From an optimization exercise on the open Yosys and OpenROAD flow, aimed at small area; shortcuts taken in it are not production practice.
In this exercise RTL edits were held to simulation tests only and were not proved equivalent to the original.
Some runs may be left out. An edit can pass the tests and still lose a function that they never use.
No activity file was given, so power comes from the tool's default toggle rates.

Figure 1. M1 wires (run 1).
Scale: 3 px per µm.
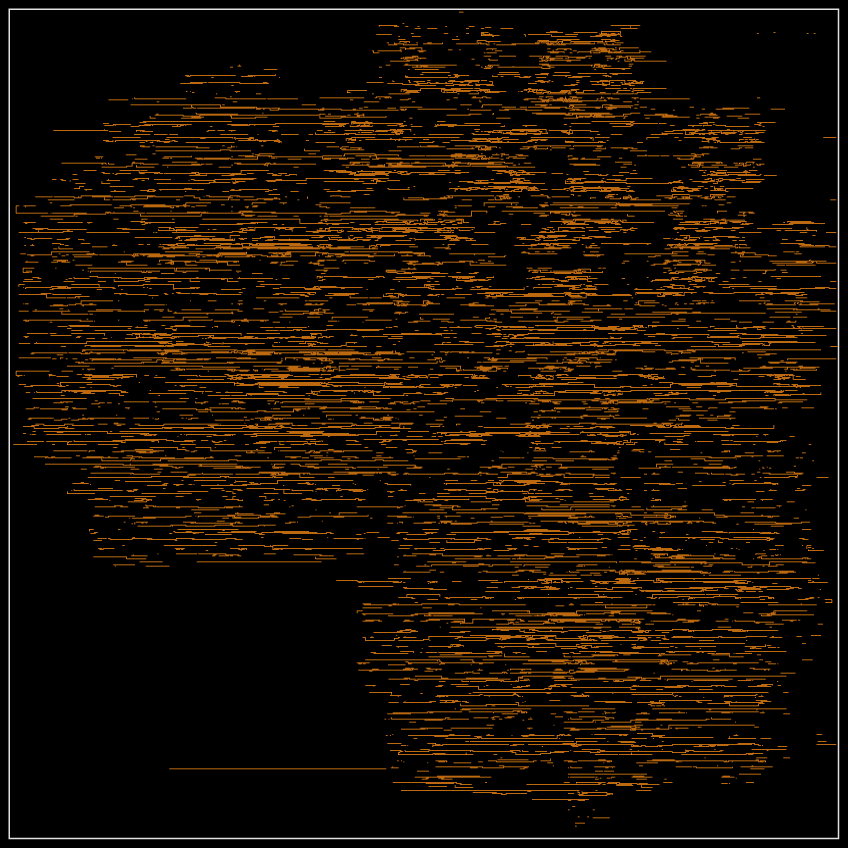
Figure 2. The metal 2 layer (run 1).
Scale: 2 px per µm.
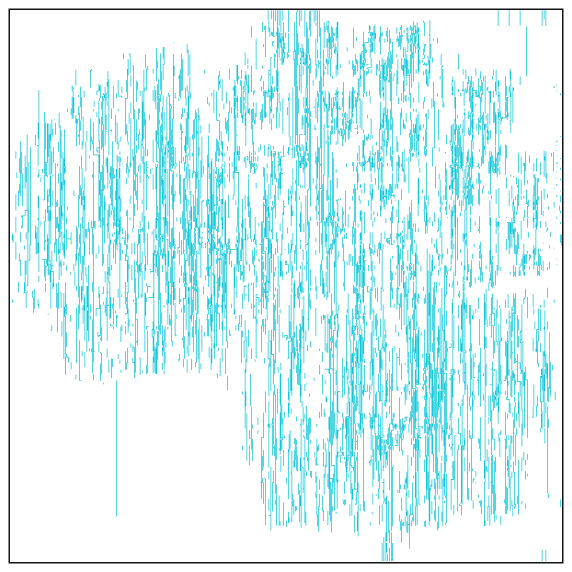
Figure 3. Met3 routing (run 1).
Scale: 1.5 px per µm.
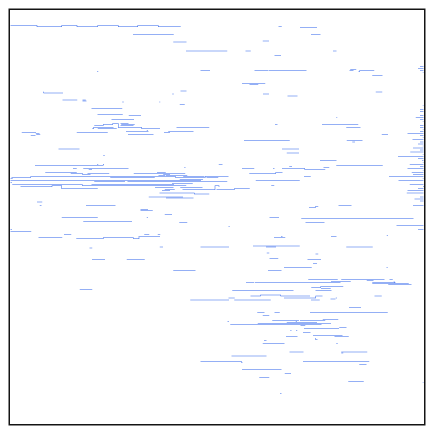
Figure 4. The metal 4 layer (run 1).
Scale: 2 px per µm.
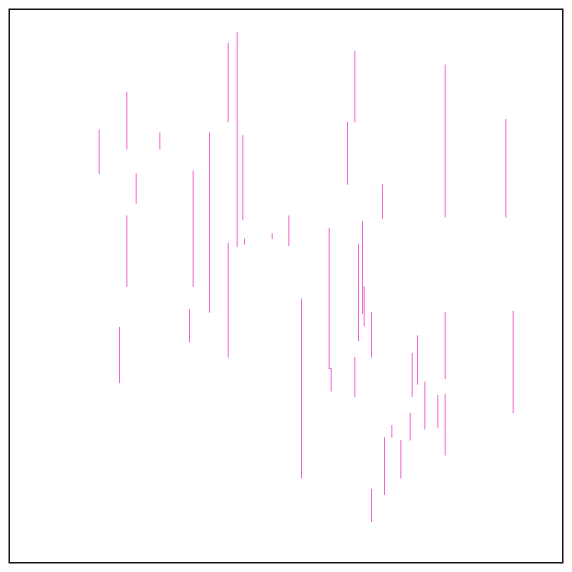
==> flow/run.sh <==
#!/bin/bash
# synth_recipe.tcl (not shown) runs the flow's synth.tcl, then flattens the netlist and writes it again
# the make line also repeats each setting of config.mk as NAME=value (left out here)
make -C /OpenROAD-flow-scripts/flow DESIGN_CONFIG=/design/flow/config.mk WORK_HOME=/design/flow/orfs CLKGATE_MAP_FILE= SYNTH_SCRIPT=/design/flow/synth_recipe.tcl finish
==> flow/config.mk <==
export PLATFORM = sky130hd
export DESIGN_NAME = AXI_LITE_UART
export DESIGN_NICKNAME = AXI_LITE_UART
export VERILOG_FILES = /design/flow/design.v
export SDC_FILE = /design/flow/constraint.sdc
export NUM_CORES = 4
export LEC_CHECK = 0
export CAP_MARGIN = 20
export CORE_MARGIN = 2
export CORE_UTILIZATION = 40
export PLACE_DENSITY = 0.6
export SLEW_MARGIN = 20
==> flow/constraint.sdc <==
create_clock -name core_clock -period 10.0 [get_ports {clk}]
set_input_delay 2.0000 -clock core_clock [delete_from_list [all_inputs] [get_ports {clk}]]
set_output_delay 2.0000 -clock core_clock [all_outputs]
set_load 0.01 [all_outputs]
==> flow/design.v <==
`timescale 1ns/1ps
module BAUDGEN
(
	input			clk,
	input			a_resetn,
	input		[3:0]	baudrate,
	output	wire		b_tick
);
	reg	[15:0]	current_count;
	wire	[15:0]	next_count;
	reg	[15:0]	prescalar;
	always @(posedge clk or negedge a_resetn) begin
		if(~a_resetn)
			current_count <= 16'd0;
		else
			current_count <= next_count;
	end
	always @(*) begin
		case(baudrate)
			4'h0	: prescalar = 16'd650;	 
			4'h1	: prescalar = 16'd324;	 
			4'h2	: prescalar = 16'd216;	 
			4'h3	: prescalar = 16'd162;	 
			4'h4	: prescalar = 16'd107;	 
			4'h5	: prescalar = 16'd80; 	 
			4'h6	: prescalar = 16'd53; 	 
			4'h7	: prescalar = 16'd26; 	 
			4'h8	: prescalar = 16'd12; 	 
			4'h9	: prescalar = 16'd10; 	 
			4'ha	: prescalar = 16'd6;  	 
			default	: prescalar = 16'd650;	 
		endcase
	end
	assign next_count = (current_count < prescalar) ? (current_count + 16'd1) : 16'd0;
	assign b_tick = (current_count == prescalar) ? 1'b1 : 1'b0;
endmodule
`timescale 1ns/1ps
module FIFO #(parameter DWIDTH=8, AWIDTH=5)(
	input				clk,
	input				a_resetn,
	input				rd,
	input				wr,
	input		[DWIDTH - 1:0]	w_data,
	output	wire			empty,
	output	wire			full,
	output	reg	[DWIDTH - 1:0]	r_data
);
	reg	[AWIDTH-1:0]	wr_ptr;
	reg	[AWIDTH-1:0]	rd_ptr;
	enum reg [1:0] {EMPTY, PARTIAL, FULL} current_state, next_state;
	reg [DWIDTH - 1:0] fifo_mem [2**AWIDTH - 1:0];
	wire [AWIDTH - 1:0] wr_ptr_next, rd_ptr_next;
	wire mem_wr_valid;
	wire [DWIDTH - 1:0] mem_dout;
	always @(posedge clk or negedge a_resetn) begin
		if(~a_resetn)	current_state <= EMPTY;
		else	current_state <= next_state;
	end
	always @(*) begin
		case(current_state)
			EMPTY	:	next_state = (wr == 1'b1) ? PARTIAL : EMPTY;
			PARTIAL	:	begin
						if(wr == 1'b1 && rd == 1'b1)	next_state = PARTIAL;
						else if(wr == 1'b1)		next_state = (wr_ptr_next == rd_ptr) ? FULL : PARTIAL;
						else if(rd == 1'b1)		next_state = (rd_ptr_next == wr_ptr) ? EMPTY : PARTIAL;
						else				next_state = PARTIAL;
					end
			FULL	:	next_state = (rd == 1'b1) ? PARTIAL : FULL;
			default	:	next_state = EMPTY;
		endcase
	end
	always @(posedge clk or negedge a_resetn) begin
		if(~a_resetn)	wr_ptr <= 4'd0;
		else begin
			if(current_state != FULL)	wr_ptr <= (wr == 1'b1) ? wr_ptr_next : wr_ptr;
			else				wr_ptr <= wr_ptr;
		end
	end
	always @(posedge clk or negedge a_resetn) begin
		if(~a_resetn)	rd_ptr <= 4'd0;
		else begin
			if(current_state != EMPTY)	rd_ptr <= (rd == 1'b1) ? rd_ptr_next : rd_ptr;
			else				rd_ptr <= rd_ptr;
		end
	end
	assign wr_ptr_next = (wr_ptr == 2**AWIDTH - 1) ? 4'd0 : (wr_ptr + 4'd1);
	assign rd_ptr_next = (rd_ptr == 2**AWIDTH - 1) ? 4'd0 : (rd_ptr + 4'd1);
	assign full = (current_state == FULL) ? 1'b1 : 1'b0;
	assign empty = (current_state == EMPTY) ? 1'b1 : 1'b0;
	always @(posedge clk or negedge a_resetn) begin
		if(~a_resetn) r_data <= 8'd0;
		else	r_data <= (current_state != EMPTY && rd == 1'b1) ? mem_dout : r_data;
	end
	assign mem_wr_valid = (full == 1'b0 && wr == 1'b1) ? 1'b1 : 1'b0;
	assign mem_dout = fifo_mem[rd_ptr];
	always @(posedge clk) begin
		if(mem_wr_valid == 1'b1)
			fifo_mem[wr_ptr] <= w_data;
	end
endmodule
`timescale 1ns / 1ps
module UART_RX (
	input			clk,
	input			rx,
	input			b_tick,
	input			a_resetn,
	input		[1:0]	parity,
	output	reg		rx_done,
	output	reg	[7:0]	dout
);
	parameter metastable_tick_count	= 15;
	enum reg [2:0] {s_IDLE = 3'b000, s_RX_START_BIT = 3'b001, s_RX_DATA_BITS = 3'b010, s_RX_PARITY = 3'b011, s_RX_STOP_BIT = 3'b100} r_SM_Main;
	reg	[3:0]	r_Bit_Index;
	reg	[15:0]	b_tick_count;
	reg	[7:0]	r_Rx_Byte;
	reg		rx_byte_parity;
	reg		parity_flag;
	always @(posedge clk or negedge a_resetn) begin
		if (!a_resetn) begin
			r_SM_Main	<= s_IDLE;
			b_tick_count	<= 16'd0;
			r_Bit_Index	<= 4'd0;
			rx_done		<= 1'b0;
			dout		<= 8'd0;
			parity_flag	<= 1'b0;
			rx_byte_parity	<= 1'b0;
			r_Rx_Byte	<= 1'b0;
		end
		else begin
			case (r_SM_Main)
				s_IDLE :	 begin
						 	rx_done		<= 0;
						 	b_tick_count	<= 0;
						 	r_Bit_Index	<= 0;
							r_Rx_Byte	<= 0;
						 	if (rx == 1'b0)	r_SM_Main <= s_RX_START_BIT;
						 	else		r_SM_Main <= s_IDLE;
						 end
				s_RX_START_BIT : begin
						 	if (b_tick == 1'b1) begin
						 		if (b_tick_count == 7) begin
						 			b_tick_count	<= 0;
						 			r_SM_Main	<= s_RX_DATA_BITS;
						 		end
						 		else	b_tick_count	<= b_tick_count + 1;
						 	end
						 end
				s_RX_DATA_BITS : begin
						 	if (b_tick == 1'b1) begin
						 		if (b_tick_count < metastable_tick_count)
						 			b_tick_count	<= b_tick_count + 1;
						 		else begin
						 			b_tick_count <= 0;
						 			r_Rx_Byte <= {rx, r_Rx_Byte[7:1]};
									if (r_Bit_Index < 7)
										r_Bit_Index <= r_Bit_Index + 1;
						 			else begin
						 				if (parity != 2'b00)	r_SM_Main <= s_RX_PARITY;
						 				else			r_SM_Main <= s_RX_STOP_BIT;
										parity_flag <= 1'b1;
						 			end
						 		end
						 	end
						 end 
				s_RX_PARITY :	 begin	
						 	rx_byte_parity <= ^r_Rx_Byte;
						 	if (b_tick == 1'b1) begin
						 		if (b_tick_count < metastable_tick_count)
						 			b_tick_count <= b_tick_count + 1;
						 		else begin
						 			b_tick_count <= 0;
						 			if (parity == 2'b01) begin	 
						 				if ((rx_byte_parity == 1 && rx == 0) || (rx_byte_parity == 0 && rx == 1))
						 					parity_flag <= 1'b1;
						 				else
						 					parity_flag <= 1'b0;
						 			end
						 			else if (parity == 2'b10) begin	 
						 				if ((rx_byte_parity == 0 && rx == 0) || (rx_byte_parity == 1 && rx == 1))
						 					parity_flag <= 1'b1;
						 				else
						 					parity_flag <= 1'b0;
						 			end
									r_SM_Main <= s_RX_STOP_BIT;
						 		end
						 	end
						 end
				s_RX_STOP_BIT :	 begin
						 	if (b_tick == 1'b1) begin
						 		if (b_tick_count < metastable_tick_count)
						 			b_tick_count <= b_tick_count + 1;
						 		else begin
						 			b_tick_count <= 0;
						 			r_SM_Main <= s_IDLE;
						 			dout <= r_Rx_Byte;
									if (rx == 1 && parity_flag == 1'b1)
						 				rx_done	<= 1'b1;
						 		end
						 	end
						 end
				default :	 r_SM_Main <= s_IDLE;
			endcase
			end
	end
endmodule
`timescale 1ns/1ps
module UART_TX(	
	input			clk,
	input			a_resetn,
	input			tx_start,
	input			b_tick,
	input		[7:0]	d_in,
	input		[1:0]	parity,
	output	reg		tx_get_data,
	output	reg		tx
);
parameter metastable_tick_count = 15;
enum reg [2:0] {S_IDLE = 3'b000, S_Start_Bit = 3'b001, S_Data_Bit = 3'b010, S_Parity = 3'b011, S_Stop_Bit = 3'b100} r_SM_Current_State;
reg [2:0] r_bit_index;
reg [7:0] r_tx_data;
reg [15:0] b_tick_count;
reg [1:0] r_parity_buffer;
reg	  parity_count;
always@(posedge clk or negedge a_resetn)begin 
	if(~a_resetn)begin
		tx <= 1'b1;
		tx_get_data <= 1'b0;
		r_SM_Current_State <= S_IDLE;
		r_bit_index <= 3'd0;
		r_tx_data <= 8'd0;
		b_tick_count <= 16'd0;
		r_parity_buffer <= 2'd0;
		parity_count <= 1'b0;
	end
	else begin
		case (r_SM_Current_State)
			S_IDLE: begin
				tx <= 1'b1;  
				b_tick_count <= 0; 
				r_bit_index <= 0;
				if(tx_start == 1'b1 && b_tick == 1'b1)begin
					tx_get_data <= 1'b1;
					r_parity_buffer <= parity;  
					r_SM_Current_State <= S_Start_Bit;
				end
				else begin
					r_SM_Current_State <= S_IDLE;
				end
			end
			S_Start_Bit: begin
				tx_get_data <= 1'b0;
				r_tx_data <= d_in; 	 
				parity_count <= ^d_in;
				tx <= 1'b0; 	 
				if(b_tick == 1'b1) begin
					if(b_tick_count < metastable_tick_count)begin
						b_tick_count <= b_tick_count + 1;
						r_SM_Current_State <= S_Start_Bit;
					end
					else begin
						b_tick_count <= 0;
						r_SM_Current_State <= S_Data_Bit;
					end
				end
				else begin
					b_tick_count <= b_tick_count;
					r_SM_Current_State <= S_Start_Bit;
				end
			end
			S_Data_Bit: begin
				tx <= r_tx_data[0];
				if(b_tick == 1'b1)begin
					if(b_tick_count < metastable_tick_count)begin
						b_tick_count <= b_tick_count + 1;
						r_SM_Current_State <= S_Data_Bit; 
					end
					else begin
						b_tick_count <= 0;
						if(r_bit_index < 7)begin
							r_bit_index <= r_bit_index + 1;
							r_tx_data <= r_tx_data >> 1;
							r_SM_Current_State <= S_Data_Bit;
						end
						else if(r_parity_buffer == 2'b00) begin
							r_bit_index <= 0;
							r_SM_Current_State <= S_Stop_Bit;
						end
						else begin
							r_bit_index <= 0;
							r_SM_Current_State <= S_Parity;
						end
					end
				end
				else begin
					b_tick_count <= b_tick_count;
					r_SM_Current_State <= S_Data_Bit;
				end
			end
			S_Parity: begin
					if(r_parity_buffer == 2'b01)begin     
						if(!parity_count)begin
							tx <= 1'b1;    	
						end
						else if (parity_count) begin
							tx <= 1'b0;
						end
					end
					else if (r_parity_buffer == 2'b10) begin    
						if(!parity_count)begin
							tx <= 1'b0;    	
						end
						else if (parity_count) begin
							tx <= 1'b1;
						end 
					else begin
						b_tick_count <= 0;
						parity_count <= 0;
						r_SM_Current_State <= S_Stop_Bit;				
					end		
					end
					if(b_tick == 1'b1)begin
						if(b_tick_count < metastable_tick_count)begin
							b_tick_count <= b_tick_count + 1;
							r_SM_Current_State <= S_Parity; 
						end
						else begin
							b_tick_count <= 0;
							parity_count <= 0;
							r_SM_Current_State <= S_Stop_Bit;
						end
					end
					else begin
						b_tick_count <= b_tick_count;
						r_SM_Current_State <= S_Parity;					
					end
			end
			S_Stop_Bit: begin
				tx <= 1'b1;   
				if(b_tick == 1'b1)begin
					if(b_tick_count < metastable_tick_count)begin
						b_tick_count <= b_tick_count + 1;
						r_SM_Current_State <= S_Stop_Bit; 
					end
					else begin
						b_tick_count <= 0;
						r_SM_Current_State <= S_IDLE;
					end
				end
				else begin
						b_tick_count <= b_tick_count;
						r_SM_Current_State <= S_Stop_Bit;				
				end
			end
			default: 
				r_SM_Current_State <= S_IDLE;
		endcase
	end
end
endmodule
`timescale 1ns/1ps
module AXI_LITE_UART(
	input			clk,
	input			a_resetn,
	input		[15:0]	S_AXI_LITE_awaddr,
	input			S_AXI_LITE_awvalid,
	output	reg		S_AXI_LITE_awready,
	input		[31:0]	S_AXI_LITE_wdata,
	input		[3:0]	S_AXI_LITE_wstrb,
	input			S_AXI_LITE_wvalid,
	output	reg		S_AXI_LITE_wready,
	output	reg	[1:0]	S_AXI_LITE_bresp,
	output	reg		S_AXI_LITE_bvalid,
	input			S_AXI_LITE_bready,
	input		[15:0]	S_AXI_LITE_araddr,
	input			S_AXI_LITE_arvalid,
	output	reg		S_AXI_LITE_arready,
	output	reg	[31:0]	S_AXI_LITE_rdata,
	output	wire	[1:0]	S_AXI_LITE_rresp,
	output	reg		S_AXI_LITE_rvalid,
	input			S_AXI_LITE_rready,
	output	wire		Tx,
	input			Rx,
	output	wire		uart_interrupt
);
	reg	[7:0]	tx_byte;
	reg	[7:0]	rx_byte;
	reg	[3:0]	baudrate;	 
	reg	[1:0]	parity;		 
	wire	[3:0]	fifo_status;		 
	wire 		b_tick;
	wire		tx_fifo_rd;
	wire		tx_fifo_wr;
	wire		tx_fifo_empty;
	wire		tx_fifo_full;
	wire	[7:0]	tx_fifo_rdata;
	wire		rx_fifo_rd;
	wire		rx_fifo_wr;
	wire	[7:0]	rx_fifo_wdata;
	wire		rx_fifo_empty;
	wire		rx_fifo_full;
	enum reg [1:0] {W_IDLE = 2'b00, AW_STATE = 2'b01, W_STATE = 2'b10, RESP_STATE = 2'b11} S_AXI_LITE_wr_state;
	reg [15:0] wr_addr;
	always @(posedge clk or negedge a_resetn) begin
		if(~a_resetn) begin
			S_AXI_LITE_wr_state <= W_IDLE;
			wr_addr <= 16'd0;
		end
		else begin
			case(S_AXI_LITE_wr_state)
				W_IDLE		:	begin
								S_AXI_LITE_wr_state <= AW_STATE;
								wr_addr	<= 16'd0;
							end
				AW_STATE	:	begin
								if(S_AXI_LITE_awvalid && S_AXI_LITE_awready) begin
									S_AXI_LITE_wr_state <= W_STATE;
									wr_addr <= S_AXI_LITE_awaddr;
								end
							end
				W_STATE		:	begin
								if(S_AXI_LITE_wvalid && S_AXI_LITE_wready)
									S_AXI_LITE_wr_state <= RESP_STATE;
							end
				RESP_STATE	:	begin
								if(S_AXI_LITE_bvalid && S_AXI_LITE_bready)
									S_AXI_LITE_wr_state <= W_IDLE;
							end
				default		:	begin
								S_AXI_LITE_wr_state <= W_IDLE;
								wr_addr <= 16'd0;
							end
			endcase
		end
	end
	always @(*) begin
		S_AXI_LITE_awready = 1'b0;
		S_AXI_LITE_wready = 1'b0;
		S_AXI_LITE_bvalid = 1'b0;
		case(S_AXI_LITE_wr_state)
			AW_STATE	: S_AXI_LITE_awready = (S_AXI_LITE_awvalid) ? 1'b1 : 1'b0;
			W_STATE		: S_AXI_LITE_wready = (S_AXI_LITE_wvalid) ? 1'b1 : 1'b0;
			RESP_STATE	: S_AXI_LITE_bvalid = 1'b1;
		endcase
	end
	assign S_AXI_LITE_bresp = 2'b00;
	enum reg [1:0] {R_IDLE = 2'b00, AR_STATE = 2'b01, R_STATE = 2'b10} S_AXI_LITE_rd_state;
	reg [15:0] rd_addr;
	always @(posedge clk or negedge a_resetn) begin
		if(~a_resetn) begin
			S_AXI_LITE_rd_state <= R_IDLE;
			rd_addr <= 16'd0;
		end
		else begin
			case(S_AXI_LITE_rd_state)
				R_IDLE		:	S_AXI_LITE_rd_state <= AR_STATE;
				AR_STATE	:	begin
								if(S_AXI_LITE_arvalid && S_AXI_LITE_arready) begin
									S_AXI_LITE_rd_state <= R_STATE;
									rd_addr <= S_AXI_LITE_araddr;
								end
							end
				R_STATE		:	begin
								if(S_AXI_LITE_rvalid && S_AXI_LITE_rready)
									S_AXI_LITE_rd_state <= R_IDLE;
							end
				default		:	begin
								S_AXI_LITE_rd_state <= R_IDLE;
								rd_addr <= 16'd0;
							end
			endcase
		end
	end
	always @(*) begin
		S_AXI_LITE_arready = 1'b0;
		S_AXI_LITE_rvalid = 1'b0;
		if(rd_addr == 16'h0000)		S_AXI_LITE_rdata = {24'd0, tx_byte};
		else if(rd_addr == 16'h0004)	S_AXI_LITE_rdata = {24'd0, rx_byte};
		else if(rd_addr == 16'h0008)	S_AXI_LITE_rdata = {28'd0, baudrate};
		else if(rd_addr == 16'h000C)	S_AXI_LITE_rdata = {30'd0, parity};
		else if(rd_addr == 16'h0010)	S_AXI_LITE_rdata = {28'd0, fifo_status};
		else				S_AXI_LITE_rdata = 32'd0;
		case(S_AXI_LITE_rd_state)
			AR_STATE	: S_AXI_LITE_arready = (S_AXI_LITE_arvalid) ? 1'b1 : 1'b0;
			R_STATE		: S_AXI_LITE_rvalid = 1'b1;
		endcase
	end
	assign S_AXI_LITE_rresp = 2'b00;
	wire s_axi_lite_wr_pulse;
	wire s_axi_lite_rd_pulse;
	reg s_axi_lite_wvalid_delay;
	reg s_axi_lite_arvalid_delay;
	always @(posedge clk or negedge a_resetn) begin
		if(~a_resetn) begin
			s_axi_lite_wvalid_delay <= 1'b0;
			s_axi_lite_arvalid_delay <= 1'b0;
		end
		else begin
			s_axi_lite_wvalid_delay <= S_AXI_LITE_wvalid;
			s_axi_lite_arvalid_delay <= S_AXI_LITE_arvalid;
		end
	end
	assign s_axi_lite_wr_pulse = S_AXI_LITE_wvalid & (~s_axi_lite_wvalid_delay);
	assign s_axi_lite_rd_pulse = S_AXI_LITE_arvalid & (~s_axi_lite_arvalid_delay);
	assign tx_fifo_wr = (wr_addr == 16'h0000 && s_axi_lite_wr_pulse) ? 1'b1 : 1'b0;
	assign rx_fifo_rd = (S_AXI_LITE_araddr == 16'h0004 && s_axi_lite_rd_pulse) ? 1'b1 : 1'b0;
	always @(posedge clk or negedge a_resetn) begin
		if(~a_resetn)
			tx_byte <= 8'd0;
		else
			tx_byte <= (!tx_fifo_full && tx_fifo_wr) ? S_AXI_LITE_wdata[7:0] : tx_byte;
	end
	always @(posedge clk or negedge a_resetn) begin
		if(~a_resetn)
			baudrate <= 4'd0;
		else
			baudrate <= (wr_addr == 16'h0008 && S_AXI_LITE_wvalid) ? S_AXI_LITE_wdata[3:0] : baudrate;
	end
	always @(posedge clk or negedge a_resetn) begin
		if(~a_resetn)
			parity <= 2'd0;
		else
			parity <= (wr_addr == 16'h000C && S_AXI_LITE_wvalid) ? S_AXI_LITE_wdata[1:0] : parity;
	end
	assign fifo_status = {tx_fifo_full, tx_fifo_empty, rx_fifo_full, rx_fifo_empty};
	assign uart_interrupt = ~rx_fifo_empty;
	BAUDGEN baudgen_inst(
		.clk(clk),
		.a_resetn(a_resetn),
		.baudrate(baudrate),
		.b_tick(b_tick)
	);
	FIFO #(.DWIDTH(8), .AWIDTH(5))	tx_fifo_inst(
		.clk(clk),
		.a_resetn(a_resetn),
		.rd(tx_fifo_rd),
		.wr(tx_fifo_wr),
		.w_data(S_AXI_LITE_wdata[7:0]),
		.empty(tx_fifo_empty),
		.full(tx_fifo_full),
		.r_data(tx_fifo_rdata)
	);
	FIFO #(.DWIDTH(8), .AWIDTH(5))	rx_fifo_inst(
		.clk(clk),
		.a_resetn(a_resetn),
		.rd(rx_fifo_rd),
		.wr(rx_fifo_wr),
		.w_data(rx_fifo_wdata),
		.empty(rx_fifo_empty),
		.full(rx_fifo_full),
		.r_data(rx_byte)
	);
	UART_TX uart_tx_inst(
		.clk(clk),
		.a_resetn(a_resetn),
		.tx_start(~tx_fifo_empty),
		.b_tick(b_tick),
		.d_in(tx_fifo_rdata),
		.parity(parity),
		.tx_get_data(tx_fifo_rd),
		.tx(Tx)
	);
	UART_RX uart_rx_inst(
		.clk(clk),
		.a_resetn(a_resetn),
		.b_tick(b_tick),
		.rx(Rx),
		.parity(parity),
		.rx_done(rx_fifo_wr),
		.dout(rx_fifo_wdata)
	);
endmodule
==> impl_metrics.py, run 1 <==
metrics = {
    "outcome": {
        "outcome": "finished clean",
    },
    "synthesis": {
        "adder_and_majority_gate_portion_of_the_synthesized_area": 0.01865,
        "cell_area_after_technology_mapping_um2": 29580,
        "synth_compound_gate_area_share": 0.06712,
        "postSynth.asyncResetShare": 0.2654,
        "synthDistinctLibCells": 72,
        "synth_commonest_cells": "edfxtp_1 (512), dfrtp_1 (184), mux4_2 (129)",
        "synth.ff_latch_count": 697,
        "syn-mean-instance-area_um2": 15.70,
        "synthesis.instances": 1884,
        "synth.most_common_cell": "edfxtp_1",
        "synth_area_leader_cell": "edfxtp_1",
        "seq_area_frac_synth": 0.6762,
        "synth.area.top_cells": "edfxtp_1 (52%), dfrtp_1 (16%), mux4_2 (9.8%)",
        "main_combinational_cell_family_by_area_after_synthesis": "multiplexers",
    },
    "worst_setup_path": {
        "reg2regPathDepth": 10,
        "startpoint_type": "input port",
        "rr_startpoint": "baudrate[1]",
        "cp-endpoint": "S_AXI_LITE_awready",
        "worst_setup_path_startpoint": "S_AXI_LITE_awvalid",
        "worstSetupPathType": "input port to primary output",
        "critical_path.endpoint_type": "primary output",
        "critical_path_cell_count": 3,
        "worst_ep_required_time_ps": 8000,
        "cp_cell_sequence": "clkdlybuf4s50_1 -> and2_1 -> clkdlybuf4s50_1",
        "cp.buffers_inverters": 2,
        "crit_top_cell": "clkdlybuf4s50_1",
        "critical-path-slowest-cell": "clkdlybuf4s50_1",
        "timing.critical_path.max_delay_family": "buffers and inverters",
    },
    "final_layout": {
        "areaGrowthSynthToFinish_pct": 13.73,
        "layout.nonclk_buf_frac": 0.02298,
        "layout.filler_cells": 6284,
        "layout_top_registers": "rx_fifo_inst.fifo_mem (256), tx_fifo_inst.fifo_mem (256)",
        "post-route-util": 0.4604,
        "layout.cells.most_common": "edfxtp_1",
        "antenna_cells_inserted": 1,
        "clock_network_contribution_to_total_cell_area": 0.07382,
        "multi_input_comb_cells": 1078,
        "seq_area_um2": 20030,
        "design.final.nets": 2077,
        "seq_cell_count": 697,
        "non_clock_inverter_count": 28,
        "area_dominant_class": "registers",
        "area.share.sequential": 0.5953,
        "multiInputGateArea_um2": 9054,
        "n_all_buffers": 82,
        "final_cell_area_um2": 33650,
        "layout.clock_buffers": 96,
        "most-common-layout-cells": "edfxtp_1 (512), dfrtp_1 (172), mux4_2 (129)",
        "multi_input_gate_share_of_the_layout_cell_area": 0.2691,
    },
    "routing": {
        "drc": 0,
        "drtAntennaViolNets": 0,
        "wl_per_cell_um": 21.66,
        "drt_iter0_markers": 1266,
        "routed_wl_um": 64600,
        "wl_met1_um": 28370,
        "firstDrtPassIters": 21,
        "wl_met3_um": 3517,
        "route.vias.total": 16650,
    },
    "placed_design": {
        "dp.final_hpwl_um": 40510,
        "post-place-ws_ps": 4311,
        "placedCellCount": 2844,
        "place.port_buffers": 62,
    },
    "sta": {
        "final_min_period_over_clock_period": 0.5705,
        "hold_viol": 0,
        "worst_slew_margin": 0.2786,
        "worst_hold_slack_ps": 477.3,
        "postLayoutSetupSlackWorst_ps": 4295,
        "final_period_minus_worst_setup_slack_ps": 5705,
        "finalClockSkew_ps": 43.50,
        "worstMarginPinSlew_ps": 1055,
    },
    "clock_network": {
        "ctsHtreeMaxLevel": 3,
        "tritoncts": "built",
        "worst_skew_pair.late_latency_ps": 640,
        "clock_sinks": 697,
        "cts_buf_count": 74,
        "cts.clk_slew.worst_paths_ps": 50,
        "hold_buffers": 0,
        "clockBufferDepth": 3,
        "clockRootBuffer": "clkbuf_16",
        "cts_resized": 0,
        "cts_setup_buffers": 0,
    },
    "pwr": {
        "vdd.ir_drop.worst_uv": 126.1,
        "power-per-cell-area_nw_per_um2": 205.6,
        "total_leakage_power_nw": 11.79,
        "finalPower_w": 0.006916,
        "seq-power_w": 0.00338,
        "p_switching_w": 0.001736,
        "p_comb_frac": 0.111,
        "seq_power_share": 0.489,
        "main_power_consuming_group": "sequential cells",
        "clock_power_share": 0.400,
        "cell_internal_pwr_w": 0.005180,
    },
    "floorplanning": {
        "fp.dieArea_um2": 76150,
        "num_rows": 99,
        "ioPinCount": 119,
        "die_w_um": 276.0,
    },
    "hold_path": {
        "hold_path.class": "register to register",
        "holdPathEnd": "rx_fifo_inst.r_data[3]",
        "hold_path_startpoint": "rx_fifo_inst.r_data[3]",
        "worstHoldPathCells": 2,
    },
    "global_routing": {
        "global_route.peak_usage_layer": "met2",
        "grtUsageMet2": 0.2780,
        "grt_antenna_before_repair": 2,
        "grt_max_degree": 113,
        "via_count_of_the_first_global_routing_pass": 16580,
        "first_pass_grt_wire_length_um": 99280,
        "overflow": 0,
    },
}
## Picture notes: Figure 1
The layer carries 28.4 mm of wire. The wires run mostly horizontal. The longest straight run is 72.2 µm.

## Picture notes: Figure 2
The wires run mostly vertical. 1791 nets have wire on it.

## Picture notes: Figure 3
The layer carries 3520 µm of wire. The longest straight run is 127 µm. The wires run mostly horizontal. The layer holds 5.4% of the routed length. 168 nets have wire on it.

## Picture notes: Figure 4
The layer carries 1390 µm of wire. The layer holds 2.2% of the routed length.

## Run 2: files that changed since run 1, shown whole
==> flow/design.v <==
`timescale 1ns/1ps
module BAUDGEN (
	input			clk,
	input			a_resetn,
	input		[3:0]	baudrate,
	output	wire		b_tick
);
	reg [9:0] cnt;
	reg [9:0] presc;
	always @(*) begin
		case (baudrate)
			4'h1:	 presc = 10'd324;
			4'h2:	 presc = 10'd216;
			4'h3:	 presc = 10'd162;
			4'h4:	 presc = 10'd107;
			4'h5:	 presc = 10'd80;
			4'h6:	 presc = 10'd53;
			4'h7:	 presc = 10'd26;
			4'h8:	 presc = 10'd12;
			4'h9:	 presc = 10'd10;
			4'ha:	 presc = 10'd6;
			default: presc = 10'd650;
		endcase
	end
	assign b_tick = (cnt == presc);
	always @(posedge clk or negedge a_resetn)
		if (!a_resetn) cnt <= 10'd0;
		else cnt <= (cnt < presc) ? cnt + 10'd1 : 10'd0;
endmodule
`timescale 1ns/1ps
module UART_RX (
	input			clk,
	input			a_resetn,
	input			b_tick,
	input		[4:0]	ph,
	input			rx,
	input		[1:0]	parity,
	input			rd,
	output	reg	[7:0]	rx_byte,
	output	wire		empty,
	output	wire		full
);
	localparam [3:0] S_IDLE = 4'd0, S_START = 4'd1, S_D0 = 4'd2, S_D7 = 4'd9, S_PAR = 4'd10, S_STOP = 4'd11;
	reg [3:0] st;
	reg [3:0] cnt;
	reg [7:0] sh;
	reg acc;
	reg ok;
	reg done;
	wire bit_end = b_tick && (cnt == 4'd15);
	wire in_data = (st >= S_D0) && (st <= S_D7);
	always @(posedge clk or negedge a_resetn) begin
		if (!a_resetn) begin
			st <= S_IDLE;
			cnt <= 4'd8;
			done <= 1'b0;
			ok <= 1'b0;
		end else begin
			done <= (st == S_STOP) && bit_end && rx && ok;
			if (st == S_IDLE) begin
				cnt <= 4'd8;
				if (!rx) st <= S_START;
			end else if (b_tick) begin
				cnt <= cnt + 4'd1;
				if (cnt == 4'd15) begin
					if (st == S_D7) st <= (parity != 2'b00) ? S_PAR : S_STOP;
					else if (st == S_STOP) st <= S_IDLE;
					else st <= st + 4'd1;
				end
			end
			if ((st == S_D7) && bit_end) ok <= 1'b1;
			else if ((st == S_PAR) && bit_end) begin
				if (parity == 2'b01) ok <= acc ^ rx;
				else if (parity == 2'b10) ok <= !(acc ^ rx);
			end
		end
	end
	always @(posedge clk) begin
		if (st == S_IDLE) acc <= 1'b0;
		else if (in_data && bit_end) acc <= acc ^ rx;
		if (in_data && bit_end) sh <= {rx, sh[7:1]};
	end
	reg [4:0] head, tail;
	reg e;
	reg pend;	 
	reg [7:0] hbyte;	 
	wire one = (head == tail);
	wire [4:0] tail_inc = tail + 5'd1;
	wire [4:0] head_inc = head + 5'd1;
	assign empty = e;
	assign full = !e && (tail_inc == head);
	wire push = done && !full;
	wire pop = rd && !e;
	wire we = pend && (ph == tail);
	always @(posedge clk or negedge a_resetn) begin
		if (!a_resetn) begin
			head <= 5'd0;
			tail <= 5'd31;
			e <= 1'b1;
			pend <= 1'b0;
			rx_byte <= 8'd0;
		end else begin
			if (push) tail <= tail_inc;
			if (pop) head <= head_inc;
			if (push) e <= 1'b0;
			else if (pop && one) e <= 1'b1;
			if (push) pend <= 1'b1;
			else if (we) pend <= 1'b0;
			if (pop) rx_byte <= (pend && one) ? sh : hbyte;
		end
	end
	reg [255:0] ring;	 
	wire [7:0] din = we ? sh : ring[255 -: 8];
	always @(posedge clk)
		ring <= {ring[247:0], din};
	wire [127:0] taps;
	genvar j;
	generate for (j = 0; j < 16; j = j + 1) begin : g_tap
		if (j == 0) assign taps[7:0] = din;
		else assign taps[8*j +: 8] = ring[16*j-8 +: 8];
	end endgenerate
	wire [4:0] next_head = pop ? head_inc : head;
	wire [4:0] dpos = ph - next_head;
	always @(posedge clk)
		if (!dpos[0]) hbyte <= taps[8*dpos[4:1] +: 8];
endmodule
`timescale 1ns/1ps
module UART_TX (
	input			clk,
	input			a_resetn,
	input			b_tick,
	input		[2:0]	ph,
	input			wr,
	input		[7:0]	w_data,
	input		[1:0]	parity,
	output	wire	[7:0]	tx_byte,
	output	wire		empty,
	output	wire		full,
	output	reg		tx
);
	reg [4:0] head, tail;	 
	reg e;
	wire pop;
	wire [4:0] tail_inc = tail + 5'd1;
	wire [4:0] tail_dec = tail - 5'd1;
	wire one = (head == tail);
	assign empty = e;
	assign full = !e && (tail_inc == head);
	wire push = wr && !full;
	always @(posedge clk or negedge a_resetn) begin
		if (!a_resetn) begin
			head <= 5'd0;
			tail <= 5'd31;
			e <= 1'b1;
		end else begin
			if (push) tail <= tail_inc;
			if (pop) head <= head + 5'd1;
			if (push) e <= 1'b0;
			else if (pop && one) e <= 1'b1;
		end
	end
	reg [7:0] hold_a, hold_b;
	always @(posedge clk or negedge a_resetn) begin
		if (!a_resetn) begin
			hold_a <= 8'd0;
			hold_b <= 8'd0;
		end else if (push) begin
			if (tail_inc[0]) hold_b <= w_data;
			else hold_a <= w_data;
		end
	end
	assign tx_byte = tail[0] ? hold_b : hold_a;
	wire [4:0] slot_a = tail[0] ? tail_dec : tail;
	wire [4:0] slot_b = tail[0] ? tail : tail_dec;
	reg [255:0] ring;	 
	wire [31:0] din;	 
	genvar k;
	generate for (k = 0; k < 4; k = k + 1) begin : g_ring
		wire [4:0] slot = k[0] ? slot_b : slot_a;
		wire we = (slot[1:0] == k) && (ph == slot[4:2]);
		assign din[8*k +: 8] = we ? (k[0] ? hold_b : hold_a) : ring[64*k+56 +: 8];
		always @(posedge clk)
			ring[64*k +: 64] <= {ring[64*k +: 56], din[8*k +: 8]};
	end endgenerate
	wire pass = (ph == head[4:2]);
	wire [7:0] head_byte = din[8*head[1:0] +: 8];
	localparam [3:0] S_IDLE = 4'd0, S_START = 4'd1, S_D0 = 4'd2, S_D7 = 4'd9, S_PAR = 4'd10, S_STOP = 4'd11;
	reg [3:0] st;
	reg [3:0] cnt;
	reg get;
	reg [7:0] data;
	reg [1:0] pbuf;
	reg pbit;
	assign pop = get;
	wire bit_end = b_tick && (cnt == 4'd15);
	wire in_data = (st >= S_D0) && (st <= S_D7);
	wire cap = (st == S_IDLE) || (st == S_STOP) || get;
	always @(posedge clk or negedge a_resetn) begin
		if (!a_resetn) begin
			st <= S_IDLE;
			cnt <= 4'd0;
			get <= 1'b0;
			tx <= 1'b1;
		end else begin
			get <= (st == S_IDLE) && b_tick && !e;
			if (st == S_IDLE) begin
				if (b_tick && !e) st <= S_START;
			end else if (b_tick) begin
				cnt <= cnt + 4'd1;
				if (cnt == 4'd15) begin
					if (st == S_D7) st <= (pbuf != 2'b00) ? S_PAR : S_STOP;
					else if (st == S_STOP) st <= S_IDLE;
					else st <= st + 4'd1;
				end
			end
			case (st)
				S_START: tx <= 1'b0;
				S_PAR:	 tx <= (pbuf == 2'b11) ? tx : pbit;
				default: tx <= in_data ? data[0] : 1'b1;
			endcase
		end
	end
	always @(posedge clk) begin
		if (st == S_IDLE) pbuf <= parity;
		if (st == S_START) pbit <= (pbuf == 2'b01);
		else if (in_data && bit_end) pbit <= pbit ^ data[0];
		if (cap && (pass || one)) data <= pass ? head_byte : tx_byte;
		else if (in_data && bit_end) data <= {1'b0, data[7:1]};
	end
endmodule
`timescale 1ns/1ps
module AXI_LITE_UART(
	input			clk,
	input			a_resetn,
	input		[15:0]	S_AXI_LITE_awaddr,
	input			S_AXI_LITE_awvalid,
	output	wire		S_AXI_LITE_awready,
	input		[31:0]	S_AXI_LITE_wdata,
	input		[3:0]	S_AXI_LITE_wstrb,
	input			S_AXI_LITE_wvalid,
	output	wire		S_AXI_LITE_wready,
	output	wire	[1:0]	S_AXI_LITE_bresp,
	output	wire		S_AXI_LITE_bvalid,
	input			S_AXI_LITE_bready,
	input		[15:0]	S_AXI_LITE_araddr,
	input			S_AXI_LITE_arvalid,
	output	wire		S_AXI_LITE_arready,
	output	reg	[31:0]	S_AXI_LITE_rdata,
	output	wire	[1:0]	S_AXI_LITE_rresp,
	output	wire		S_AXI_LITE_rvalid,
	input			S_AXI_LITE_rready,
	output	wire		Tx,
	input			Rx,
	output	wire		uart_interrupt
);
	localparam [1:0] W_IDLE = 2'b00, W_AW = 2'b01, W_W = 2'b11, W_B = 2'b10;
	reg [1:0] ws;
	reg [1:0] wcode;	 
	always @(posedge clk or negedge a_resetn) begin
		if (!a_resetn)
			ws <= W_IDLE;
		else case (ws)
			W_IDLE:	ws <= W_AW;
			W_AW:	if (S_AXI_LITE_awvalid) ws <= W_W;
			W_W:	if (S_AXI_LITE_wvalid) ws <= W_B;
			W_B:	if (S_AXI_LITE_bready) ws <= W_IDLE;
		endcase
	end
	wire aw_ok = (S_AXI_LITE_awaddr[15:4] == 12'd0) && (S_AXI_LITE_awaddr[1:0] == 2'd0);
	always @(posedge clk)
		if (ws != W_W)
			wcode <= aw_ok ? S_AXI_LITE_awaddr[3:2] : 2'b01;
	assign S_AXI_LITE_awready = (ws == W_AW) && S_AXI_LITE_awvalid;
	assign S_AXI_LITE_wready  = (ws == W_W) && S_AXI_LITE_wvalid;
	assign S_AXI_LITE_bvalid  = (ws == W_B);
	assign S_AXI_LITE_bresp   = 2'b00;
	wire wr_tx   = S_AXI_LITE_wvalid && (wcode == 2'b00);
	wire wr_baud = S_AXI_LITE_wvalid && (wcode == 2'b10);
	wire wr_par  = S_AXI_LITE_wvalid && (wcode == 2'b11);
	localparam [1:0] R_IDLE = 2'b00, R_AR = 2'b01, R_AR2 = 2'b11, R_R = 2'b10;
	reg [1:0] rs;
	reg [2:0] rcode;	 
	always @(posedge clk or negedge a_resetn) begin
		if (!a_resetn)
			rs <= R_IDLE;
		else case (rs)
			R_IDLE:	rs <= S_AXI_LITE_arvalid ? R_AR2 : R_AR;
			R_AR:	if (S_AXI_LITE_arvalid) rs <= R_R;
			R_AR2:	rs <= R_R;
			R_R:	if (S_AXI_LITE_rready) rs <= R_IDLE;
		endcase
	end
	wire ar_ok = (S_AXI_LITE_araddr[15:5] == 11'd0) && (S_AXI_LITE_araddr[1:0] == 2'd0) &&
		     (!S_AXI_LITE_araddr[4] || S_AXI_LITE_araddr[3:2] == 2'd0);
	always @(posedge clk)
		if (rs != R_R)
			rcode <= ar_ok ? S_AXI_LITE_araddr[4:2] : 3'b111;
	assign S_AXI_LITE_arready = rs[0] && S_AXI_LITE_arvalid;
	assign S_AXI_LITE_rvalid  = (rs == R_R);
	assign S_AXI_LITE_rresp   = 2'b00;
	wire rd_rx = S_AXI_LITE_arvalid && (rs != R_AR2) && (S_AXI_LITE_araddr == 16'h0004);
	reg [3:0] baudrate;
	reg [1:0] parity;
	wire [7:0] tx_byte, rx_byte;
	wire tx_full, tx_empty, rx_full, rx_empty;
	always @(posedge clk or negedge a_resetn) begin
		if (!a_resetn) begin
			baudrate <= 4'd0;
			parity <= 2'd0;
		end else begin
			if (wr_baud) baudrate <= S_AXI_LITE_wdata[3:0];
			if (wr_par) parity <= S_AXI_LITE_wdata[1:0];
		end
	end
	always @(*) begin
		case (rcode)
			3'd0:	 S_AXI_LITE_rdata = {24'd0, tx_byte};
			3'd1:	 S_AXI_LITE_rdata = {24'd0, rx_byte};
			3'd2:	 S_AXI_LITE_rdata = {28'd0, baudrate};
			3'd3:	 S_AXI_LITE_rdata = {30'd0, parity};
			3'd4:	 S_AXI_LITE_rdata = {28'd0, tx_full, tx_empty, rx_full, rx_empty};
			default: S_AXI_LITE_rdata = 32'd0;
		endcase
	end
	assign uart_interrupt = !rx_empty;
	wire b_tick;
	BAUDGEN baudgen_inst(
		.clk(clk),
		.a_resetn(a_resetn),
		.baudrate(baudrate),
		.b_tick(b_tick)
	);
	reg [4:0] ph;
	always @(posedge clk or negedge a_resetn)
		if (!a_resetn) ph <= 5'd0;
		else ph <= ph + 5'd1;
	UART_TX uart_tx_inst(
		.clk(clk),
		.a_resetn(a_resetn),
		.b_tick(b_tick),
		.ph(ph[2:0]),
		.wr(wr_tx),
		.w_data(S_AXI_LITE_wdata[7:0]),
		.parity(parity),
		.tx_byte(tx_byte),
		.empty(tx_empty),
		.full(tx_full),
		.tx(Tx)
	);
	UART_RX uart_rx_inst(
		.clk(clk),
		.a_resetn(a_resetn),
		.b_tick(b_tick),
		.ph(ph),
		.rx(Rx),
		.parity(parity),
		.rd(rd_rx),
		.rx_byte(rx_byte),
		.empty(rx_empty),
		.full(rx_full)
	);
endmodule
==> run 2 against run 1 <==
  * Still clean on timing, DRC and antenna
  * Via count fell by 32%
  * Non-clock buffer count down 7
  * Utilization is 1.0 points higher
  * Largest cell class unchanged
==> impl_metrics.py, run 2 <==
metrics = {
    "outcome": {
        "outcome": "finished clean",
    },
    "pwr": {
        "seq-power_w": 0.00271,
        "main_power_consuming_group": "sequential cells",
        "total_leakage_power_nw": 9.602,
        "p_comb_frac": 0.063,
        "cell_internal_pwr_w": 0.004151,
        "power-per-cell-area_nw_per_um2": 227.9,
        "seq_power_share": 0.504,
        "p_switching_w": 0.001220,
        "clock_power_share": 0.432,
    },
    "routing": {
        "wl_met3_um": 1680,
        "firstDrtPassIters": 5,
        "wl_per_cell_um": 16.22,
        "drc": 0,
        "routed_wl_um": 38170,
        "drtAntennaViolNets": 0,
    },
    "synthesis": {
        "synth_commonest_cells": "dfxtp_1 (513), nand2_1 (95), dfrtp_1 (78)",
        "cell_area_after_technology_mapping_um2": 20270,
        "synth_area_leader_cell": "dfxtp_1",
        "synth.area.top_cells": "dfxtp_1 (51%), dfrtp_1 (9.6%), edfxtp_1 (4.7%)",
        "adder_and_majority_gate_portion_of_the_synthesized_area": 0.02815,
        "postSynth.asyncResetShare": 0.1444,
        "seq_area_frac_synth": 0.6685,
        "area_share_of_xor_xnor_cells_in_the_synthesized_design": 0.03111,
        "syn-mean-instance-area_um2": 12.99,
        "synthDistinctLibCells": 76,
        "main_combinational_cell_family_by_area_after_synthesis": "simple AND/OR/NAND/NOR gates",
        "synth_compound_gate_area_share": 0.07148,
        "synthesis.instances": 1560,
    },
    "clock_network": {
        "cts_setup_buffers": 0,
        "clockRootBuffer": "clkbuf_16",
        "cts_resized": 0,
        "cts.clk_slew.worst_paths_ps": 70,
        "tritoncts": "built",
        "hold_buffers": 0,
        "ctsHtreeMaxLevel": 2,
        "clockBufferDepth": 3,
    },
    "global_routing": {
        "overflow": 0,
        "grtUsageMet2": 0.2277,
        "first_pass_grt_wire_length_um": 61330,
        "grt_max_degree": 53,
        "via_count_of_the_first_global_routing_pass": 11180,
        "global_route.peak_usage_layer": "met2",
    },
    "final_layout": {
        "final_cell_area_um2": 23570,
        "design.final.nets": 1753,
        "layout.cells.most_common": "dfxtp_1",
        "multi_input_gate_share_of_the_layout_cell_area": 0.2637,
        "layout.filler_cells": 4533,
        "post-route-util": 0.4707,
        "layout.clock_buffers": 84,
        "layout_top_registers": "uart_rx_inst.ring (256), uart_tx_inst.ring (256), baudgen_inst.cnt (10)",
        "areaGrowthSynthToFinish_pct": 16.26,
        "antenna_cells_inserted": 0,
        "multiInputGateArea_um2": 6215,
        "area.share.sequential": 0.5750,
        "clock_network_contribution_to_total_cell_area": 0.08883,
        "seq_cell_count": 637,
        "multi_input_comb_cells": 820,
        "most-common-layout-cells": "dfxtp_1 (513), nand2_1 (95), dfrtp_1 (78)",
        "area_dominant_class": "registers",
    },
    "hold_path": {
        "hold_path.class": "register to register",
        "worstHoldPathCells": 0,
    },
    "placed_design": {
        "dp.final_hpwl_um": 24660,
        "place.port_buffers": 62,
        "post-place-ws_ps": 3382,
    },
    "worst_setup_path": {
        "worst_setup_path_startpoint": "uart_tx_inst.tail[0]",
        "worstSetupPathType": "register to primary output",
        "startpoint_type": "register",
        "worst_ep_required_time_ps": 8000,
        "rr_startpoint": "rs[1]",
        "critical_path.endpoint_type": "primary output",
        "critical-path-slowest-cell": "dfstp_2",
        "timing.critical_path.max_delay_family": "simple AND/OR/NAND/NOR gates",
        "cp.buffers_inverters": 2,
        "critical_path_cell_count": 8,
        "reg2regPathDepth": 12,
        "cp-endpoint": "S_AXI_LITE_rdata[3]",
    },
    "floorplanning": {
        "ioPinCount": 119,
        "num_rows": 82,
        "fp.dieArea_um2": 52490,
        "die_w_um": 229.1,
    },
    "sta": {
        "worst_slew_margin": 0.1929,
        "worstMarginPinSlew_ps": 1206,
        "postLayoutSetupSlackWorst_ps": 3542,
        "hold_viol": 0,
        "final_period_minus_worst_setup_slack_ps": 6458,
        "worst_hold_slack_ps": 284.4,
        "final_min_period_over_clock_period": 0.6458,
    },
}
Figure 5. Met3 routing (run 2).
Scale: 2 px per µm.
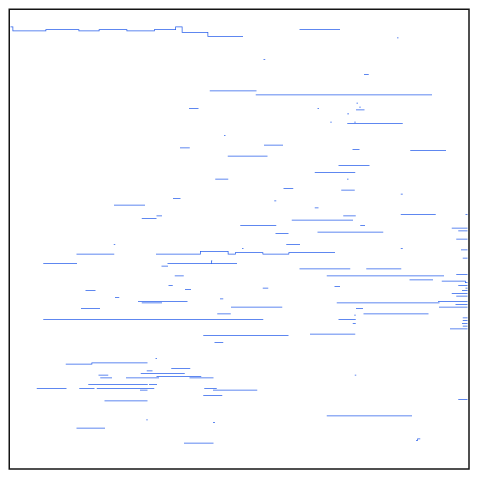
The longest straight run is 110 µm. The layer holds 4.4% of the routed length. 68 nets have wire on it. The wires run mostly horizontal.

Figure 6. The metal 4 layer (run 2).
Scale: 2 px per µm.
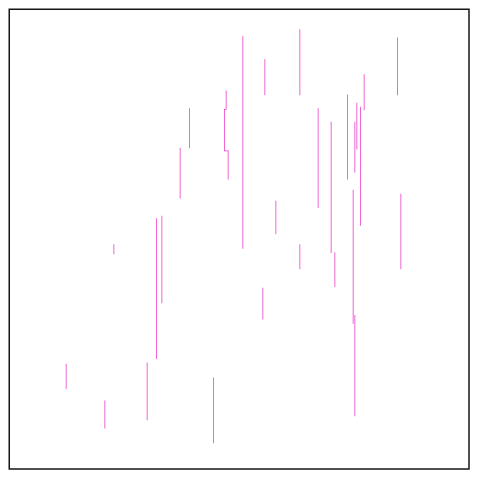
The longest straight run is 106 µm. The layer carries 980 µm of wire. 12 nets have wire on it. The layer holds 2.6% of the routed length. The wires run mostly vertical.

Figure 7. Clock nets (run 2).
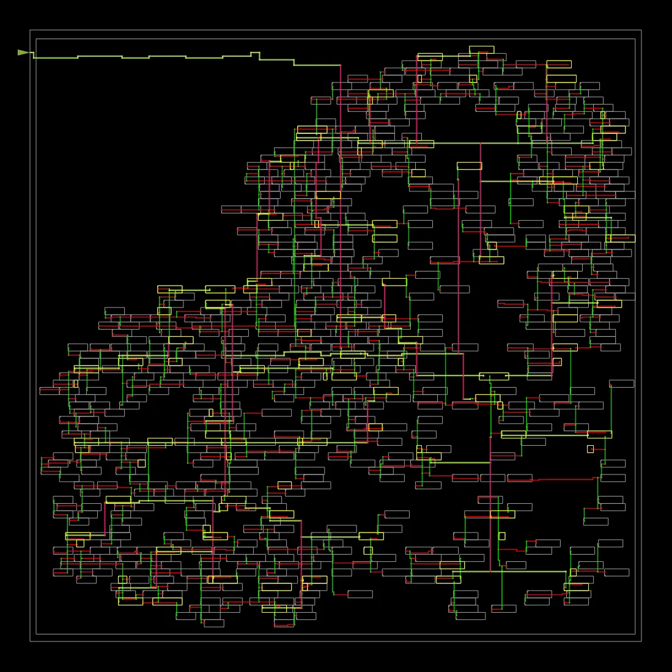
Clk Latency, worst-skew pair: 630 ps
power attributed to the clock group: 0.00232 W
# clock sinks: 637
largest clock skew in the final design: 44.88 ps

## Run 3: what changed since run 2
--- a/flow/design.v
+++ b/flow/design.v
@@ -32,7 +32,6 @@
 	input			clk,
 	input			a_resetn,
 	input			b_tick,
-	input		[4:0]	ph,
 	input			rx,
 	input		[1:0]	parity,
 	input			rd,
@@ -80,28 +79,27 @@
 		else if (in_data && bit_end) acc <= acc ^ rx;
 		if (in_data && bit_end) sh <= {rx, sh[7:1]};
 	end
-	reg [4:0] head, tail;
+	reg [4:0] hp, tp;
 	reg e;
 	reg pend;	 
 	reg [7:0] hbyte;	 
-	wire one = (head == tail);
-	wire [4:0] tail_inc = tail + 5'd1;
-	wire [4:0] head_inc = head + 5'd1;
+	wire one = (hp == tp);
+	wire [4:0] hp_inc = hp + 5'd1;
 	assign empty = e;
-	assign full = !e && (tail_inc == head);
+	assign full = !e && (hp_inc == tp);
 	wire push = done && !full;
 	wire pop = rd && !e;
-	wire we = pend && (ph == tail);
+	wire we = pend && (tp == 5'd0);
 	always @(posedge clk or negedge a_resetn) begin
 		if (!a_resetn) begin
-			head <= 5'd0;
-			tail <= 5'd31;
+			hp <= 5'd0;
+			tp <= 5'd1;
 			e <= 1'b1;
 			pend <= 1'b0;
 			rx_byte <= 8'd0;
 		end else begin
-			if (push) tail <= tail_inc;
-			if (pop) head <= head_inc;
+			if (!pop) hp <= hp_inc;
+			if (!push) tp <= tp + 5'd1;
 			if (push) e <= 1'b0;
 			else if (pop && one) e <= 1'b1;
 			if (push) pend <= 1'b1;
@@ -119,17 +117,14 @@
 		if (j == 0) assign taps[7:0] = din;
 		else assign taps[8*j +: 8] = ring[16*j-8 +: 8];
 	end endgenerate
-	wire [4:0] next_head = pop ? head_inc : head;
-	wire [4:0] dpos = ph - next_head;
 	always @(posedge clk)
-		if (!dpos[0]) hbyte <= taps[8*dpos[4:1] +: 8];
+		if (hp[0] == pop) hbyte <= taps[8*hp[4:1] +: 8];
 endmodule
 `timescale 1ns/1ps
 module UART_TX (
 	input			clk,
 	input			a_resetn,
 	input			b_tick,
-	input		[2:0]	ph,
 	input			wr,
 	input		[7:0]	w_data,
 	input		[1:0]	parity,
@@ -138,52 +133,51 @@
 	output	wire		full,
 	output	reg		tx
 );
-	reg [4:0] head, tail;	 
+	reg [1:0] hk, tk;	 
+	reg [2:0] hd, td;
 	reg e;
 	wire pop;
-	wire [4:0] tail_inc = tail + 5'd1;
-	wire [4:0] tail_dec = tail - 5'd1;
-	wire one = (head == tail);
+	wire [2:0] hd_inc = hd + 3'd1;
+	wire [2:0] td_inc = td + 3'd1;
+	wire one = (hk == tk) && (hd == td);
 	assign empty = e;
-	assign full = !e && (tail_inc == head);
+	assign full = !e && (hk == tk + 2'd1) && (td == ((tk == 2'd3) ? hd_inc : hd));
 	wire push = wr && !full;
 	always @(posedge clk or negedge a_resetn) begin
 		if (!a_resetn) begin
-			head <= 5'd0;
-			tail <= 5'd31;
+			hk <= 2'd0;
+			hd <= 3'd0;
+			tk <= 2'd3;
+			td <= 3'd1;
 			e <= 1'b1;
 		end else begin
-			if (push) tail <= tail_inc;
-			if (pop) head <= head + 5'd1;
+			if (pop) hk <= hk + 2'd1;
+			if (!(pop && hk == 2'd3)) hd <= hd_inc;
+			if (push) tk <= tk + 2'd1;
+			if (!(push && tk == 2'd3)) td <= td_inc;
 			if (push) e <= 1'b0;
 			else if (pop && one) e <= 1'b1;
 		end
 	end
 	reg [7:0] hold_a, hold_b;
-	always @(posedge clk or negedge a_resetn) begin
-		if (!a_resetn) begin
-			hold_a <= 8'd0;
-			hold_b <= 8'd0;
-		end else if (push) begin
-			if (tail_inc[0]) hold_b <= w_data;
-			else hold_a <= w_data;
-		end
-	end
-	assign tx_byte = tail[0] ? hold_b : hold_a;
-	wire [4:0] slot_a = tail[0] ? tail_dec : tail;
-	wire [4:0] slot_b = tail[0] ? tail : tail_dec;
+	always @(posedge clk)
+		if (push && tk[0]) hold_a <= w_data;
+	always @(posedge clk or negedge a_resetn)
+		if (!a_resetn) hold_b <= 8'd0;
+		else if (push && !tk[0]) hold_b <= w_data;
+	assign tx_byte = tk[0] ? hold_b : hold_a;
 	reg [255:0] ring;	 
 	wire [31:0] din;	 
 	genvar k;
 	generate for (k = 0; k < 4; k = k + 1) begin : g_ring
-		wire [4:0] slot = k[0] ? slot_b : slot_a;
-		wire we = (slot[1:0] == k) && (ph == slot[4:2]);
+		wire we = (k == 3) ? ((tk == 2'd3 && td == 3'd0) || (tk == 2'd0 && td == 3'd7))
+				   : ((tk == k || tk == k + 1) && td == 3'd0);
 		assign din[8*k +: 8] = we ? (k[0] ? hold_b : hold_a) : ring[64*k+56 +: 8];
 		always @(posedge clk)
 			ring[64*k +: 64] <= {ring[64*k +: 56], din[8*k +: 8]};
 	end endgenerate
-	wire pass = (ph == head[4:2]);
-	wire [7:0] head_byte = din[8*head[1:0] +: 8];
+	wire pass = (hd == 3'd0);
+	wire [7:0] head_byte = din[8*hk +: 8];
 	localparam [3:0] S_IDLE = 4'd0, S_START = 4'd1, S_D0 = 4'd2, S_D7 = 4'd9, S_PAR = 4'd10, S_STOP = 4'd11;
 	reg [3:0] st;
 	reg [3:0] cnt;
@@ -330,15 +324,10 @@
 		.baudrate(baudrate),
 		.b_tick(b_tick)
 	);
-	reg [4:0] ph;
-	always @(posedge clk or negedge a_resetn)
-		if (!a_resetn) ph <= 5'd0;
-		else ph <= ph + 5'd1;
 	UART_TX uart_tx_inst(
 		.clk(clk),
 		.a_resetn(a_resetn),
 		.b_tick(b_tick),
-		.ph(ph[2:0]),
 		.wr(wr_tx),
 		.w_data(S_AXI_LITE_wdata[7:0]),
 		.parity(parity),
@@ -351,7 +340,6 @@
 		.clk(clk),
 		.a_resetn(a_resetn),
 		.b_tick(b_tick),
-		.ph(ph),
 		.rx(Rx),
 		.parity(parity),
 		.rd(rd_rx),
--- a/flow/config.mk
+++ b/flow/config.mk
@@ -8,5 +8,8 @@
 export CAP_MARGIN = 20
 export CORE_MARGIN = 2
 export CORE_UTILIZATION = 40
+export CTS_BUF_LIST = sky130_fd_sc_hd__clkbuf_16
+export CTS_CLUSTER_DIAMETER = 70
+export CTS_CLUSTER_SIZE = 25
 export PLACE_DENSITY = 0.6
 export SLEW_MARGIN = 20
==> run 3 against run 2 <==
  * Non-clock buffer count decreased by 9
  * Combinational power shrank 4%
  * Via count is 18% lower
  * Clock-buffer cell count shrank 53
  * First-iteration DRC count is 27% lower
  * Sequential share of layout area increased by 6.9 points
  * Largest power group unchanged
==> impl_metrics.py, run 3 <==
metrics = {
    "outcome": {
        "outcome": "finished clean",
    },
    "pwr": {
        "total_leakage_power_nw": 8.514,
        "vdd.ir_drop.worst_uv": 215.8,
        "power-per-cell-area_nw_per_um2": 210.2,
        "seq-power_w": 0.00268,
        "clock_power_w": 0.00138,
        "p_switching_w": 0.001021,
        "finalPower_w": 0.004394,
        "clock_power_share": 0.315,
        "cell_internal_pwr_w": 0.003373,
    },
    "global_routing": {
        "first_pass_grt_wire_length_um": 50540,
        "overflow": 0,
        "grt_antenna_before_repair": 0,
        "grt_max_degree": 73,
        "global_route.peak_usage_layer": "met2",
    },
    "worst_setup_path": {
        "startpoint_type": "register",
        "critical-path-slowest-cell": "dfstp_2",
        "cp_cell_sequence": "inv_1 -> ha_1 -> xor2_1 -> nor3_1 -> o211ai_2 -> o22ai_1 -> clkdlybuf4s50_1",
        "cp-endpoint": "S_AXI_LITE_rdata[3]",
        "critical_path.endpoint_type": "primary output",
        "timing.critical_path.max_delay_family": "flip-flops",
        "critical_path_cell_count": 7,
        "rr_startpoint": "baudrate[0]",
        "worst_ep_required_time_ps": 8000,
        "worst_setup_path_startpoint": "uart_tx_inst.tk[0]",
        "cp.buffers_inverters": 2,
        "reg2regPathDepth": 9,
    },
    "final_layout": {
        "multi_input_gate_share_of_the_layout_cell_area": 0.2361,
        "areaGrowthSynthToFinish_pct": 10.94,
        "design.final.nets": 1497,
        "most-common-layout-cells": "dfxtp_1 (513), mux2_2 (76), dfrtp_1 (70)",
        "clock_network_contribution_to_total_cell_area": 0.04470,
        "area_dominant_class": "registers",
        "post-route-util": 0.4491,
        "layout.nonclk_buf_frac": 0.03118,
        "n_all_buffers": 66,
        "multiInputGateArea_um2": 4937,
        "non_clock_inverter_count": 44,
        "seq_cell_count": 632,
        "multi_input_comb_cells": 601,
    },
    "sta": {
        "final_period_minus_worst_setup_slack_ps": 5496,
        "postLayoutSetupSlackWorst_ps": 4504,
        "hold_viol": 0,
        "worstMarginPinSlew_ps": 1001,
    },
    "synthesis": {
        "synth_commonest_cells": "dfxtp_1 (513), mux2_2 (76), dfrtp_1 (71)",
        "synth_compound_gate_area_share": 0.05205,
        "synth.most_common_cell": "dfxtp_1",
        "seq_area_frac_synth": 0.7141,
        "postSynth.asyncResetShare": 0.1250,
        "cell_area_after_technology_mapping_um2": 18850,
        "synth.area.top_cells": "dfxtp_1 (54%), dfrtp_1 (9.4%), edfxtp_1 (6.4%)",
        "syn-mean-instance-area_um2": 14.32,
        "synth.ff_latch_count": 632,
        "area_share_of_xor_xnor_cells_in_the_synthesized_design": 0.02350,
    },
    "hold_path": {
        "hold_path_startpoint": "uart_rx_inst.ring[160]",
        "worstHoldPathCells": 0,
    },
    "routing": {
        "route.vias.total": 9215,
        "drc": 0,
        "wl_per_cell_um": 15.63,
        "drt_iter0_markers": 444,
        "wl_met3_um": 859,
        "firstDrtPassIters": 4,
        "wl_met1_um": 15390,
    },
    "floorplanning": {
        "die_w_um": 221.1,
        "ioPinCount": 119,
        "num_rows": 79,
    },
    "clock_network": {
        "cts_resized": 0,
        "hold_buffers": 0,
        "ctsHtreeMaxLevel": 1,
        "cts_buf_count": 31,
        "clockBufferDepth": 3,
        "cts.clk_slew.worst_paths_ps": 100,
        "tritoncts": "built",
        "clockRootBuffer": "clkbuf_16",
    },
    "placed_design": {
        "post-place-ws_ps": 4758,
        "placedCellCount": 1950,
    },
}
Figure 8. M1 wires (run 3).
Scale: 3 px per µm.
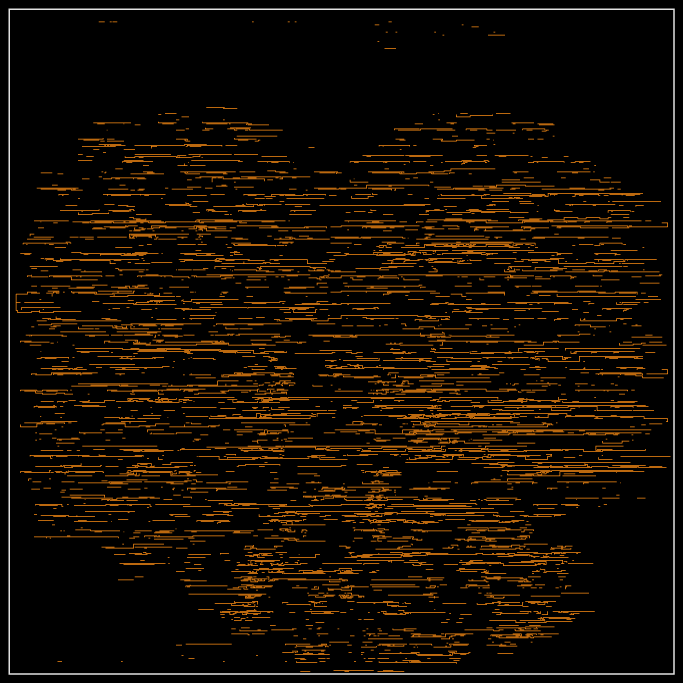
The wires run mostly horizontal. 1378 nets have wire on it.

Figure 9. Clock nets (run 3).
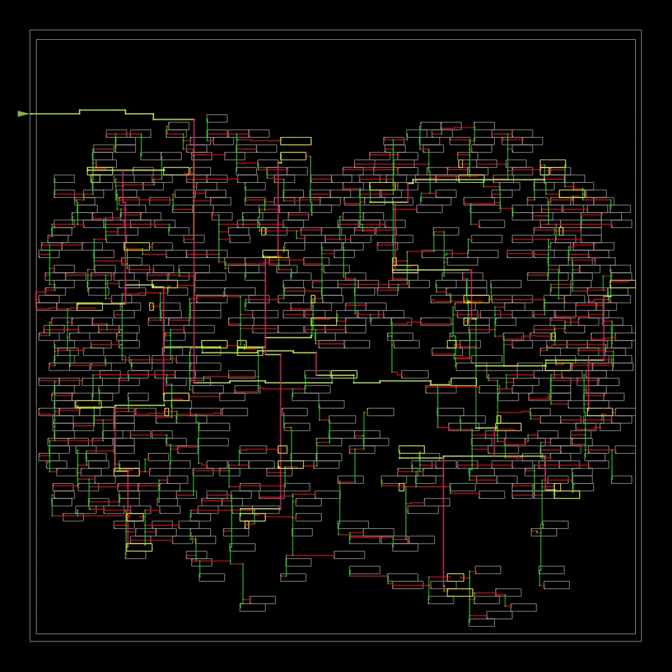
# clk buffers: 31
Clk Latency, worst-skew pair: 600 ps

Figure 10. The metal 2 layer (run 3).
Scale: 2 px per µm.
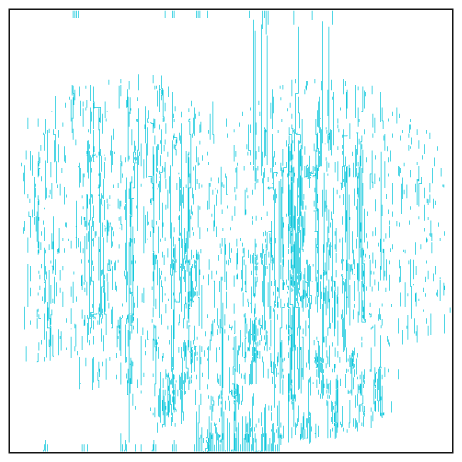
The wires run mostly vertical. The longest straight run is 100 µm. 1254 nets have wire on it. The layer carries 14300 µm of wire. The layer holds 46% of the routed length.

## Run 4: what changed since run 3
--- a/flow/design.v
+++ b/flow/design.v
@@ -39,7 +39,7 @@
 	output	wire		empty,
 	output	wire		full
 );
-	localparam [3:0] S_IDLE = 4'd0, S_START = 4'd1, S_D0 = 4'd2, S_D7 = 4'd9, S_PAR = 4'd10, S_STOP = 4'd11;
+	localparam [3:0] S_PAR = 4'd0, S_STOP = 4'd1, S_IDLE = 4'd2, S_START = 4'd7, S_D7 = 4'd15;
 	reg [3:0] st;
 	reg [3:0] cnt;
 	reg [7:0] sh;
@@ -47,13 +47,12 @@
 	reg ok;
 	reg done;
 	wire bit_end = b_tick && (cnt == 4'd15);
-	wire in_data = (st >= S_D0) && (st <= S_D7);
+	wire in_data = st[3];
 	always @(posedge clk or negedge a_resetn) begin
 		if (!a_resetn) begin
 			st <= S_IDLE;
 			cnt <= 4'd8;
 			done <= 1'b0;
-			ok <= 1'b0;
 		end else begin
 			done <= (st == S_STOP) && bit_end && rx && ok;
 			if (st == S_IDLE) begin
@@ -62,16 +61,17 @@
 			end else if (b_tick) begin
 				cnt <= cnt + 4'd1;
 				if (cnt == 4'd15) begin
-					if (st == S_D7) st <= (parity != 2'b00) ? S_PAR : S_STOP;
-					else if (st == S_STOP) st <= S_IDLE;
+					if (st == S_D7 && parity == 2'b00) st <= S_STOP;
 					else st <= st + 4'd1;
 				end
 			end
-			if ((st == S_D7) && bit_end) ok <= 1'b1;
-			else if ((st == S_PAR) && bit_end) begin
-				if (parity == 2'b01) ok <= acc ^ rx;
-				else if (parity == 2'b10) ok <= !(acc ^ rx);
-			end
+		end
+	end
+	always @(posedge clk) begin
+		if ((st == S_D7) && bit_end) ok <= 1'b1;
+		else if ((st == S_PAR) && bit_end) begin
+			if (parity == 2'b01) ok <= acc ^ rx;
+			else if (parity == 2'b10) ok <= !(acc ^ rx);
 		end
 	end
 	always @(posedge clk) begin
@@ -178,7 +178,7 @@
 	end endgenerate
 	wire pass = (hd == 3'd0);
 	wire [7:0] head_byte = din[8*hk +: 8];
-	localparam [3:0] S_IDLE = 4'd0, S_START = 4'd1, S_D0 = 4'd2, S_D7 = 4'd9, S_PAR = 4'd10, S_STOP = 4'd11;
+	localparam [3:0] S_PAR = 4'd0, S_STOP = 4'd1, S_IDLE = 4'd2, S_START = 4'd7, S_D7 = 4'd15;
 	reg [3:0] st;
 	reg [3:0] cnt;
 	reg get;
@@ -187,7 +187,7 @@
 	reg pbit;
 	assign pop = get;
 	wire bit_end = b_tick && (cnt == 4'd15);
-	wire in_data = (st >= S_D0) && (st <= S_D7);
+	wire in_data = st[3];
 	wire cap = (st == S_IDLE) || (st == S_STOP) || get;
 	always @(posedge clk or negedge a_resetn) begin
 		if (!a_resetn) begin
@@ -202,8 +202,7 @@
 			end else if (b_tick) begin
 				cnt <= cnt + 4'd1;
 				if (cnt == 4'd15) begin
-					if (st == S_D7) st <= (pbuf != 2'b00) ? S_PAR : S_STOP;
-					else if (st == S_STOP) st <= S_IDLE;
+					if (st == S_D7 && pbuf == 2'b00) st <= S_STOP;
 					else st <= st + 4'd1;
 				end
 			end
==> flow/flow/run.sh (new file) <==
#!/bin/bash
# The standard layout (standard.sh), with two changes:
#  - the port buffers are the smallest buffer cell (buf_1) instead of the one
#    buffer_ports picks by default;
#  - clock tree synthesis does not add dummy loads.
# make's full output goes to layout.log; ORFS keeps each step's log under orfs/logs.
set -euo pipefail
export BUFFER_PORTS_ARGS="-buffer_cell sky130_fd_sc_hd__buf_1"
export CTS_ARGS="-sink_clustering_enable -repair_clock_nets -sink_clustering_size 25 -sink_clustering_max_diameter 70 -buf_list sky130_fd_sc_hd__clkbuf_16 -dont_use_dummy_load"
bash standard.sh > layout.log 2>&1
==> flow/standard.sh (new file) <==
#!/bin/bash
# synth_recipe.tcl (not shown) runs the flow's synth.tcl, then flattens the netlist and writes it again
# the make line also repeats each setting of config.mk as NAME=value (left out here)
make -C /OpenROAD-flow-scripts/flow DESIGN_CONFIG=/design/flow/config.mk WORK_HOME=/design/flow/orfs CLKGATE_MAP_FILE= SYNTH_SCRIPT=/design/flow/synth_recipe.tcl "${@:-finish}"
removed: flow/run.sh
==> run 4 against run 3 <==
  * Non-clock buffer count stayed put
  * Design area is 2.4% lower
  * Utilization is 1.1 points lower
  * Critical path depth is 1 higher
  * Area after synthesis is 0.16% higher
  * Still clean on timing, DRC and antenna
  * Clock skew is 31 ps higher
  * Maximum frequency is 2.7% lower
  * Die area is 0.16% higher
  * Sequential share of layout area is 1.5 points higher
  * Flip-flop and latch count stayed put
  * Largest power group unchanged
  * Register-to-register slack better by 270 ps
  * Synthesized cell count is 1.4% higher
==> impl_metrics.py, run 4 <==
metrics = {
    "outcome": {
        "outcome": "finished clean",
    },
    "hold_path": {
        "worstHoldPathCells": 0,
        "holdPathEnd": "uart_rx_inst.ring[191]",
        "hold_path_startpoint": "uart_rx_inst.ring[183]",
    },
    "final_layout": {
        "multi_input_comb_cells": 626,
        "seq_area_um2": 13460,
        "multi_input_gate_share_of_the_layout_cell_area": 0.2449,
        "final_cell_area_um2": 20420,
        "layout.nonclk_buf_frac": 0.01305,
        "most-common-layout-cells": "dfxtp_1 (514), mux2_2 (71), dfrtp_1 (67)",
        "layout.clock_buffers": 31,
        "layout.cells.most_common": "dfxtp_1",
        "areaGrowthSynthToFinish_pct": 8.160,
        "clock_network_contribution_to_total_cell_area": 0.03800,
        "antenna_cells_inserted": 0,
        "multiInputGateArea_um2": 5000,
        "layout_top_registers": "uart_rx_inst.ring (256), uart_tx_inst.ring (256), baudgen_inst.cnt (10)",
        "n_all_buffers": 66,
    },
    "worst_setup_path": {
        "worst_ep_required_time_ps": 8000,
        "critical-path-slowest-cell": "buf_4",
        "critical_path_cell_count": 8,
        "startpoint_type": "register",
        "critical_path.endpoint_type": "primary output",
        "reg2regPathDepth": 10,
        "cp-endpoint": "S_AXI_LITE_rdata[1]",
        "worst_setup_path_startpoint": "uart_rx_inst.hp[1]",
        "rr_startpoint": "baudrate[1]",
    },
    "clock_network": {
        "ctsHtreeMaxLevel": 1,
        "clockBufferDepth": 3,
        "hold_buffers": 0,
        "cts_setup_buffers": 0,
        "clockRootBuffer": "clkbuf_16",
        "tritoncts": "built",
    },
    "global_routing": {
        "global_route.peak_usage_layer": "met2",
        "via_count_of_the_first_global_routing_pass": 9535,
        "grt_antenna_before_repair": 0,
        "overflow": 0,
    },
    "synthesis": {
        "synthesis.instances": 1335,
        "seq_area_frac_synth": 0.7128,
        "synth.most_common_cell": "dfxtp_1",
        "synthDistinctLibCells": 77,
        "synth_area_leader_cell": "dfxtp_1",
        "cell_area_after_technology_mapping_um2": 18880,
        "adder_and_majority_gate_portion_of_the_synthesized_area": 0.03049,
    },
    "pwr": {
        "clock_power_share": 0.303,
        "seq-power_w": 0.00265,
        "power-per-cell-area_nw_per_um2": 205.5,
    },
    "sta": {
        "worstMarginPinSlew_ps": 962.8,
        "worst_slew_margin": 0.3558,
        "worst_hold_slack_ps": 298.3,
        "postLayoutSetupSlackWorst_ps": 4353,
    },
    "placed_design": {
        "post-place-ws_ps": 4974,
        "dp.final_hpwl_um": 21840,
    },
    "floorplanning": {
        "ioPinCount": 119,
        "num_rows": 79,
        "die_w_um": 221.2,
    },
    "routing": {
        "wl_met1_um": 16590,
        "wl_met3_um": 998,
        "drt_iter0_markers": 433,
        "wl_per_cell_um": 16.33,
    },
}
Figure 11. The metal 2 layer (run 4).
Scale: 2 px per µm.
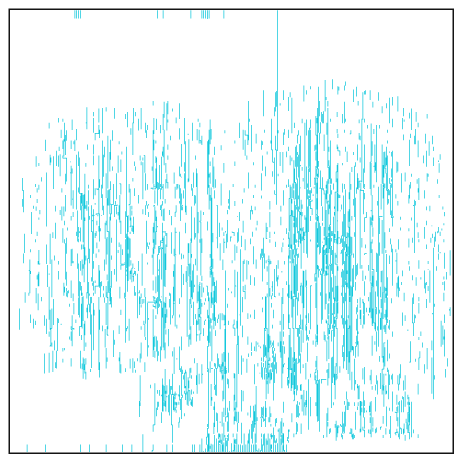
The longest straight run is 79.9 µm. The layer holds 44% of the routed length.

Figure 12. The metal 4 layer (run 4).
Scale: 2 px per µm.
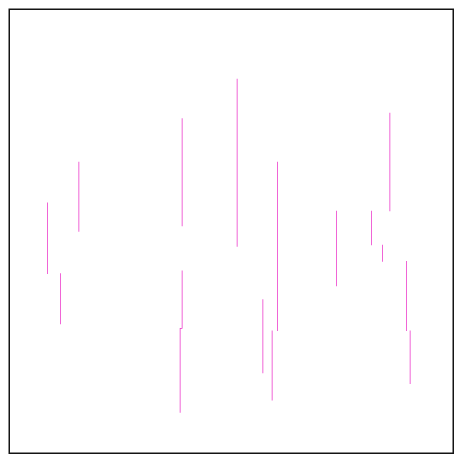
The wires run mostly vertical. The layer carries 633 µm of wire. 5 nets have wire on it. The longest straight run is 84.3 µm.

Figure 13. Clock nets (run 4).
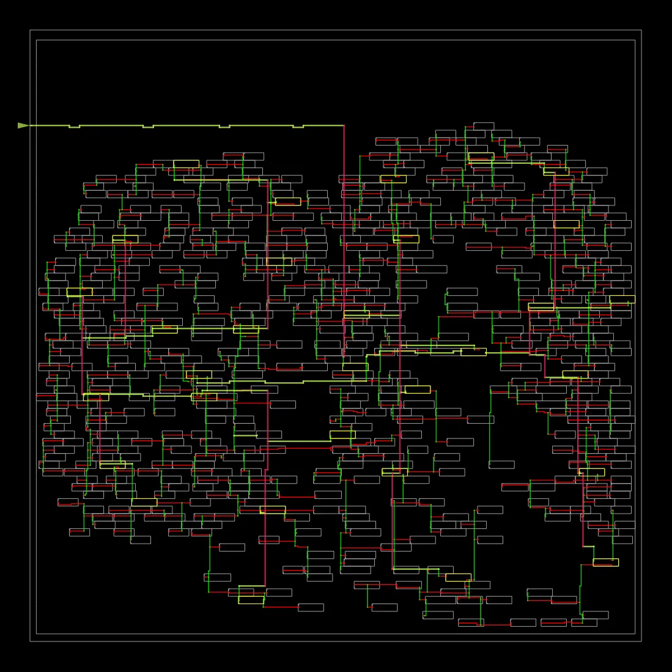
largest clock skew in the final design: 54.43 ps
# clock sinks: 632
power attributed to the clock group: 0.00127 W
CTS Buf Count: 31

## Run 5: what changed since run 4
--- a/flow/design.v
+++ b/flow/design.v
@@ -83,6 +83,8 @@
 	reg e;
 	reg pend;	 
 	reg [7:0] hbyte;	 
+	reg hv;
+	reg rdl;	 
 	wire one = (hp == tp);
 	wire [4:0] hp_inc = hp + 5'd1;
 	assign empty = e;
@@ -90,12 +92,29 @@
 	wire push = done && !full;
 	wire pop = rd && !e;
 	wire we = pend && (tp == 5'd0);
+	reg [255:0] ring;	 
+	wire [7:0] din = we ? sh : ring[255 -: 8];
+	always @(posedge clk)
+		ring <= {ring[247:0], din};
+	wire [63:0] taps;
+	genvar j;
+	generate for (j = 0; j < 8; j = j + 1) begin : g_tap
+		if (j == 0) assign taps[7:0] = din;
+		else assign taps[8*j +: 8] = ring[32*j-8 +: 8];
+	end endgenerate
+	wire [2:0] sel = hp[4:2] + {2'b00, hp[1:0] == 2'b11};
+	wire [7:0] tap = taps[8*sel +: 8];
+	wire head_at_tap = (hp[1:0] == 2'b00);
+	wire next_at_tap = (hp[1:0] == 2'b01);
+	wire last_at_tap = (hp[1:0] == 2'b11);
 	always @(posedge clk or negedge a_resetn) begin
 		if (!a_resetn) begin
 			hp <= 5'd0;
 			tp <= 5'd1;
 			e <= 1'b1;
 			pend <= 1'b0;
+			hv <= 1'b0;
+			rdl <= 1'b0;
 			rx_byte <= 8'd0;
 		end else begin
 			if (!pop) hp <= hp_inc;
@@ -104,21 +123,21 @@
 			else if (pop && one) e <= 1'b1;
 			if (push) pend <= 1'b1;
 			else if (we) pend <= 1'b0;
-			if (pop) rx_byte <= (pend && one) ? sh : hbyte;
+			if (pop) hv <= next_at_tap;
+			else if (head_at_tap) hv <= 1'b1;
+			if (pop) begin
+				if (pend && one) rx_byte <= sh;
+				else if (hv) rx_byte <= hbyte;
+				else if (head_at_tap) rx_byte <= tap;
+				rdl <= !(pend && one) && !hv && !head_at_tap;
+			end else if (rdl && last_at_tap) begin
+				rx_byte <= tap;
+				rdl <= 1'b0;
+			end
 		end
 	end
-	reg [255:0] ring;	 
-	wire [7:0] din = we ? sh : ring[255 -: 8];
-	always @(posedge clk)
-		ring <= {ring[247:0], din};
-	wire [127:0] taps;
-	genvar j;
-	generate for (j = 0; j < 16; j = j + 1) begin : g_tap
-		if (j == 0) assign taps[7:0] = din;
-		else assign taps[8*j +: 8] = ring[16*j-8 +: 8];
-	end endgenerate
 	always @(posedge clk)
-		if (hp[0] == pop) hbyte <= taps[8*hp[4:1] +: 8];
+		if (pop ? next_at_tap : head_at_tap) hbyte <= tap;
 endmodule
 `timescale 1ns/1ps
 module UART_TX (
==> run 5 against run 4 <==
  * Worst hold slack better by 13 ps
  * Utilization up 0.25 points
  * Clock-buffer cell count unchanged
  * Flip-flop and latch count up 2
  * Synthesized cell count down 1.1%
  * Wire length down 8.9%
  * Critical path type unchanged
  * Highest routed layer unchanged
==> impl_metrics.py, run 5 <==
metrics = {
    "final_layout": {
        "layout.cells.most_common": "dfxtp_1",
        "areaGrowthSynthToFinish_pct": 8.488,
        "post-route-util": 0.4411,
        "seq_area_um2": 13510,
        "layout_top_registers": "uart_rx_inst.ring (256), uart_tx_inst.ring (256), baudgen_inst.cnt (10)",
        "non_clock_inverter_count": 51,
        "layout.clock_buffers": 31,
    },
    "placed_design": {
        "place.port_buffers": 62,
        "placedCellCount": 1961,
        "post-place-ws_ps": 5440,
    },
    "pwr": {
        "main_power_consuming_group": "sequential cells",
        "seq_power_share": 0.632,
        "total_leakage_power_nw": 8.078,
        "vdd.ir_drop.worst_uv": 211.7,
        "cell_internal_pwr_w": 0.003411,
        "finalPower_w": 0.004411,
    },
    "synthesis": {
        "postSynth.asyncResetShare": 0.1262,
        "syn-mean-instance-area_um2": 14.04,
        "synth_area_leader_cell": "dfxtp_1",
        "synth_compound_gate_area_share": 0.04997,
        "synthesis.instances": 1320,
    },
    "worst_setup_path": {
        "cp-endpoint": "S_AXI_LITE_rdata[1]",
        "reg2regPathDepth": 9,
        "cp.buffers_inverters": 2,
        "critical-path-slowest-cell": "dfrtp_1",
        "worst_ep_required_time_ps": 8000,
        "crit_top_cell": "ha_1",
        "critical_path_cell_count": 10,
        "critical_path.endpoint_type": "primary output",
        "rr_startpoint": "baudrate[0]",
        "worst_setup_path_startpoint": "uart_rx_inst.hp[0]",
    },
    "routing": {
        "wl_met3_um": 815,
    },
    "clock_network": {
        "tritoncts": "built",
        "ctsHtreeMaxLevel": 1,
        "cts_setup_buffers": 0,
        "worst_skew_pair.late_latency_ps": 600,
        "clockRootBuffer": "clkbuf_16",
        "cts.clk_slew.worst_paths_ps": 80,
        "cts_buf_count": 31,
        "clock_sinks": 634,
    },
    "floorplanning": {
        "fp.dieArea_um2": 48060,
        "num_rows": 78,
    },
    "global_routing": {
        "first_pass_grt_wire_length_um": 47530,
        "grt_antenna_before_repair": 0,
        "via_count_of_the_first_global_routing_pass": 8840,
    },
    "hold_path": {
        "worstHoldPathCells": 0,
    },
    "outcome": {
        "outcome": "finished clean",
    },
    "sta": {
        "postLayoutSetupSlackWorst_ps": 4888,
        "hold_viol": 0,
        "worstMarginPinSlew_ps": 913.2,
    },
}
Figure 14. M1 wires (run 5).
Scale: 3 px per µm.
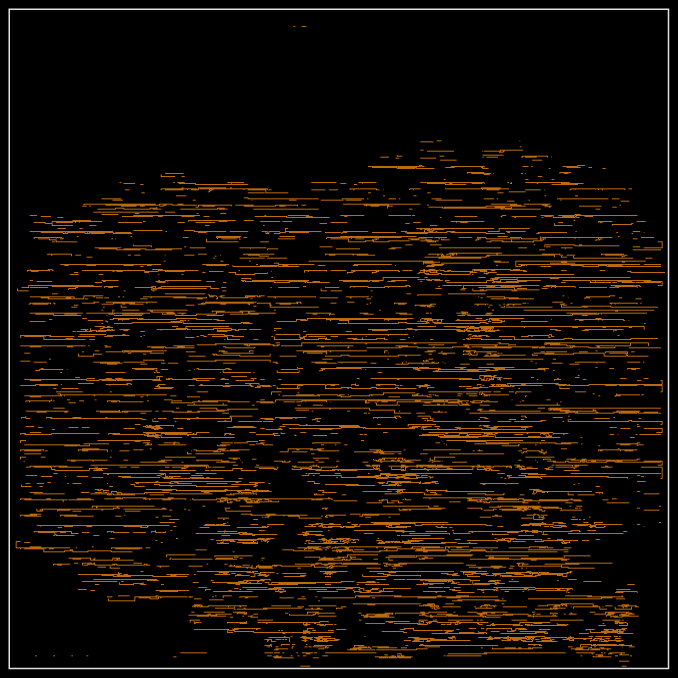
The layer carries 15500 µm of wire. The wires run mostly horizontal. 1389 nets have wire on it. The longest straight run is 54.7 µm.

Figure 15. The metal 2 layer (run 5).
Scale: 2 px per µm.
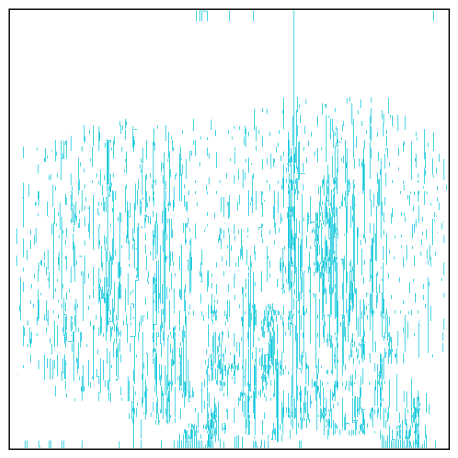
GR Util met2: 0.1947
number of vias after detailed routing: 8961
wire length reported by the detailed router: 29810 µm

Figure 16. Met3 routing (run 5).
Scale: 2 px per µm.
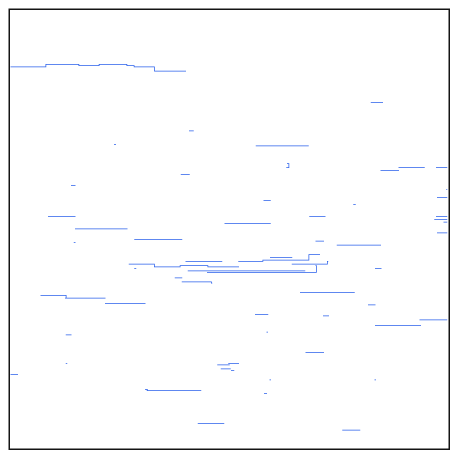
The layer carries 816 µm of wire. The wires run mostly horizontal.

## Run 6: what changed since run 5
--- a/flow/design.v
+++ b/flow/design.v
@@ -187,27 +187,30 @@
 	assign tx_byte = tk[0] ? hold_b : hold_a;
 	reg [255:0] ring;	 
 	wire [31:0] din;	 
+	wire busy;
 	genvar k;
 	generate for (k = 0; k < 4; k = k + 1) begin : g_ring
-		wire we = (k == 3) ? ((tk == 2'd3 && td == 3'd0) || (tk == 2'd0 && td == 3'd7))
-				   : ((tk == k || tk == k + 1) && td == 3'd0);
-		assign din[8*k +: 8] = we ? (k[0] ? hold_b : hold_a) : ring[64*k+56 +: 8];
+		wire we_new = (tk == k) && (td == 3'd0) && !(busy && full);
+		wire we_old = (k == 3) ? (tk == 2'd0 && td == 3'd7) : (tk == k + 1 && td == 3'd0);
+		assign din[8*k +: 8] = (we_new || we_old) ? (k[0] ? hold_b : hold_a) : ring[64*k+56 +: 8];
 		always @(posedge clk)
 			ring[64*k +: 64] <= {ring[64*k +: 56], din[8*k +: 8]};
 	end endgenerate
-	wire pass = (hd == 3'd0);
-	wire [7:0] head_byte = din[8*hk +: 8];
 	localparam [3:0] S_PAR = 4'd0, S_STOP = 4'd1, S_IDLE = 4'd2, S_START = 4'd7, S_D7 = 4'd15;
 	reg [3:0] st;
 	reg [3:0] cnt;
 	reg get;
-	reg [7:0] data;
+	reg nbit;	 
 	reg [1:0] pbuf;
 	reg pbit;
 	assign pop = get;
+	assign busy = (st != S_IDLE);
 	wire bit_end = b_tick && (cnt == 4'd15);
 	wire in_data = st[3];
-	wire cap = (st == S_IDLE) || (st == S_STOP) || get;
+	wire [1:0] sk = hk - 2'd1;
+	wire spass = (hk == 2'd0) ? (hd == 3'd7) : (hd == 3'd0);
+	wire [7:0] sbyte = din[8*sk +: 8];
+	wire [2:0] nidx = st[2:0] + 3'd1;	 
 	always @(posedge clk or negedge a_resetn) begin
 		if (!a_resetn) begin
 			st <= S_IDLE;
@@ -228,16 +231,16 @@
 			case (st)
 				S_START: tx <= 1'b0;
 				S_PAR:	 tx <= (pbuf == 2'b11) ? tx : pbit;
-				default: tx <= in_data ? data[0] : 1'b1;
+				default: tx <= in_data ? ((cnt == 4'd0) ? nbit : tx) : 1'b1;
 			endcase
 		end
 	end
 	always @(posedge clk) begin
 		if (st == S_IDLE) pbuf <= parity;
 		if (st == S_START) pbit <= (pbuf == 2'b01);
-		else if (in_data && bit_end) pbit <= pbit ^ data[0];
-		if (cap && (pass || one)) data <= pass ? head_byte : tx_byte;
-		else if (in_data && bit_end) data <= {1'b0, data[7:1]};
+		else if (in_data && bit_end) pbit <= pbit ^ tx;
+		if (((st == S_START && !get) || (in_data && cnt != 4'd0)) && spass)
+			nbit <= sbyte[nidx];
 	end
 endmodule
 `timescale 1ns/1ps
==> run 6 against run 5 <==
  * Critical path depth is 2 lower
  * Wire length is 2.4% higher
  * Clock-buffer cell count is 5 higher
  * Design area is 0.19% lower
  * Worst hold slack worse by 38 ps
  * Sequential share of layout area is 0.92 points lower
  * Clock power is 8% higher
  * Die area is 0.98% lower
  * Register-to-register slack worse by 1100 ps
  * Clock skew is 25 ps higher
  * Critical path type unchanged
  * Largest cell class unchanged
  * Largest power group unchanged
==> impl_metrics.py, run 6 <==
metrics = {
    "outcome": {
        "outcome": "finished clean",
    },
    "worst_setup_path": {
        "startpoint_type": "register",
        "critical_path_cell_count": 8,
        "reg2regPathDepth": 11,
        "worst_ep_required_time_ps": 8000,
        "cp_cell_sequence": "inv_1 -> ha_1 -> xor2_1 -> or3_1 -> a211oi_2 -> a21oi_1 -> o21ai_0 -> buf_1",
        "critPathMaxFanout": 14,
        "critical-path-slowest-cell": "dfstp_2",
        "worstSetupPathType": "register to primary output",
        "setup_slack_reg_to_reg_ps": 5580,
        "highest_cell_delay_on_the_worst_timing_path_ps": 770,
        "critical_path.endpoint_type": "primary output",
        "cp-endpoint": "S_AXI_LITE_rdata[3]",
        "timing.critical_path.max_delay_family": "compound AO/OA/AOI/OAI gates",
        "rr_startpoint": "uart_tx_inst.tk[0]",
    },
    "hold_path": {
        "holdPathEnd": "uart_rx_inst.ring[122]",
        "hold_path_startpoint": "uart_rx_inst.ring[114]",
        "worstHoldPathCells": 0,
        "hold_path.class": "register to register",
    },
    "global_routing": {
        "grtUsageMet2": 0.2134,
        "global_route.peak_usage_layer": "met2",
        "first_pass_grt_wire_length_um": 49000,
        "grt_antenna_before_repair": 1,
        "track_usage": 0.1313,
        "grt_max_degree": 57,
        "overflow": 0,
        "via_count_of_the_first_global_routing_pass": 9049,
        "grt_use_met3": 0.02171,
    },
    "sta": {
        "finalClockSkew_ps": 67.16,
        "hold_viol": 0,
        "final_min_period_over_clock_period": 0.5509,
        "grt_setup_unrepaired": "false",
        "postLayoutSetupSlackWorst_ps": 4491,
        "setup_violations": 0,
        "worst_hold_slack_ps": 273.1,
        "final_period_minus_worst_setup_slack_ps": 5509,
        "worstMarginPinSlew_ps": 1013,
    },
    "synthesis": {
        "number_of_flops_mapped_to_enable_cells_by_yosys": 33,
        "area_share_of_xor_xnor_cells_in_the_synthesized_design": 0.02340,
        "cell_area_after_technology_mapping_um2": 18340,
        "syn-mean-instance-area_um2": 13.92,
        "main_combinational_cell_family_by_area_after_synthesis": "multiplexers",
        "seq_area_frac_synth": 0.7248,
        "synth_commonest_cells": "dfxtp_1 (514), nand2_1 (76), dfrtp_1 (70)",
        "adder_and_majority_gate_portion_of_the_synthesized_area": 0.03547,
        "synthesis.instances": 1318,
        "synth_area_leader_cell": "dfxtp_1",
        "synth.area.top_cells": "dfxtp_1 (56%), dfrtp_1 (9.5%), edfxtp_1 (5.4%)",
        "synthDistinctLibCells": 79,
        "synth.most_common_cell": "dfxtp_1",
        "postSynth.asyncResetShare": 0.1276,
        "synth.ff_latch_count": 627,
    },
    "placed_design": {
        "placedCellCount": 1959,
        "dp.final_hpwl_um": 21120,
        "post-place-ws_ps": 4957,
        "place.port_buffers": 62,
    },
    "final_layout": {
        "seq_area_um2": 13300,
        "layout.filler_cells": 4128,
        "area_dominant_class": "registers",
        "layout_top_registers": "uart_rx_inst.ring (256), uart_tx_inst.ring (256), baudgen_inst.cnt (10)",
        "area.share.sequential": 0.6627,
        "seq_cell_count": 627,
        "most-common-layout-cells": "dfxtp_1 (514), nand2_1 (76), dfrtp_1 (70)",
        "non_clock_inverter_count": 46,
        "post-route-util": 0.4431,
        "final_cell_area_um2": 20060,
        "n_all_buffers": 70,
        "multi_input_gate_share_of_the_layout_cell_area": 0.2317,
        "multiInputGateArea_um2": 4649,
        "layout.cells.most_common": "dfxtp_1",
        "design.final.nets": 1525,
        "multi_input_comb_cells": 616,
        "clock_network_contribution_to_total_cell_area": 0.04490,
        "layout.clock_buffers": 36,
    },
    "clock_network": {
        "clockRootBuffer": "clkbuf_16",
        "clockBufferDepth": 3,
        "cts.clk_slew.worst_paths_ps": 90,
        "tritoncts": "built",
        "hold_buffers": 0,
        "clock_sinks": 627,
        "cts_setup_buffers": 0,
        "cts_resized": 0,
    },
    "pwr": {
        "power-per-cell-area_nw_per_um2": 212.0,
        "main_power_consuming_group": "sequential cells",
        "finalPower_w": 0.004253,
        "seq-power_w": 0.00263,
        "seq_power_share": 0.617,
        "cell_internal_pwr_w": 0.003329,
        "p_switching_w": 0.0009246,
        "total_leakage_power_nw": 8.062,
        "vdd.ir_drop.worst_uv": 139.2,
    },
    "floorplanning": {
        "ioPinCount": 119,
        "num_rows": 78,
        "die_w_um": 218.2,
        "fp.dieArea_um2": 47590,
    },
    "routing": {
        "wl_met3_um": 852,
        "wl_met1_um": 14780,
        "drt_iter0_markers": 459,
        "firstDrtPassIters": 4,
        "wl_per_cell_um": 15.31,
    },
}
Figure 17. Met3 routing (run 6).
Scale: 2 px per µm.
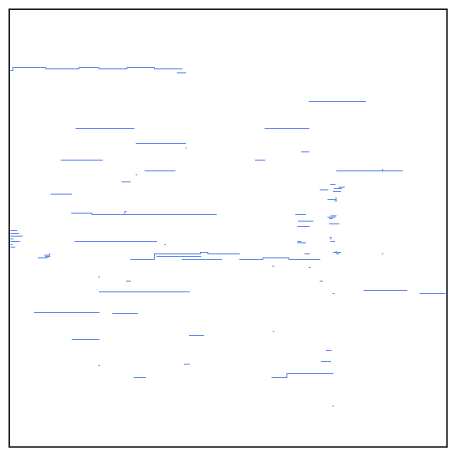
40 nets have wire on it. The wires run mostly horizontal. The layer holds 2.8% of the routed length.

Figure 18. The metal 4 layer (run 6).
Scale: 2 px per µm.
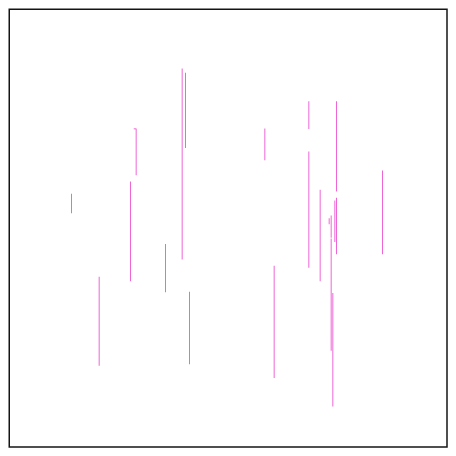
wire length reported by the detailed router: 30540 µm
number of vias after detailed routing: 9114

Figure 19. Clock nets (run 6).
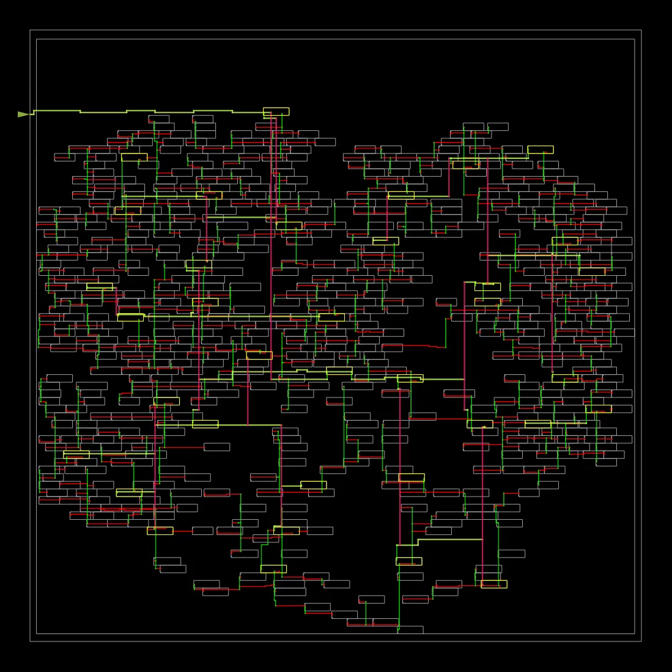
CTS Buf Count: 36
power attributed to the clock group: 0.00137 W
Clk Latency, worst-skew pair: 550 ps

## Run 7: what changed since run 6
--- a/flow/design.v
+++ b/flow/design.v
@@ -42,7 +42,8 @@
 	localparam [3:0] S_PAR = 4'd0, S_STOP = 4'd1, S_IDLE = 4'd2, S_START = 4'd7, S_D7 = 4'd15;
 	reg [3:0] st;
 	reg [3:0] cnt;
-	reg [7:0] sh;
+	reg xb;	 
+	reg bp;	 
 	reg acc;
 	reg ok;
 	reg done;
@@ -77,11 +78,10 @@
 	always @(posedge clk) begin
 		if (st == S_IDLE) acc <= 1'b0;
 		else if (in_data && bit_end) acc <= acc ^ rx;
-		if (in_data && bit_end) sh <= {rx, sh[7:1]};
+		if (in_data && bit_end) xb <= rx;
 	end
 	reg [4:0] hp, tp;
 	reg e;
-	reg pend;	 
 	reg [7:0] hbyte;	 
 	reg hv;
 	reg rdl;	 
@@ -91,9 +91,11 @@
 	assign full = !e && (hp_inc == tp);
 	wire push = done && !full;
 	wire pop = rd && !e;
-	wire we = pend && (tp == 5'd0);
+	wire [2:0] widx = in_data ? st[2:0] - 3'd1 : 3'd7;
+	wire we = bp && (tp == 5'd1);
+	wire [7:0] wsel = we ? (8'd1 << widx) : 8'd0;
 	reg [255:0] ring;	 
-	wire [7:0] din = we ? sh : ring[255 -: 8];
+	wire [7:0] din = (ring[255 -: 8] & ~wsel) | ({8{xb}} & wsel);
 	always @(posedge clk)
 		ring <= {ring[247:0], din};
 	wire [63:0] taps;
@@ -112,7 +114,7 @@
 			hp <= 5'd0;
 			tp <= 5'd1;
 			e <= 1'b1;
-			pend <= 1'b0;
+			bp <= 1'b0;
 			hv <= 1'b0;
 			rdl <= 1'b0;
 			rx_byte <= 8'd0;
@@ -121,15 +123,14 @@
 			if (!push) tp <= tp + 5'd1;
 			if (push) e <= 1'b0;
 			else if (pop && one) e <= 1'b1;
-			if (push) pend <= 1'b1;
-			else if (we) pend <= 1'b0;
+			if (in_data && bit_end) bp <= 1'b1;
+			else if (we) bp <= 1'b0;
 			if (pop) hv <= next_at_tap;
 			else if (head_at_tap) hv <= 1'b1;
 			if (pop) begin
-				if (pend && one) rx_byte <= sh;
-				else if (hv) rx_byte <= hbyte;
+				if (hv) rx_byte <= hbyte;
 				else if (head_at_tap) rx_byte <= tap;
-				rdl <= !(pend && one) && !hv && !head_at_tap;
+				rdl <= !hv && !head_at_tap;
 			end else if (rdl && last_at_tap) begin
 				rx_byte <= tap;
 				rdl <= 1'b0;
@@ -137,7 +138,7 @@
 		end
 	end
 	always @(posedge clk)
-		if (pop ? next_at_tap : head_at_tap) hbyte <= tap;
+		if (pop ? next_at_tap : (head_at_tap && (!hv || e))) hbyte <= tap;
 endmodule
 `timescale 1ns/1ps
 module UART_TX (
==> run 7 against run 6 <==
  * Maximum frequency decreased by 0.74%
  * Sequential power increased by 3%
  * Clock-buffer cell count decreased by 2
  * First-iteration DRC count increased by 34%
  * Total power increased by 1.4%
  * Clock power decreased by 4%
==> impl_metrics.py, run 7 <==
metrics = {
    "pwr": {
        "clock_power_share": 0.306,
        "vdd.ir_drop.worst_uv": 146.9,
        "p_comb_frac": 0.066,
        "main_power_consuming_group": "sequential cells",
        "seq-power_w": 0.00271,
        "power-per-cell-area_nw_per_um2": 218.3,
        "total_leakage_power_nw": 7.977,
    },
    "placed_design": {
        "placedCellCount": 1950,
        "dp.final_hpwl_um": 20980,
        "place.port_buffers": 62,
        "post-place-ws_ps": 4960,
    },
    "final_layout": {
        "multi_input_gate_share_of_the_layout_cell_area": 0.2339,
        "final_cell_area_um2": 19750,
        "design.final.nets": 1523,
        "areaGrowthSynthToFinish_pct": 9.305,
        "non_clock_inverter_count": 43,
        "seq_cell_count": 620,
        "area_dominant_class": "registers",
        "layout.cells.most_common": "dfxtp_1",
        "layout.filler_cells": 3987,
        "seq_area_um2": 13090,
        "multi_input_comb_cells": 626,
        "multiInputGateArea_um2": 4621,
        "clock_network_contribution_to_total_cell_area": 0.04307,
        "layout_top_registers": "uart_rx_inst.ring (256), uart_tx_inst.ring (256), baudgen_inst.cnt (10)",
        "post-route-util": 0.4448,
        "layout.nonclk_buf_frac": 0.01482,
        "area.share.sequential": 0.6624,
    },
    "worst_setup_path": {
        "critical_path.endpoint_type": "primary output",
        "cp-endpoint": "S_AXI_LITE_rdata[3]",
        "critPathMaxFanout": 15,
        "setup_slack_reg_to_reg_ps": 5720,
        "timing.critical_path.max_delay_family": "flip-flops",
        "cp_cell_sequence": "ha_1 -> mux2i_1 -> xnor2_1 -> nor4_1 -> a21oi_1 -> o21ai_0 -> buf_1",
        "startpoint_type": "register",
        "highest_cell_delay_on_the_worst_timing_path_ps": 770,
        "critical-path-slowest-cell": "dfstp_2",
        "worst_ep_required_time_ps": 8000,
        "worstSetupPathType": "register to primary output",
        "reg2regPathDepth": 10,
        "critical_path_cell_count": 7,
    },
    "clock_network": {
        "hold_buffers": 0,
        "cts.clk_slew.worst_paths_ps": 90,
        "ctsHtreeMaxLevel": 2,
        "clockBufferDepth": 3,
        "worst_skew_pair.late_latency_ps": 540,
        "tritoncts": "built",
        "clockRootBuffer": "clkbuf_16",
        "cts_resized": 0,
        "cts_buf_count": 34,
        "cts_setup_buffers": 0,
        "clock_sinks": 620,
    },
    "outcome": {
        "outcome": "finished clean",
    },
    "synthesis": {
        "synth.most_common_cell": "dfxtp_1",
        "synthesis.instances": 1318,
        "area_share_of_xor_xnor_cells_in_the_synthesized_design": 0.02423,
        "synthDistinctLibCells": 71,
        "number_of_flops_mapped_to_enable_cells_by_yosys": 26,
        "synth.area.top_cells": "dfxtp_1 (57%), dfrtp_1 (9.7%), edfxtp_1 (4.3%)",
        "synth_area_leader_cell": "dfxtp_1",
        "synth.ff_latch_count": 620,
        "synth_commonest_cells": "dfxtp_1 (514), nand2_1 (81), nor2_1 (76)",
        "seq_area_frac_synth": 0.7240,
        "postSynth.asyncResetShare": 0.1290,
        "adder_and_majority_gate_portion_of_the_synthesized_area": 0.03669,
        "syn-mean-instance-area_um2": 13.71,
    },
    "global_routing": {
        "grt_use_met3": 0.02246,
        "first_pass_grt_wire_length_um": 47720,
        "track_usage": 0.1293,
        "grt_max_degree": 81,
        "global_route.peak_usage_layer": "met2",
        "via_count_of_the_first_global_routing_pass": 8792,
        "grt_antenna_before_repair": 1,
        "grtUsageMet2": 0.2123,
    },
    "routing": {
        "routed_wl_um": 30140,
        "drc": 0,
        "route.vias.total": 9029,
        "wl_per_cell_um": 15.18,
        "firstDrtPassIters": 5,
        "drt_iter0_markers": 616,
    },
    "hold_path": {
        "hold_path.class": "register to register",
        "hold_path_startpoint": "uart_tx_inst.ring[195]",
        "worstHoldPathCells": 0,
    },
    "floorplanning": {
        "die_w_um": 216.6,
        "num_rows": 77,
        "fp.dieArea_um2": 46900,
        "ioPinCount": 119,
    },
    "sta": {
        "postLayoutSetupSlackWorst_ps": 4450,
        "hold_viol": 0,
        "grt_setup_unrepaired": "false",
        "worst_slew_margin": 0.4631,
        "final_period_minus_worst_setup_slack_ps": 5550,
        "final_min_period_over_clock_period": 0.5550,
        "worstMarginPinSlew_ps": 802.4,
        "worst_hold_slack_ps": 304.9,
    },
}
Figure 20. The metal 2 layer (run 7).
Scale: 3 px per µm.
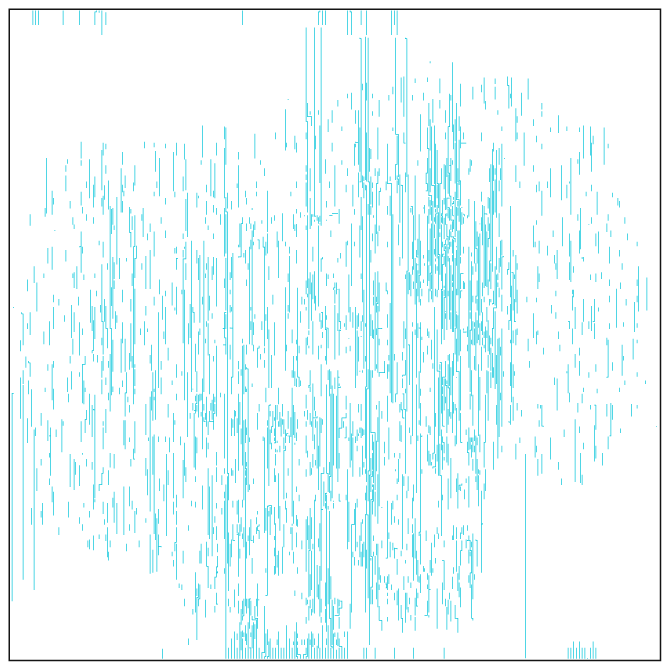
The longest straight run is 96.4 µm. The layer holds 46% of the routed length. 1259 nets have wire on it. The layer carries 14000 µm of wire. The wires run mostly vertical.

Figure 21. M1 wires (run 7).
Scale: 4 px per µm.
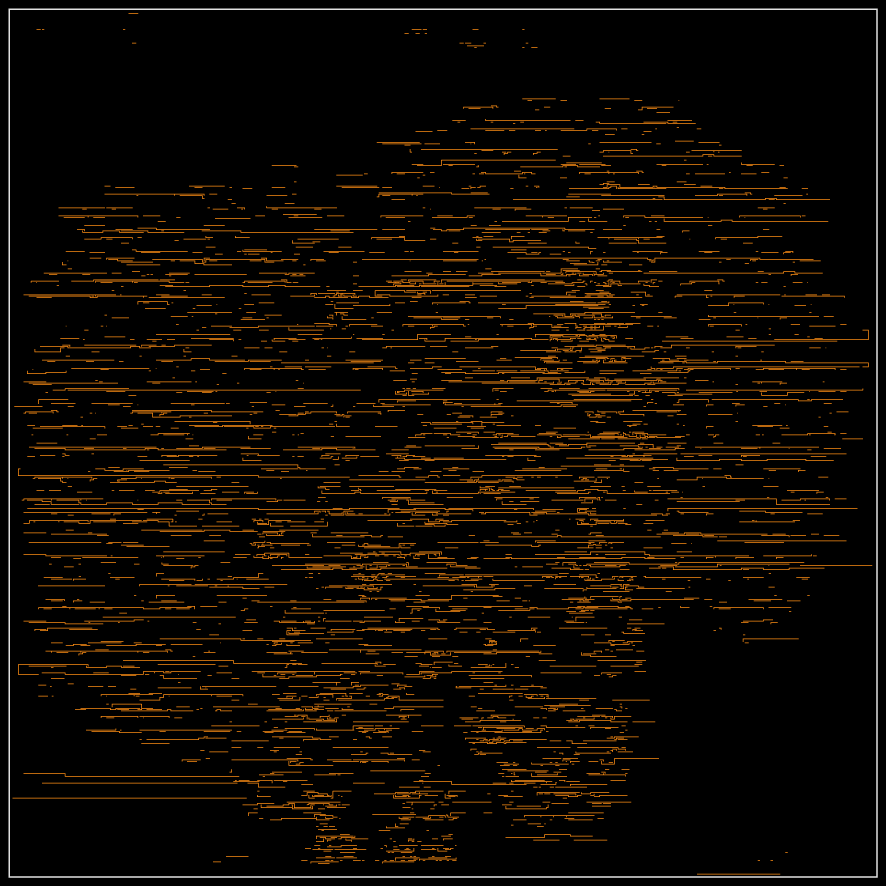
1388 nets have wire on it. The layer holds 49% of the routed length.

Figure 22. The metal 4 layer (run 7).
Scale: 3 px per µm.
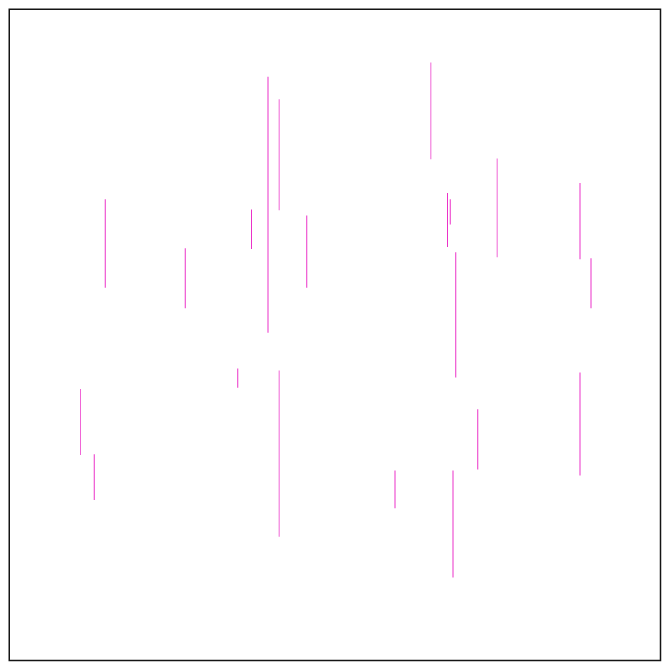
The longest straight run is 85.0 µm. The layer holds 1.9% of the routed length. The wires run mostly vertical. The layer carries 580 µm of wire. 9 nets have wire on it.

## Run 8: what changed since run 7
==> flow/flow/run.sh (replaced) <==
#!/bin/bash
# The standard layout (standard.sh), with two changes:
#  - the port buffers are the smallest buffer cell (buf_1) instead of the one
#    buffer_ports picks by default;
#  - clock tree synthesis does not add dummy loads.
# make's full output goes to layout.log; ORFS keeps each step's log under orfs/logs.
set -euo pipefail
export BUFFER_PORTS_ARGS="-buffer_cell sky130_fd_sc_hd__buf_1"
export CTS_ARGS="-sink_clustering_enable -repair_clock_nets -sink_clustering_size 28 -sink_clustering_max_diameter 80 -buf_list sky130_fd_sc_hd__clkbuf_16 -dont_use_dummy_load"
bash standard.sh > layout.log 2>&1
--- a/flow/config.mk
+++ b/flow/config.mk
@@ -9,7 +9,7 @@
 export CORE_MARGIN = 2
 export CORE_UTILIZATION = 40
 export CTS_BUF_LIST = sky130_fd_sc_hd__clkbuf_16
-export CTS_CLUSTER_DIAMETER = 70
-export CTS_CLUSTER_SIZE = 25
+export CTS_CLUSTER_DIAMETER = 80
+export CTS_CLUSTER_SIZE = 28
 export PLACE_DENSITY = 0.6
 export SLEW_MARGIN = 20
==> run 8 against run 7 <==
  * Die area did not move
  * Critical path depth did not move
  * Clock-buffer cell count fell by 7
  * Sequential power barely moved
  * Worst setup slack got worse by 13 ps
  * First-iteration DRC count fell by 8.9%
  * Non-clock buffer count did not move
  * Area after synthesis did not move
  * Clock skew fell by 27 ps
  * Largest power group unchanged
  * Utilization fell by 0.39 points
  * Global-route usage fell by 0.16 points
==> impl_metrics.py, run 8 <==
metrics = {
    "synthesis": {
        "synth_compound_gate_area_share": 0.04902,
        "cell_area_after_technology_mapping_um2": 18070,
        "syn-mean-instance-area_um2": 13.71,
        "synth.ff_latch_count": 620,
        "synth.most_common_cell": "dfxtp_1",
        "synthesis.instances": 1318,
        "seq_area_frac_synth": 0.7240,
        "synthFlopType": "dfxtp_1",
        "synth.area.top_cells": "dfxtp_1 (57%), dfrtp_1 (9.7%), edfxtp_1 (4.3%)",
        "synth_commonest_cells": "dfxtp_1 (514), nand2_1 (81), nor2_1 (76)",
        "synth_area_leader_cell": "dfxtp_1",
        "adder_and_majority_gate_portion_of_the_synthesized_area": 0.03669,
        "synthDistinctLibCells": 71,
        "area_share_of_xor_xnor_cells_in_the_synthesized_design": 0.02423,
    },
    "sta": {
        "worstMarginPinSlew_ps": 795.6,
        "postLayoutSetupSlackWorst_ps": 4437,
        "final_period_minus_worst_setup_slack_ps": 5563,
        "setup_violations": 0,
        "final_min_period_over_clock_period": 0.5563,
        "worst_hold_slack_ps": 293.9,
        "worst_slew_margin": 0.4676,
        "hold_viol": 0,
        "grt_setup_unrepaired": "false",
    },
    "final_layout": {
        "non_clock_inverter_count": 43,
        "most-common-layout-cells": "dfxtp_1 (514), nand2_1 (81), nor2_1 (76)",
        "design.final.nets": 1516,
        "layout.cells.most_common": "dfxtp_1",
        "layout.filler_cells": 3995,
        "layout.nonclk_buf_frac": 0.01495,
        "final_cell_area_um2": 19580,
        "area_dominant_class": "registers",
        "areaGrowthSynthToFinish_pct": 8.336,
        "multi_input_gate_share_of_the_layout_cell_area": 0.2360,
        "seq_area_um2": 13090,
        "post-route-util": 0.4408,
        "multi_input_comb_cells": 626,
        "area.share.sequential": 0.6683,
        "layout_top_registers": "uart_rx_inst.ring (256), uart_tx_inst.ring (256), baudgen_inst.cnt (10)",
        "clock_network_contribution_to_total_cell_area": 0.03451,
        "n_all_buffers": 69,
        "seq_cell_count": 620,
        "multiInputGateArea_um2": 4621,
        "antenna_cells_inserted": 1,
    },
    "routing": {
        "wl_met3_um": 838,
        "drtAntennaViolNets": 0,
        "drt_iter0_markers": 561,
        "wl_met1_um": 14570,
        "firstDrtPassIters": 5,
        "wl_per_cell_um": 15.11,
        "route.vias.total": 8995,
    },
    "hold_path": {
        "hold_path_startpoint": "uart_tx_inst.ring[213]",
        "worstHoldPathCells": 0,
        "hold_path.class": "register to register",
        "holdPathEnd": "uart_tx_inst.ring[221]",
    },
    "floorplanning": {
        "fp.dieArea_um2": 46900,
        "ioPinCount": 119,
        "initial_core_util": 0.4069,
        "die_w_um": 216.6,
        "num_rows": 77,
    },
    "worst_setup_path": {
        "startpoint_type": "register",
        "reg2regPathDepth": 10,
        "highest_cell_delay_on_the_worst_timing_path_ps": 750,
        "critical_path.endpoint_type": "primary output",
        "worst_ep_required_time_ps": 8000,
        "worstSetupPathType": "register to primary output",
        "cp-endpoint": "S_AXI_LITE_rdata[3]",
        "setup_slack_reg_to_reg_ps": 5750,
        "cp.buffers_inverters": 1,
        "critical-path-slowest-cell": "dfstp_2",
        "critical_path_cell_count": 7,
        "rr_startpoint": "uart_tx_inst.tk[0]",
        "worst_setup_path_startpoint": "uart_tx_inst.tk[0]",
        "cp_cell_sequence": "ha_1 -> mux2i_1 -> xnor2_1 -> nor4_1 -> a21oi_1 -> o21ai_0 -> buf_1",
    },
    "global_routing": {
        "grt.met1_usage": 0.1755,
        "grt_antenna_before_repair": 1,
        "via_count_of_the_first_global_routing_pass": 8701,
        "first_pass_grt_wire_length_um": 47320,
        "global_route.peak_usage_layer": "met2",
        "track_usage": 0.1278,
        "overflow": 0,
        "grt_use_met3": 0.02204,
    },
    "pwr": {
        "clock_power_w": 0.00116,
        "total_leakage_power_nw": 7.891,
        "seq_power_share": 0.652,
        "finalPower_w": 0.004158,
        "clock_power_share": 0.280,
        "cell_internal_pwr_w": 0.003245,
        "vdd.ir_drop.worst_uv": 169.8,
        "main_power_consuming_group": "sequential cells",
        "power-per-cell-area_nw_per_um2": 212.4,
        "seq-power_w": 0.00271,
        "p_switching_w": 0.0009132,
    },
    "clock_network": {
        "clockRootBuffer": "clkbuf_16",
        "cts_setup_buffers": 0,
        "clockBufferDepth": 3,
        "cts_resized": 0,
        "tritoncts": "built",
        "cts_buf_count": 27,
        "worst_skew_pair.late_latency_ps": 580,
    },
    "placed_design": {
        "place.port_buffers": 62,
        "placedCellCount": 1950,
        "dp.final_hpwl_um": 20980,
        "post-place-ws_ps": 4960,
    },
    "run": {
        "max_capacitance_violation_total": 0,
    },
    "outcome": {
        "outcome": "finished clean",
    },
}
Figure 23. The metal 4 layer (run 8).
Scale: 3 px per µm.
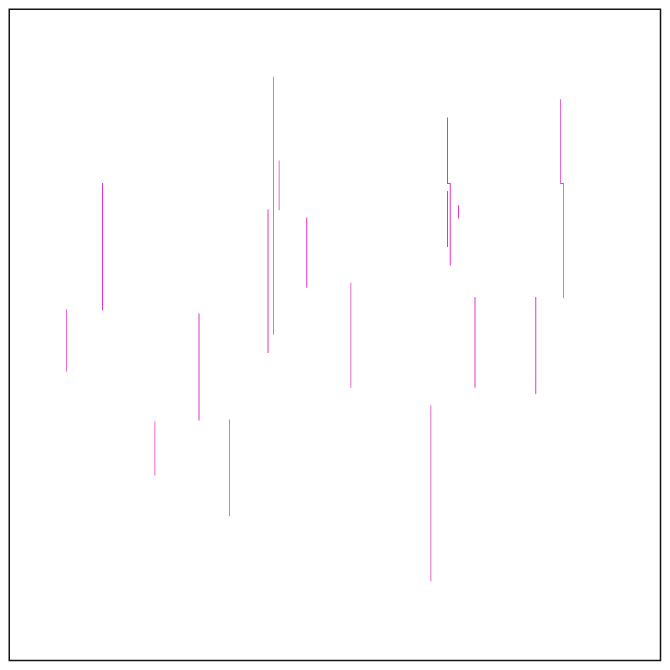
The layer holds 2.1% of the routed length. The layer carries 615 µm of wire. The longest straight run is 85.7 µm. 8 nets have wire on it.

Figure 24. Clock nets (run 8).
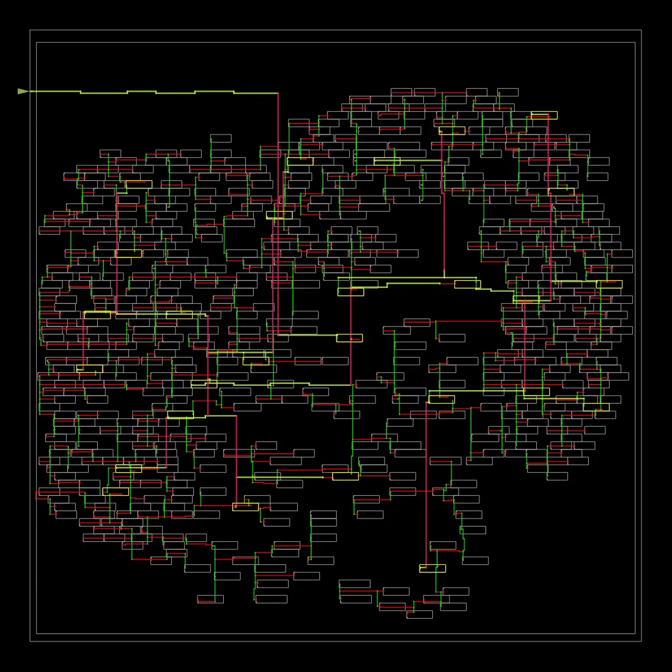
# clock sinks: 620
largest clock skew in the final design: 41.40 ps
# clk buffers: 27

Figure 25. The metal 2 layer (run 8).
Scale: 3 px per µm.
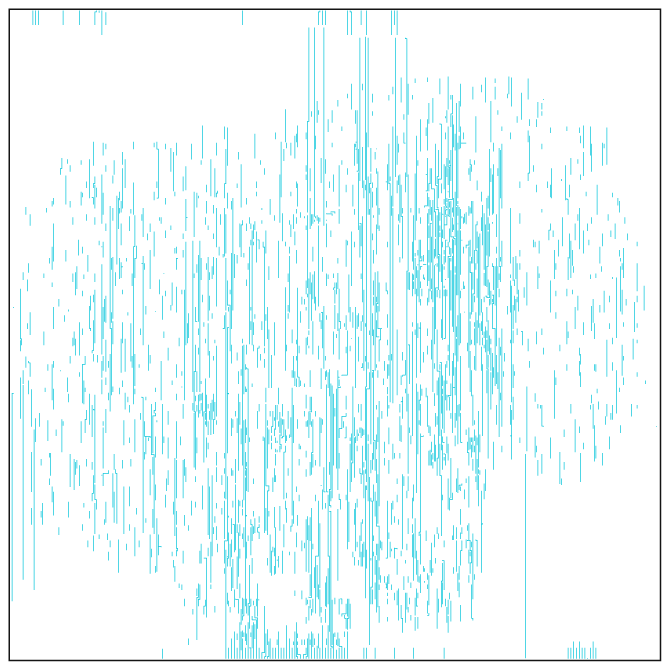
The layer holds 46% of the routed length. The wires run mostly vertical. The layer carries 13900 µm of wire. The longest straight run is 85.3 µm.

## Run 9: what changed since run 8
==> flow/flow/run.sh (replaced) <==
#!/bin/bash
# The standard layout (standard.sh), with two changes:
#  - the port buffers are the smallest buffer cell (buf_1) instead of the one
#    buffer_ports picks by default;
#  - clock tree synthesis does not add dummy loads.
# make's full output goes to layout.log; ORFS keeps each step's log under orfs/logs.
set -euo pipefail
export BUFFER_PORTS_ARGS="-buffer_cell sky130_fd_sc_hd__buf_1"
export CTS_ARGS="-sink_clustering_enable -repair_clock_nets -sink_clustering_size 30 -sink_clustering_max_diameter 80 -buf_list sky130_fd_sc_hd__clkbuf_16 -dont_use_dummy_load"
bash standard.sh > layout.log 2>&1
--- a/flow/config.mk
+++ b/flow/config.mk
@@ -7,9 +7,9 @@
 export LEC_CHECK = 0
 export CAP_MARGIN = 20
 export CORE_MARGIN = 2
-export CORE_UTILIZATION = 40
+export CORE_UTILIZATION = 55
 export CTS_BUF_LIST = sky130_fd_sc_hd__clkbuf_16
 export CTS_CLUSTER_DIAMETER = 80
-export CTS_CLUSTER_SIZE = 28
-export PLACE_DENSITY = 0.6
+export CTS_CLUSTER_SIZE = 30
+export PLACE_DENSITY = 0.8
 export SLEW_MARGIN = 20
==> run 9 against run 8 <==
  * Still clean
  * Register-to-register slack got worse by 30 ps
  * First-iteration DRC count increased by 4.5%
  * Worst setup slack improved by 59 ps
  * Clock-buffer cell count decreased by 2
  * Wire length about the same
  * Sequential share of layout area increased by 0.94 points
  * Die area decreased by 27%
  * Largest cell class unchanged
  * Highest routed layer unchanged
==> impl_metrics.py, run 9 <==
metrics = {
    "pwr": {
        "clock_power_w": 0.00113,
        "cell_internal_pwr_w": 0.003213,
        "seq-power_w": 0.00271,
        "main_power_consuming_group": "sequential cells",
        "p_comb_frac": 0.068,
        "total_leakage_power_nw": 7.848,
        "power-per-cell-area_nw_per_um2": 213.1,
        "clock_power_share": 0.274,
    },
    "routing": {
        "drt_iter0_markers": 586,
        "drtAntennaViolNets": 0,
        "drc": 0,
        "wl_met1_um": 13590,
        "firstDrtPassIters": 5,
    },
    "worst_setup_path": {
        "highest_cell_delay_on_the_worst_timing_path_ps": 790,
        "critPathMaxFanout": 15,
        "reg2regPathDepth": 10,
        "critical-path-slowest-cell": "dfstp_2",
        "startpoint_type": "register",
        "setup_slack_reg_to_reg_ps": 5720,
        "critical_path.endpoint_type": "primary output",
        "cp.buffers_inverters": 1,
    },
    "global_routing": {
        "grt_use_met3": 0.02772,
        "global_route.peak_usage_layer": "met2",
        "grt.met1_usage": 0.2400,
        "overflow": 0,
        "via_count_of_the_first_global_routing_pass": 9167,
        "first_pass_grt_wire_length_um": 47880,
        "grt_antenna_before_repair": 0,
        "grt_max_degree": 44,
    },
    "final_layout": {
        "design.final.nets": 1511,
        "layout.clock_buffers": 25,
        "seq_area_um2": 13090,
        "multiInputGateArea_um2": 4617,
        "multi_input_gate_share_of_the_layout_cell_area": 0.2391,
        "non_clock_inverter_count": 43,
        "multi_input_comb_cells": 626,
        "most-common-layout-cells": "dfxtp_1 (514), nand2_1 (81), nor2_1 (76)",
        "area.share.sequential": 0.6777,
        "layout.cells.most_common": "dfxtp_1",
        "area_dominant_class": "registers",
        "clock_network_contribution_to_total_cell_area": 0.03240,
        "antenna_cells_inserted": 0,
        "post-route-util": 0.5950,
    },
    "sta": {
        "grt_setup_unrepaired": "false",
        "postLayoutSetupSlackWorst_ps": 4496,
        "hold_viol": 0,
        "finalClockSkew_ps": 41.67,
        "setup_violations": 0,
        "worstMarginPinSlew_ps": 975.8,
        "worst_slew_margin": 0.3451,
    },
    "synthesis": {
        "synth_area_leader_cell": "dfxtp_1",
        "adder_and_majority_gate_portion_of_the_synthesized_area": 0.03669,
        "synthesis.instances": 1318,
        "synthDistinctLibCells": 71,
        "synthFlopType": "dfxtp_1",
        "postSynth.asyncResetShare": 0.1290,
        "synth.ff_latch_count": 620,
        "synth.most_common_cell": "dfxtp_1",
        "synth_compound_gate_area_share": 0.04902,
        "number_of_flops_mapped_to_enable_cells_by_yosys": 26,
        "synth_commonest_cells": "dfxtp_1 (514), nand2_1 (81), nor2_1 (76)",
    },
    "floorplanning": {
        "num_rows": 66,
        "die_w_um": 185.3,
        "ioPinCount": 119,
    },
    "clock_network": {
        "hold_buffers": 0,
        "worst_skew_pair.late_latency_ps": 560,
        "cts_setup_buffers": 0,
        "cts_buf_count": 25,
        "cts.clk_slew.worst_paths_ps": 100,
        "cts_resized": 0,
    },
    "hold_path": {
        "worstHoldPathCells": 0,
        "hold_path.class": "register to register",
    },
    "placed_design": {
        "post-place-ws_ps": 5105,
        "place.port_buffers": 62,
        "placedCellCount": 1797,
    },
    "outcome": {
        "outcome": "finished clean",
    },
}
Figure 26. Met3 routing (run 9).
Scale: 2 px per µm.
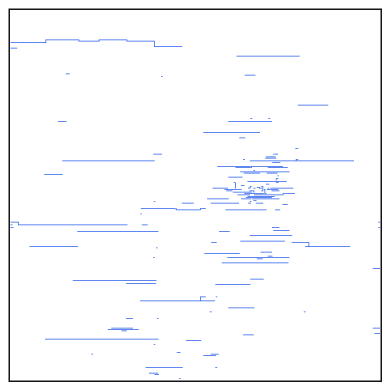
The layer carries 1300 µm of wire. 77 nets have wire on it. The wires run mostly horizontal.

Figure 27. The metal 2 layer (run 9).
Scale: 3 px per µm.
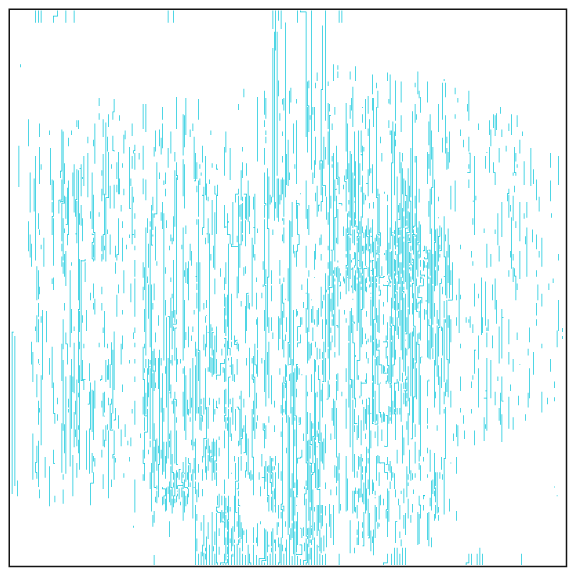
number of vias after detailed routing: 9182
wire length reported by the detailed router: 29880 µm
GR Util met2: 0.3003

Figure 28. The metal 4 layer (run 9).
Scale: 3 px per µm.
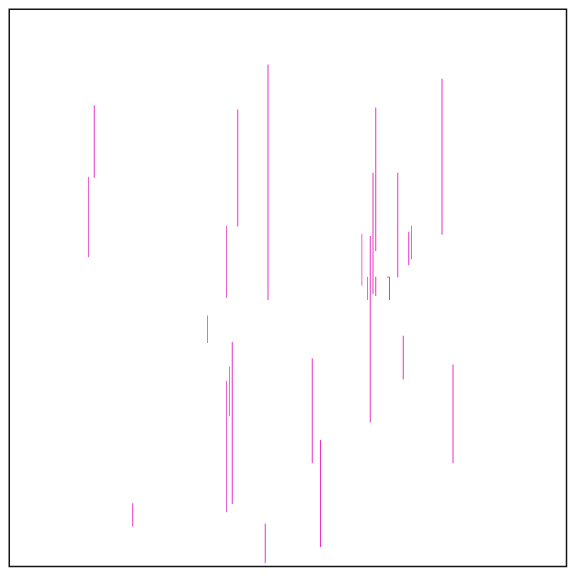


==> layout pictures side by side <==
Clock nets.
panel A
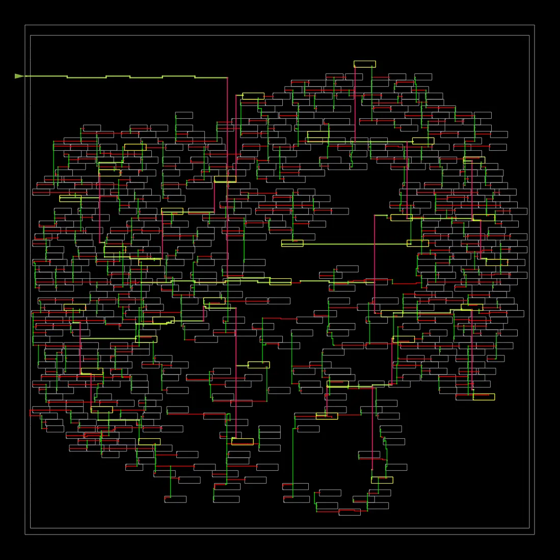
panel B
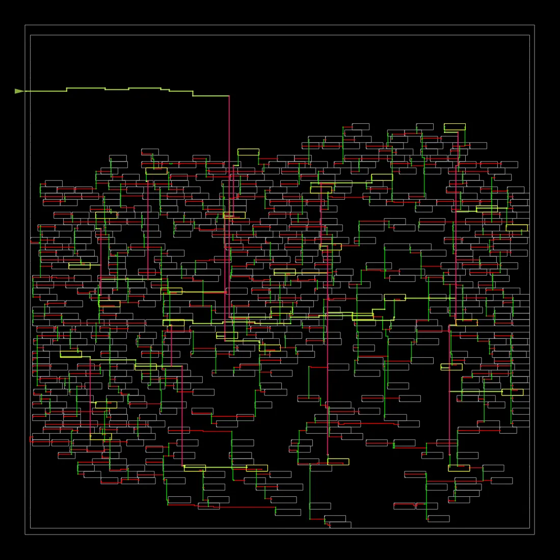
panel C
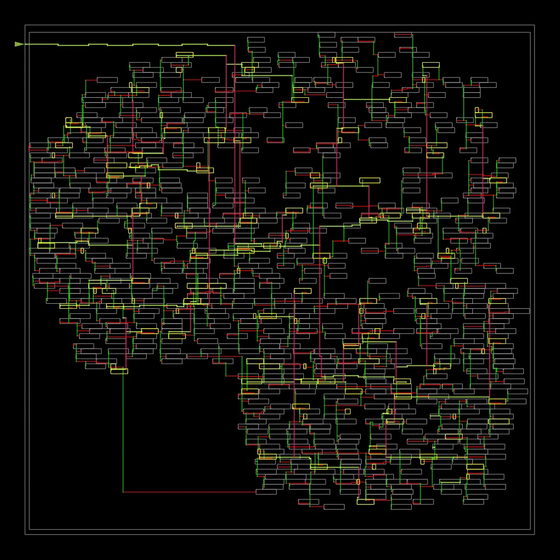
- most clock buffers: panel C
panel A: run 7
panel C: run 1
panel B: run 5

[re-timing with driven ports]
The results above use ideal ports. As a check the final layouts listed here were re-extracted and re-timed, cells and wires unchanged. Step 1, drivers: a clkbuf_16 drives clk and a buf_2 each remaining input, both assumed. Step 2, shift: input delay + t, output delay - t, t = (earliest + latest rising clock arrival at the registers) / 2. This alone moves slack from input paths to output paths. Three values: ideal, step 1, step 2; two values: the first two.
| run | t (ns) | slack for setup (ns) | cell pins on the clock port's net |
|---|---|---|---|
| run 1 | 0.682 | 4.295 / 4.265 / 4.265 | 1 |
| run 2 | 0.663 | 3.542 / 3.488 / 3.322 | 1 |
| run 3 | 0.647 | 4.504 / 4.447 / 4.738 | 1 |
| run 4 | 0.626 | 4.353 / 4.304 / 4.930 | 1 |
| run 5 | 0.627 | 4.888 / 4.835 / 5.427 | 1 |
| run 6 | 0.575 | 4.491 / 4.435 / 5.009 | 1 |
| run 7 | 0.555 | 4.450 / 4.399 / 4.954 | 1 |
| run 8 | 0.617 | 4.437 / 4.387 / 5.004 | 1 |
| run 9 | 0.593 | 4.496 / 4.446 / 5.039 | 1 |
After both steps every run listed still meets setup and hold. For run 2, which loses most, drivers alone change the setup slack by -0.054 ns; drivers and shift together by -0.220 ns.
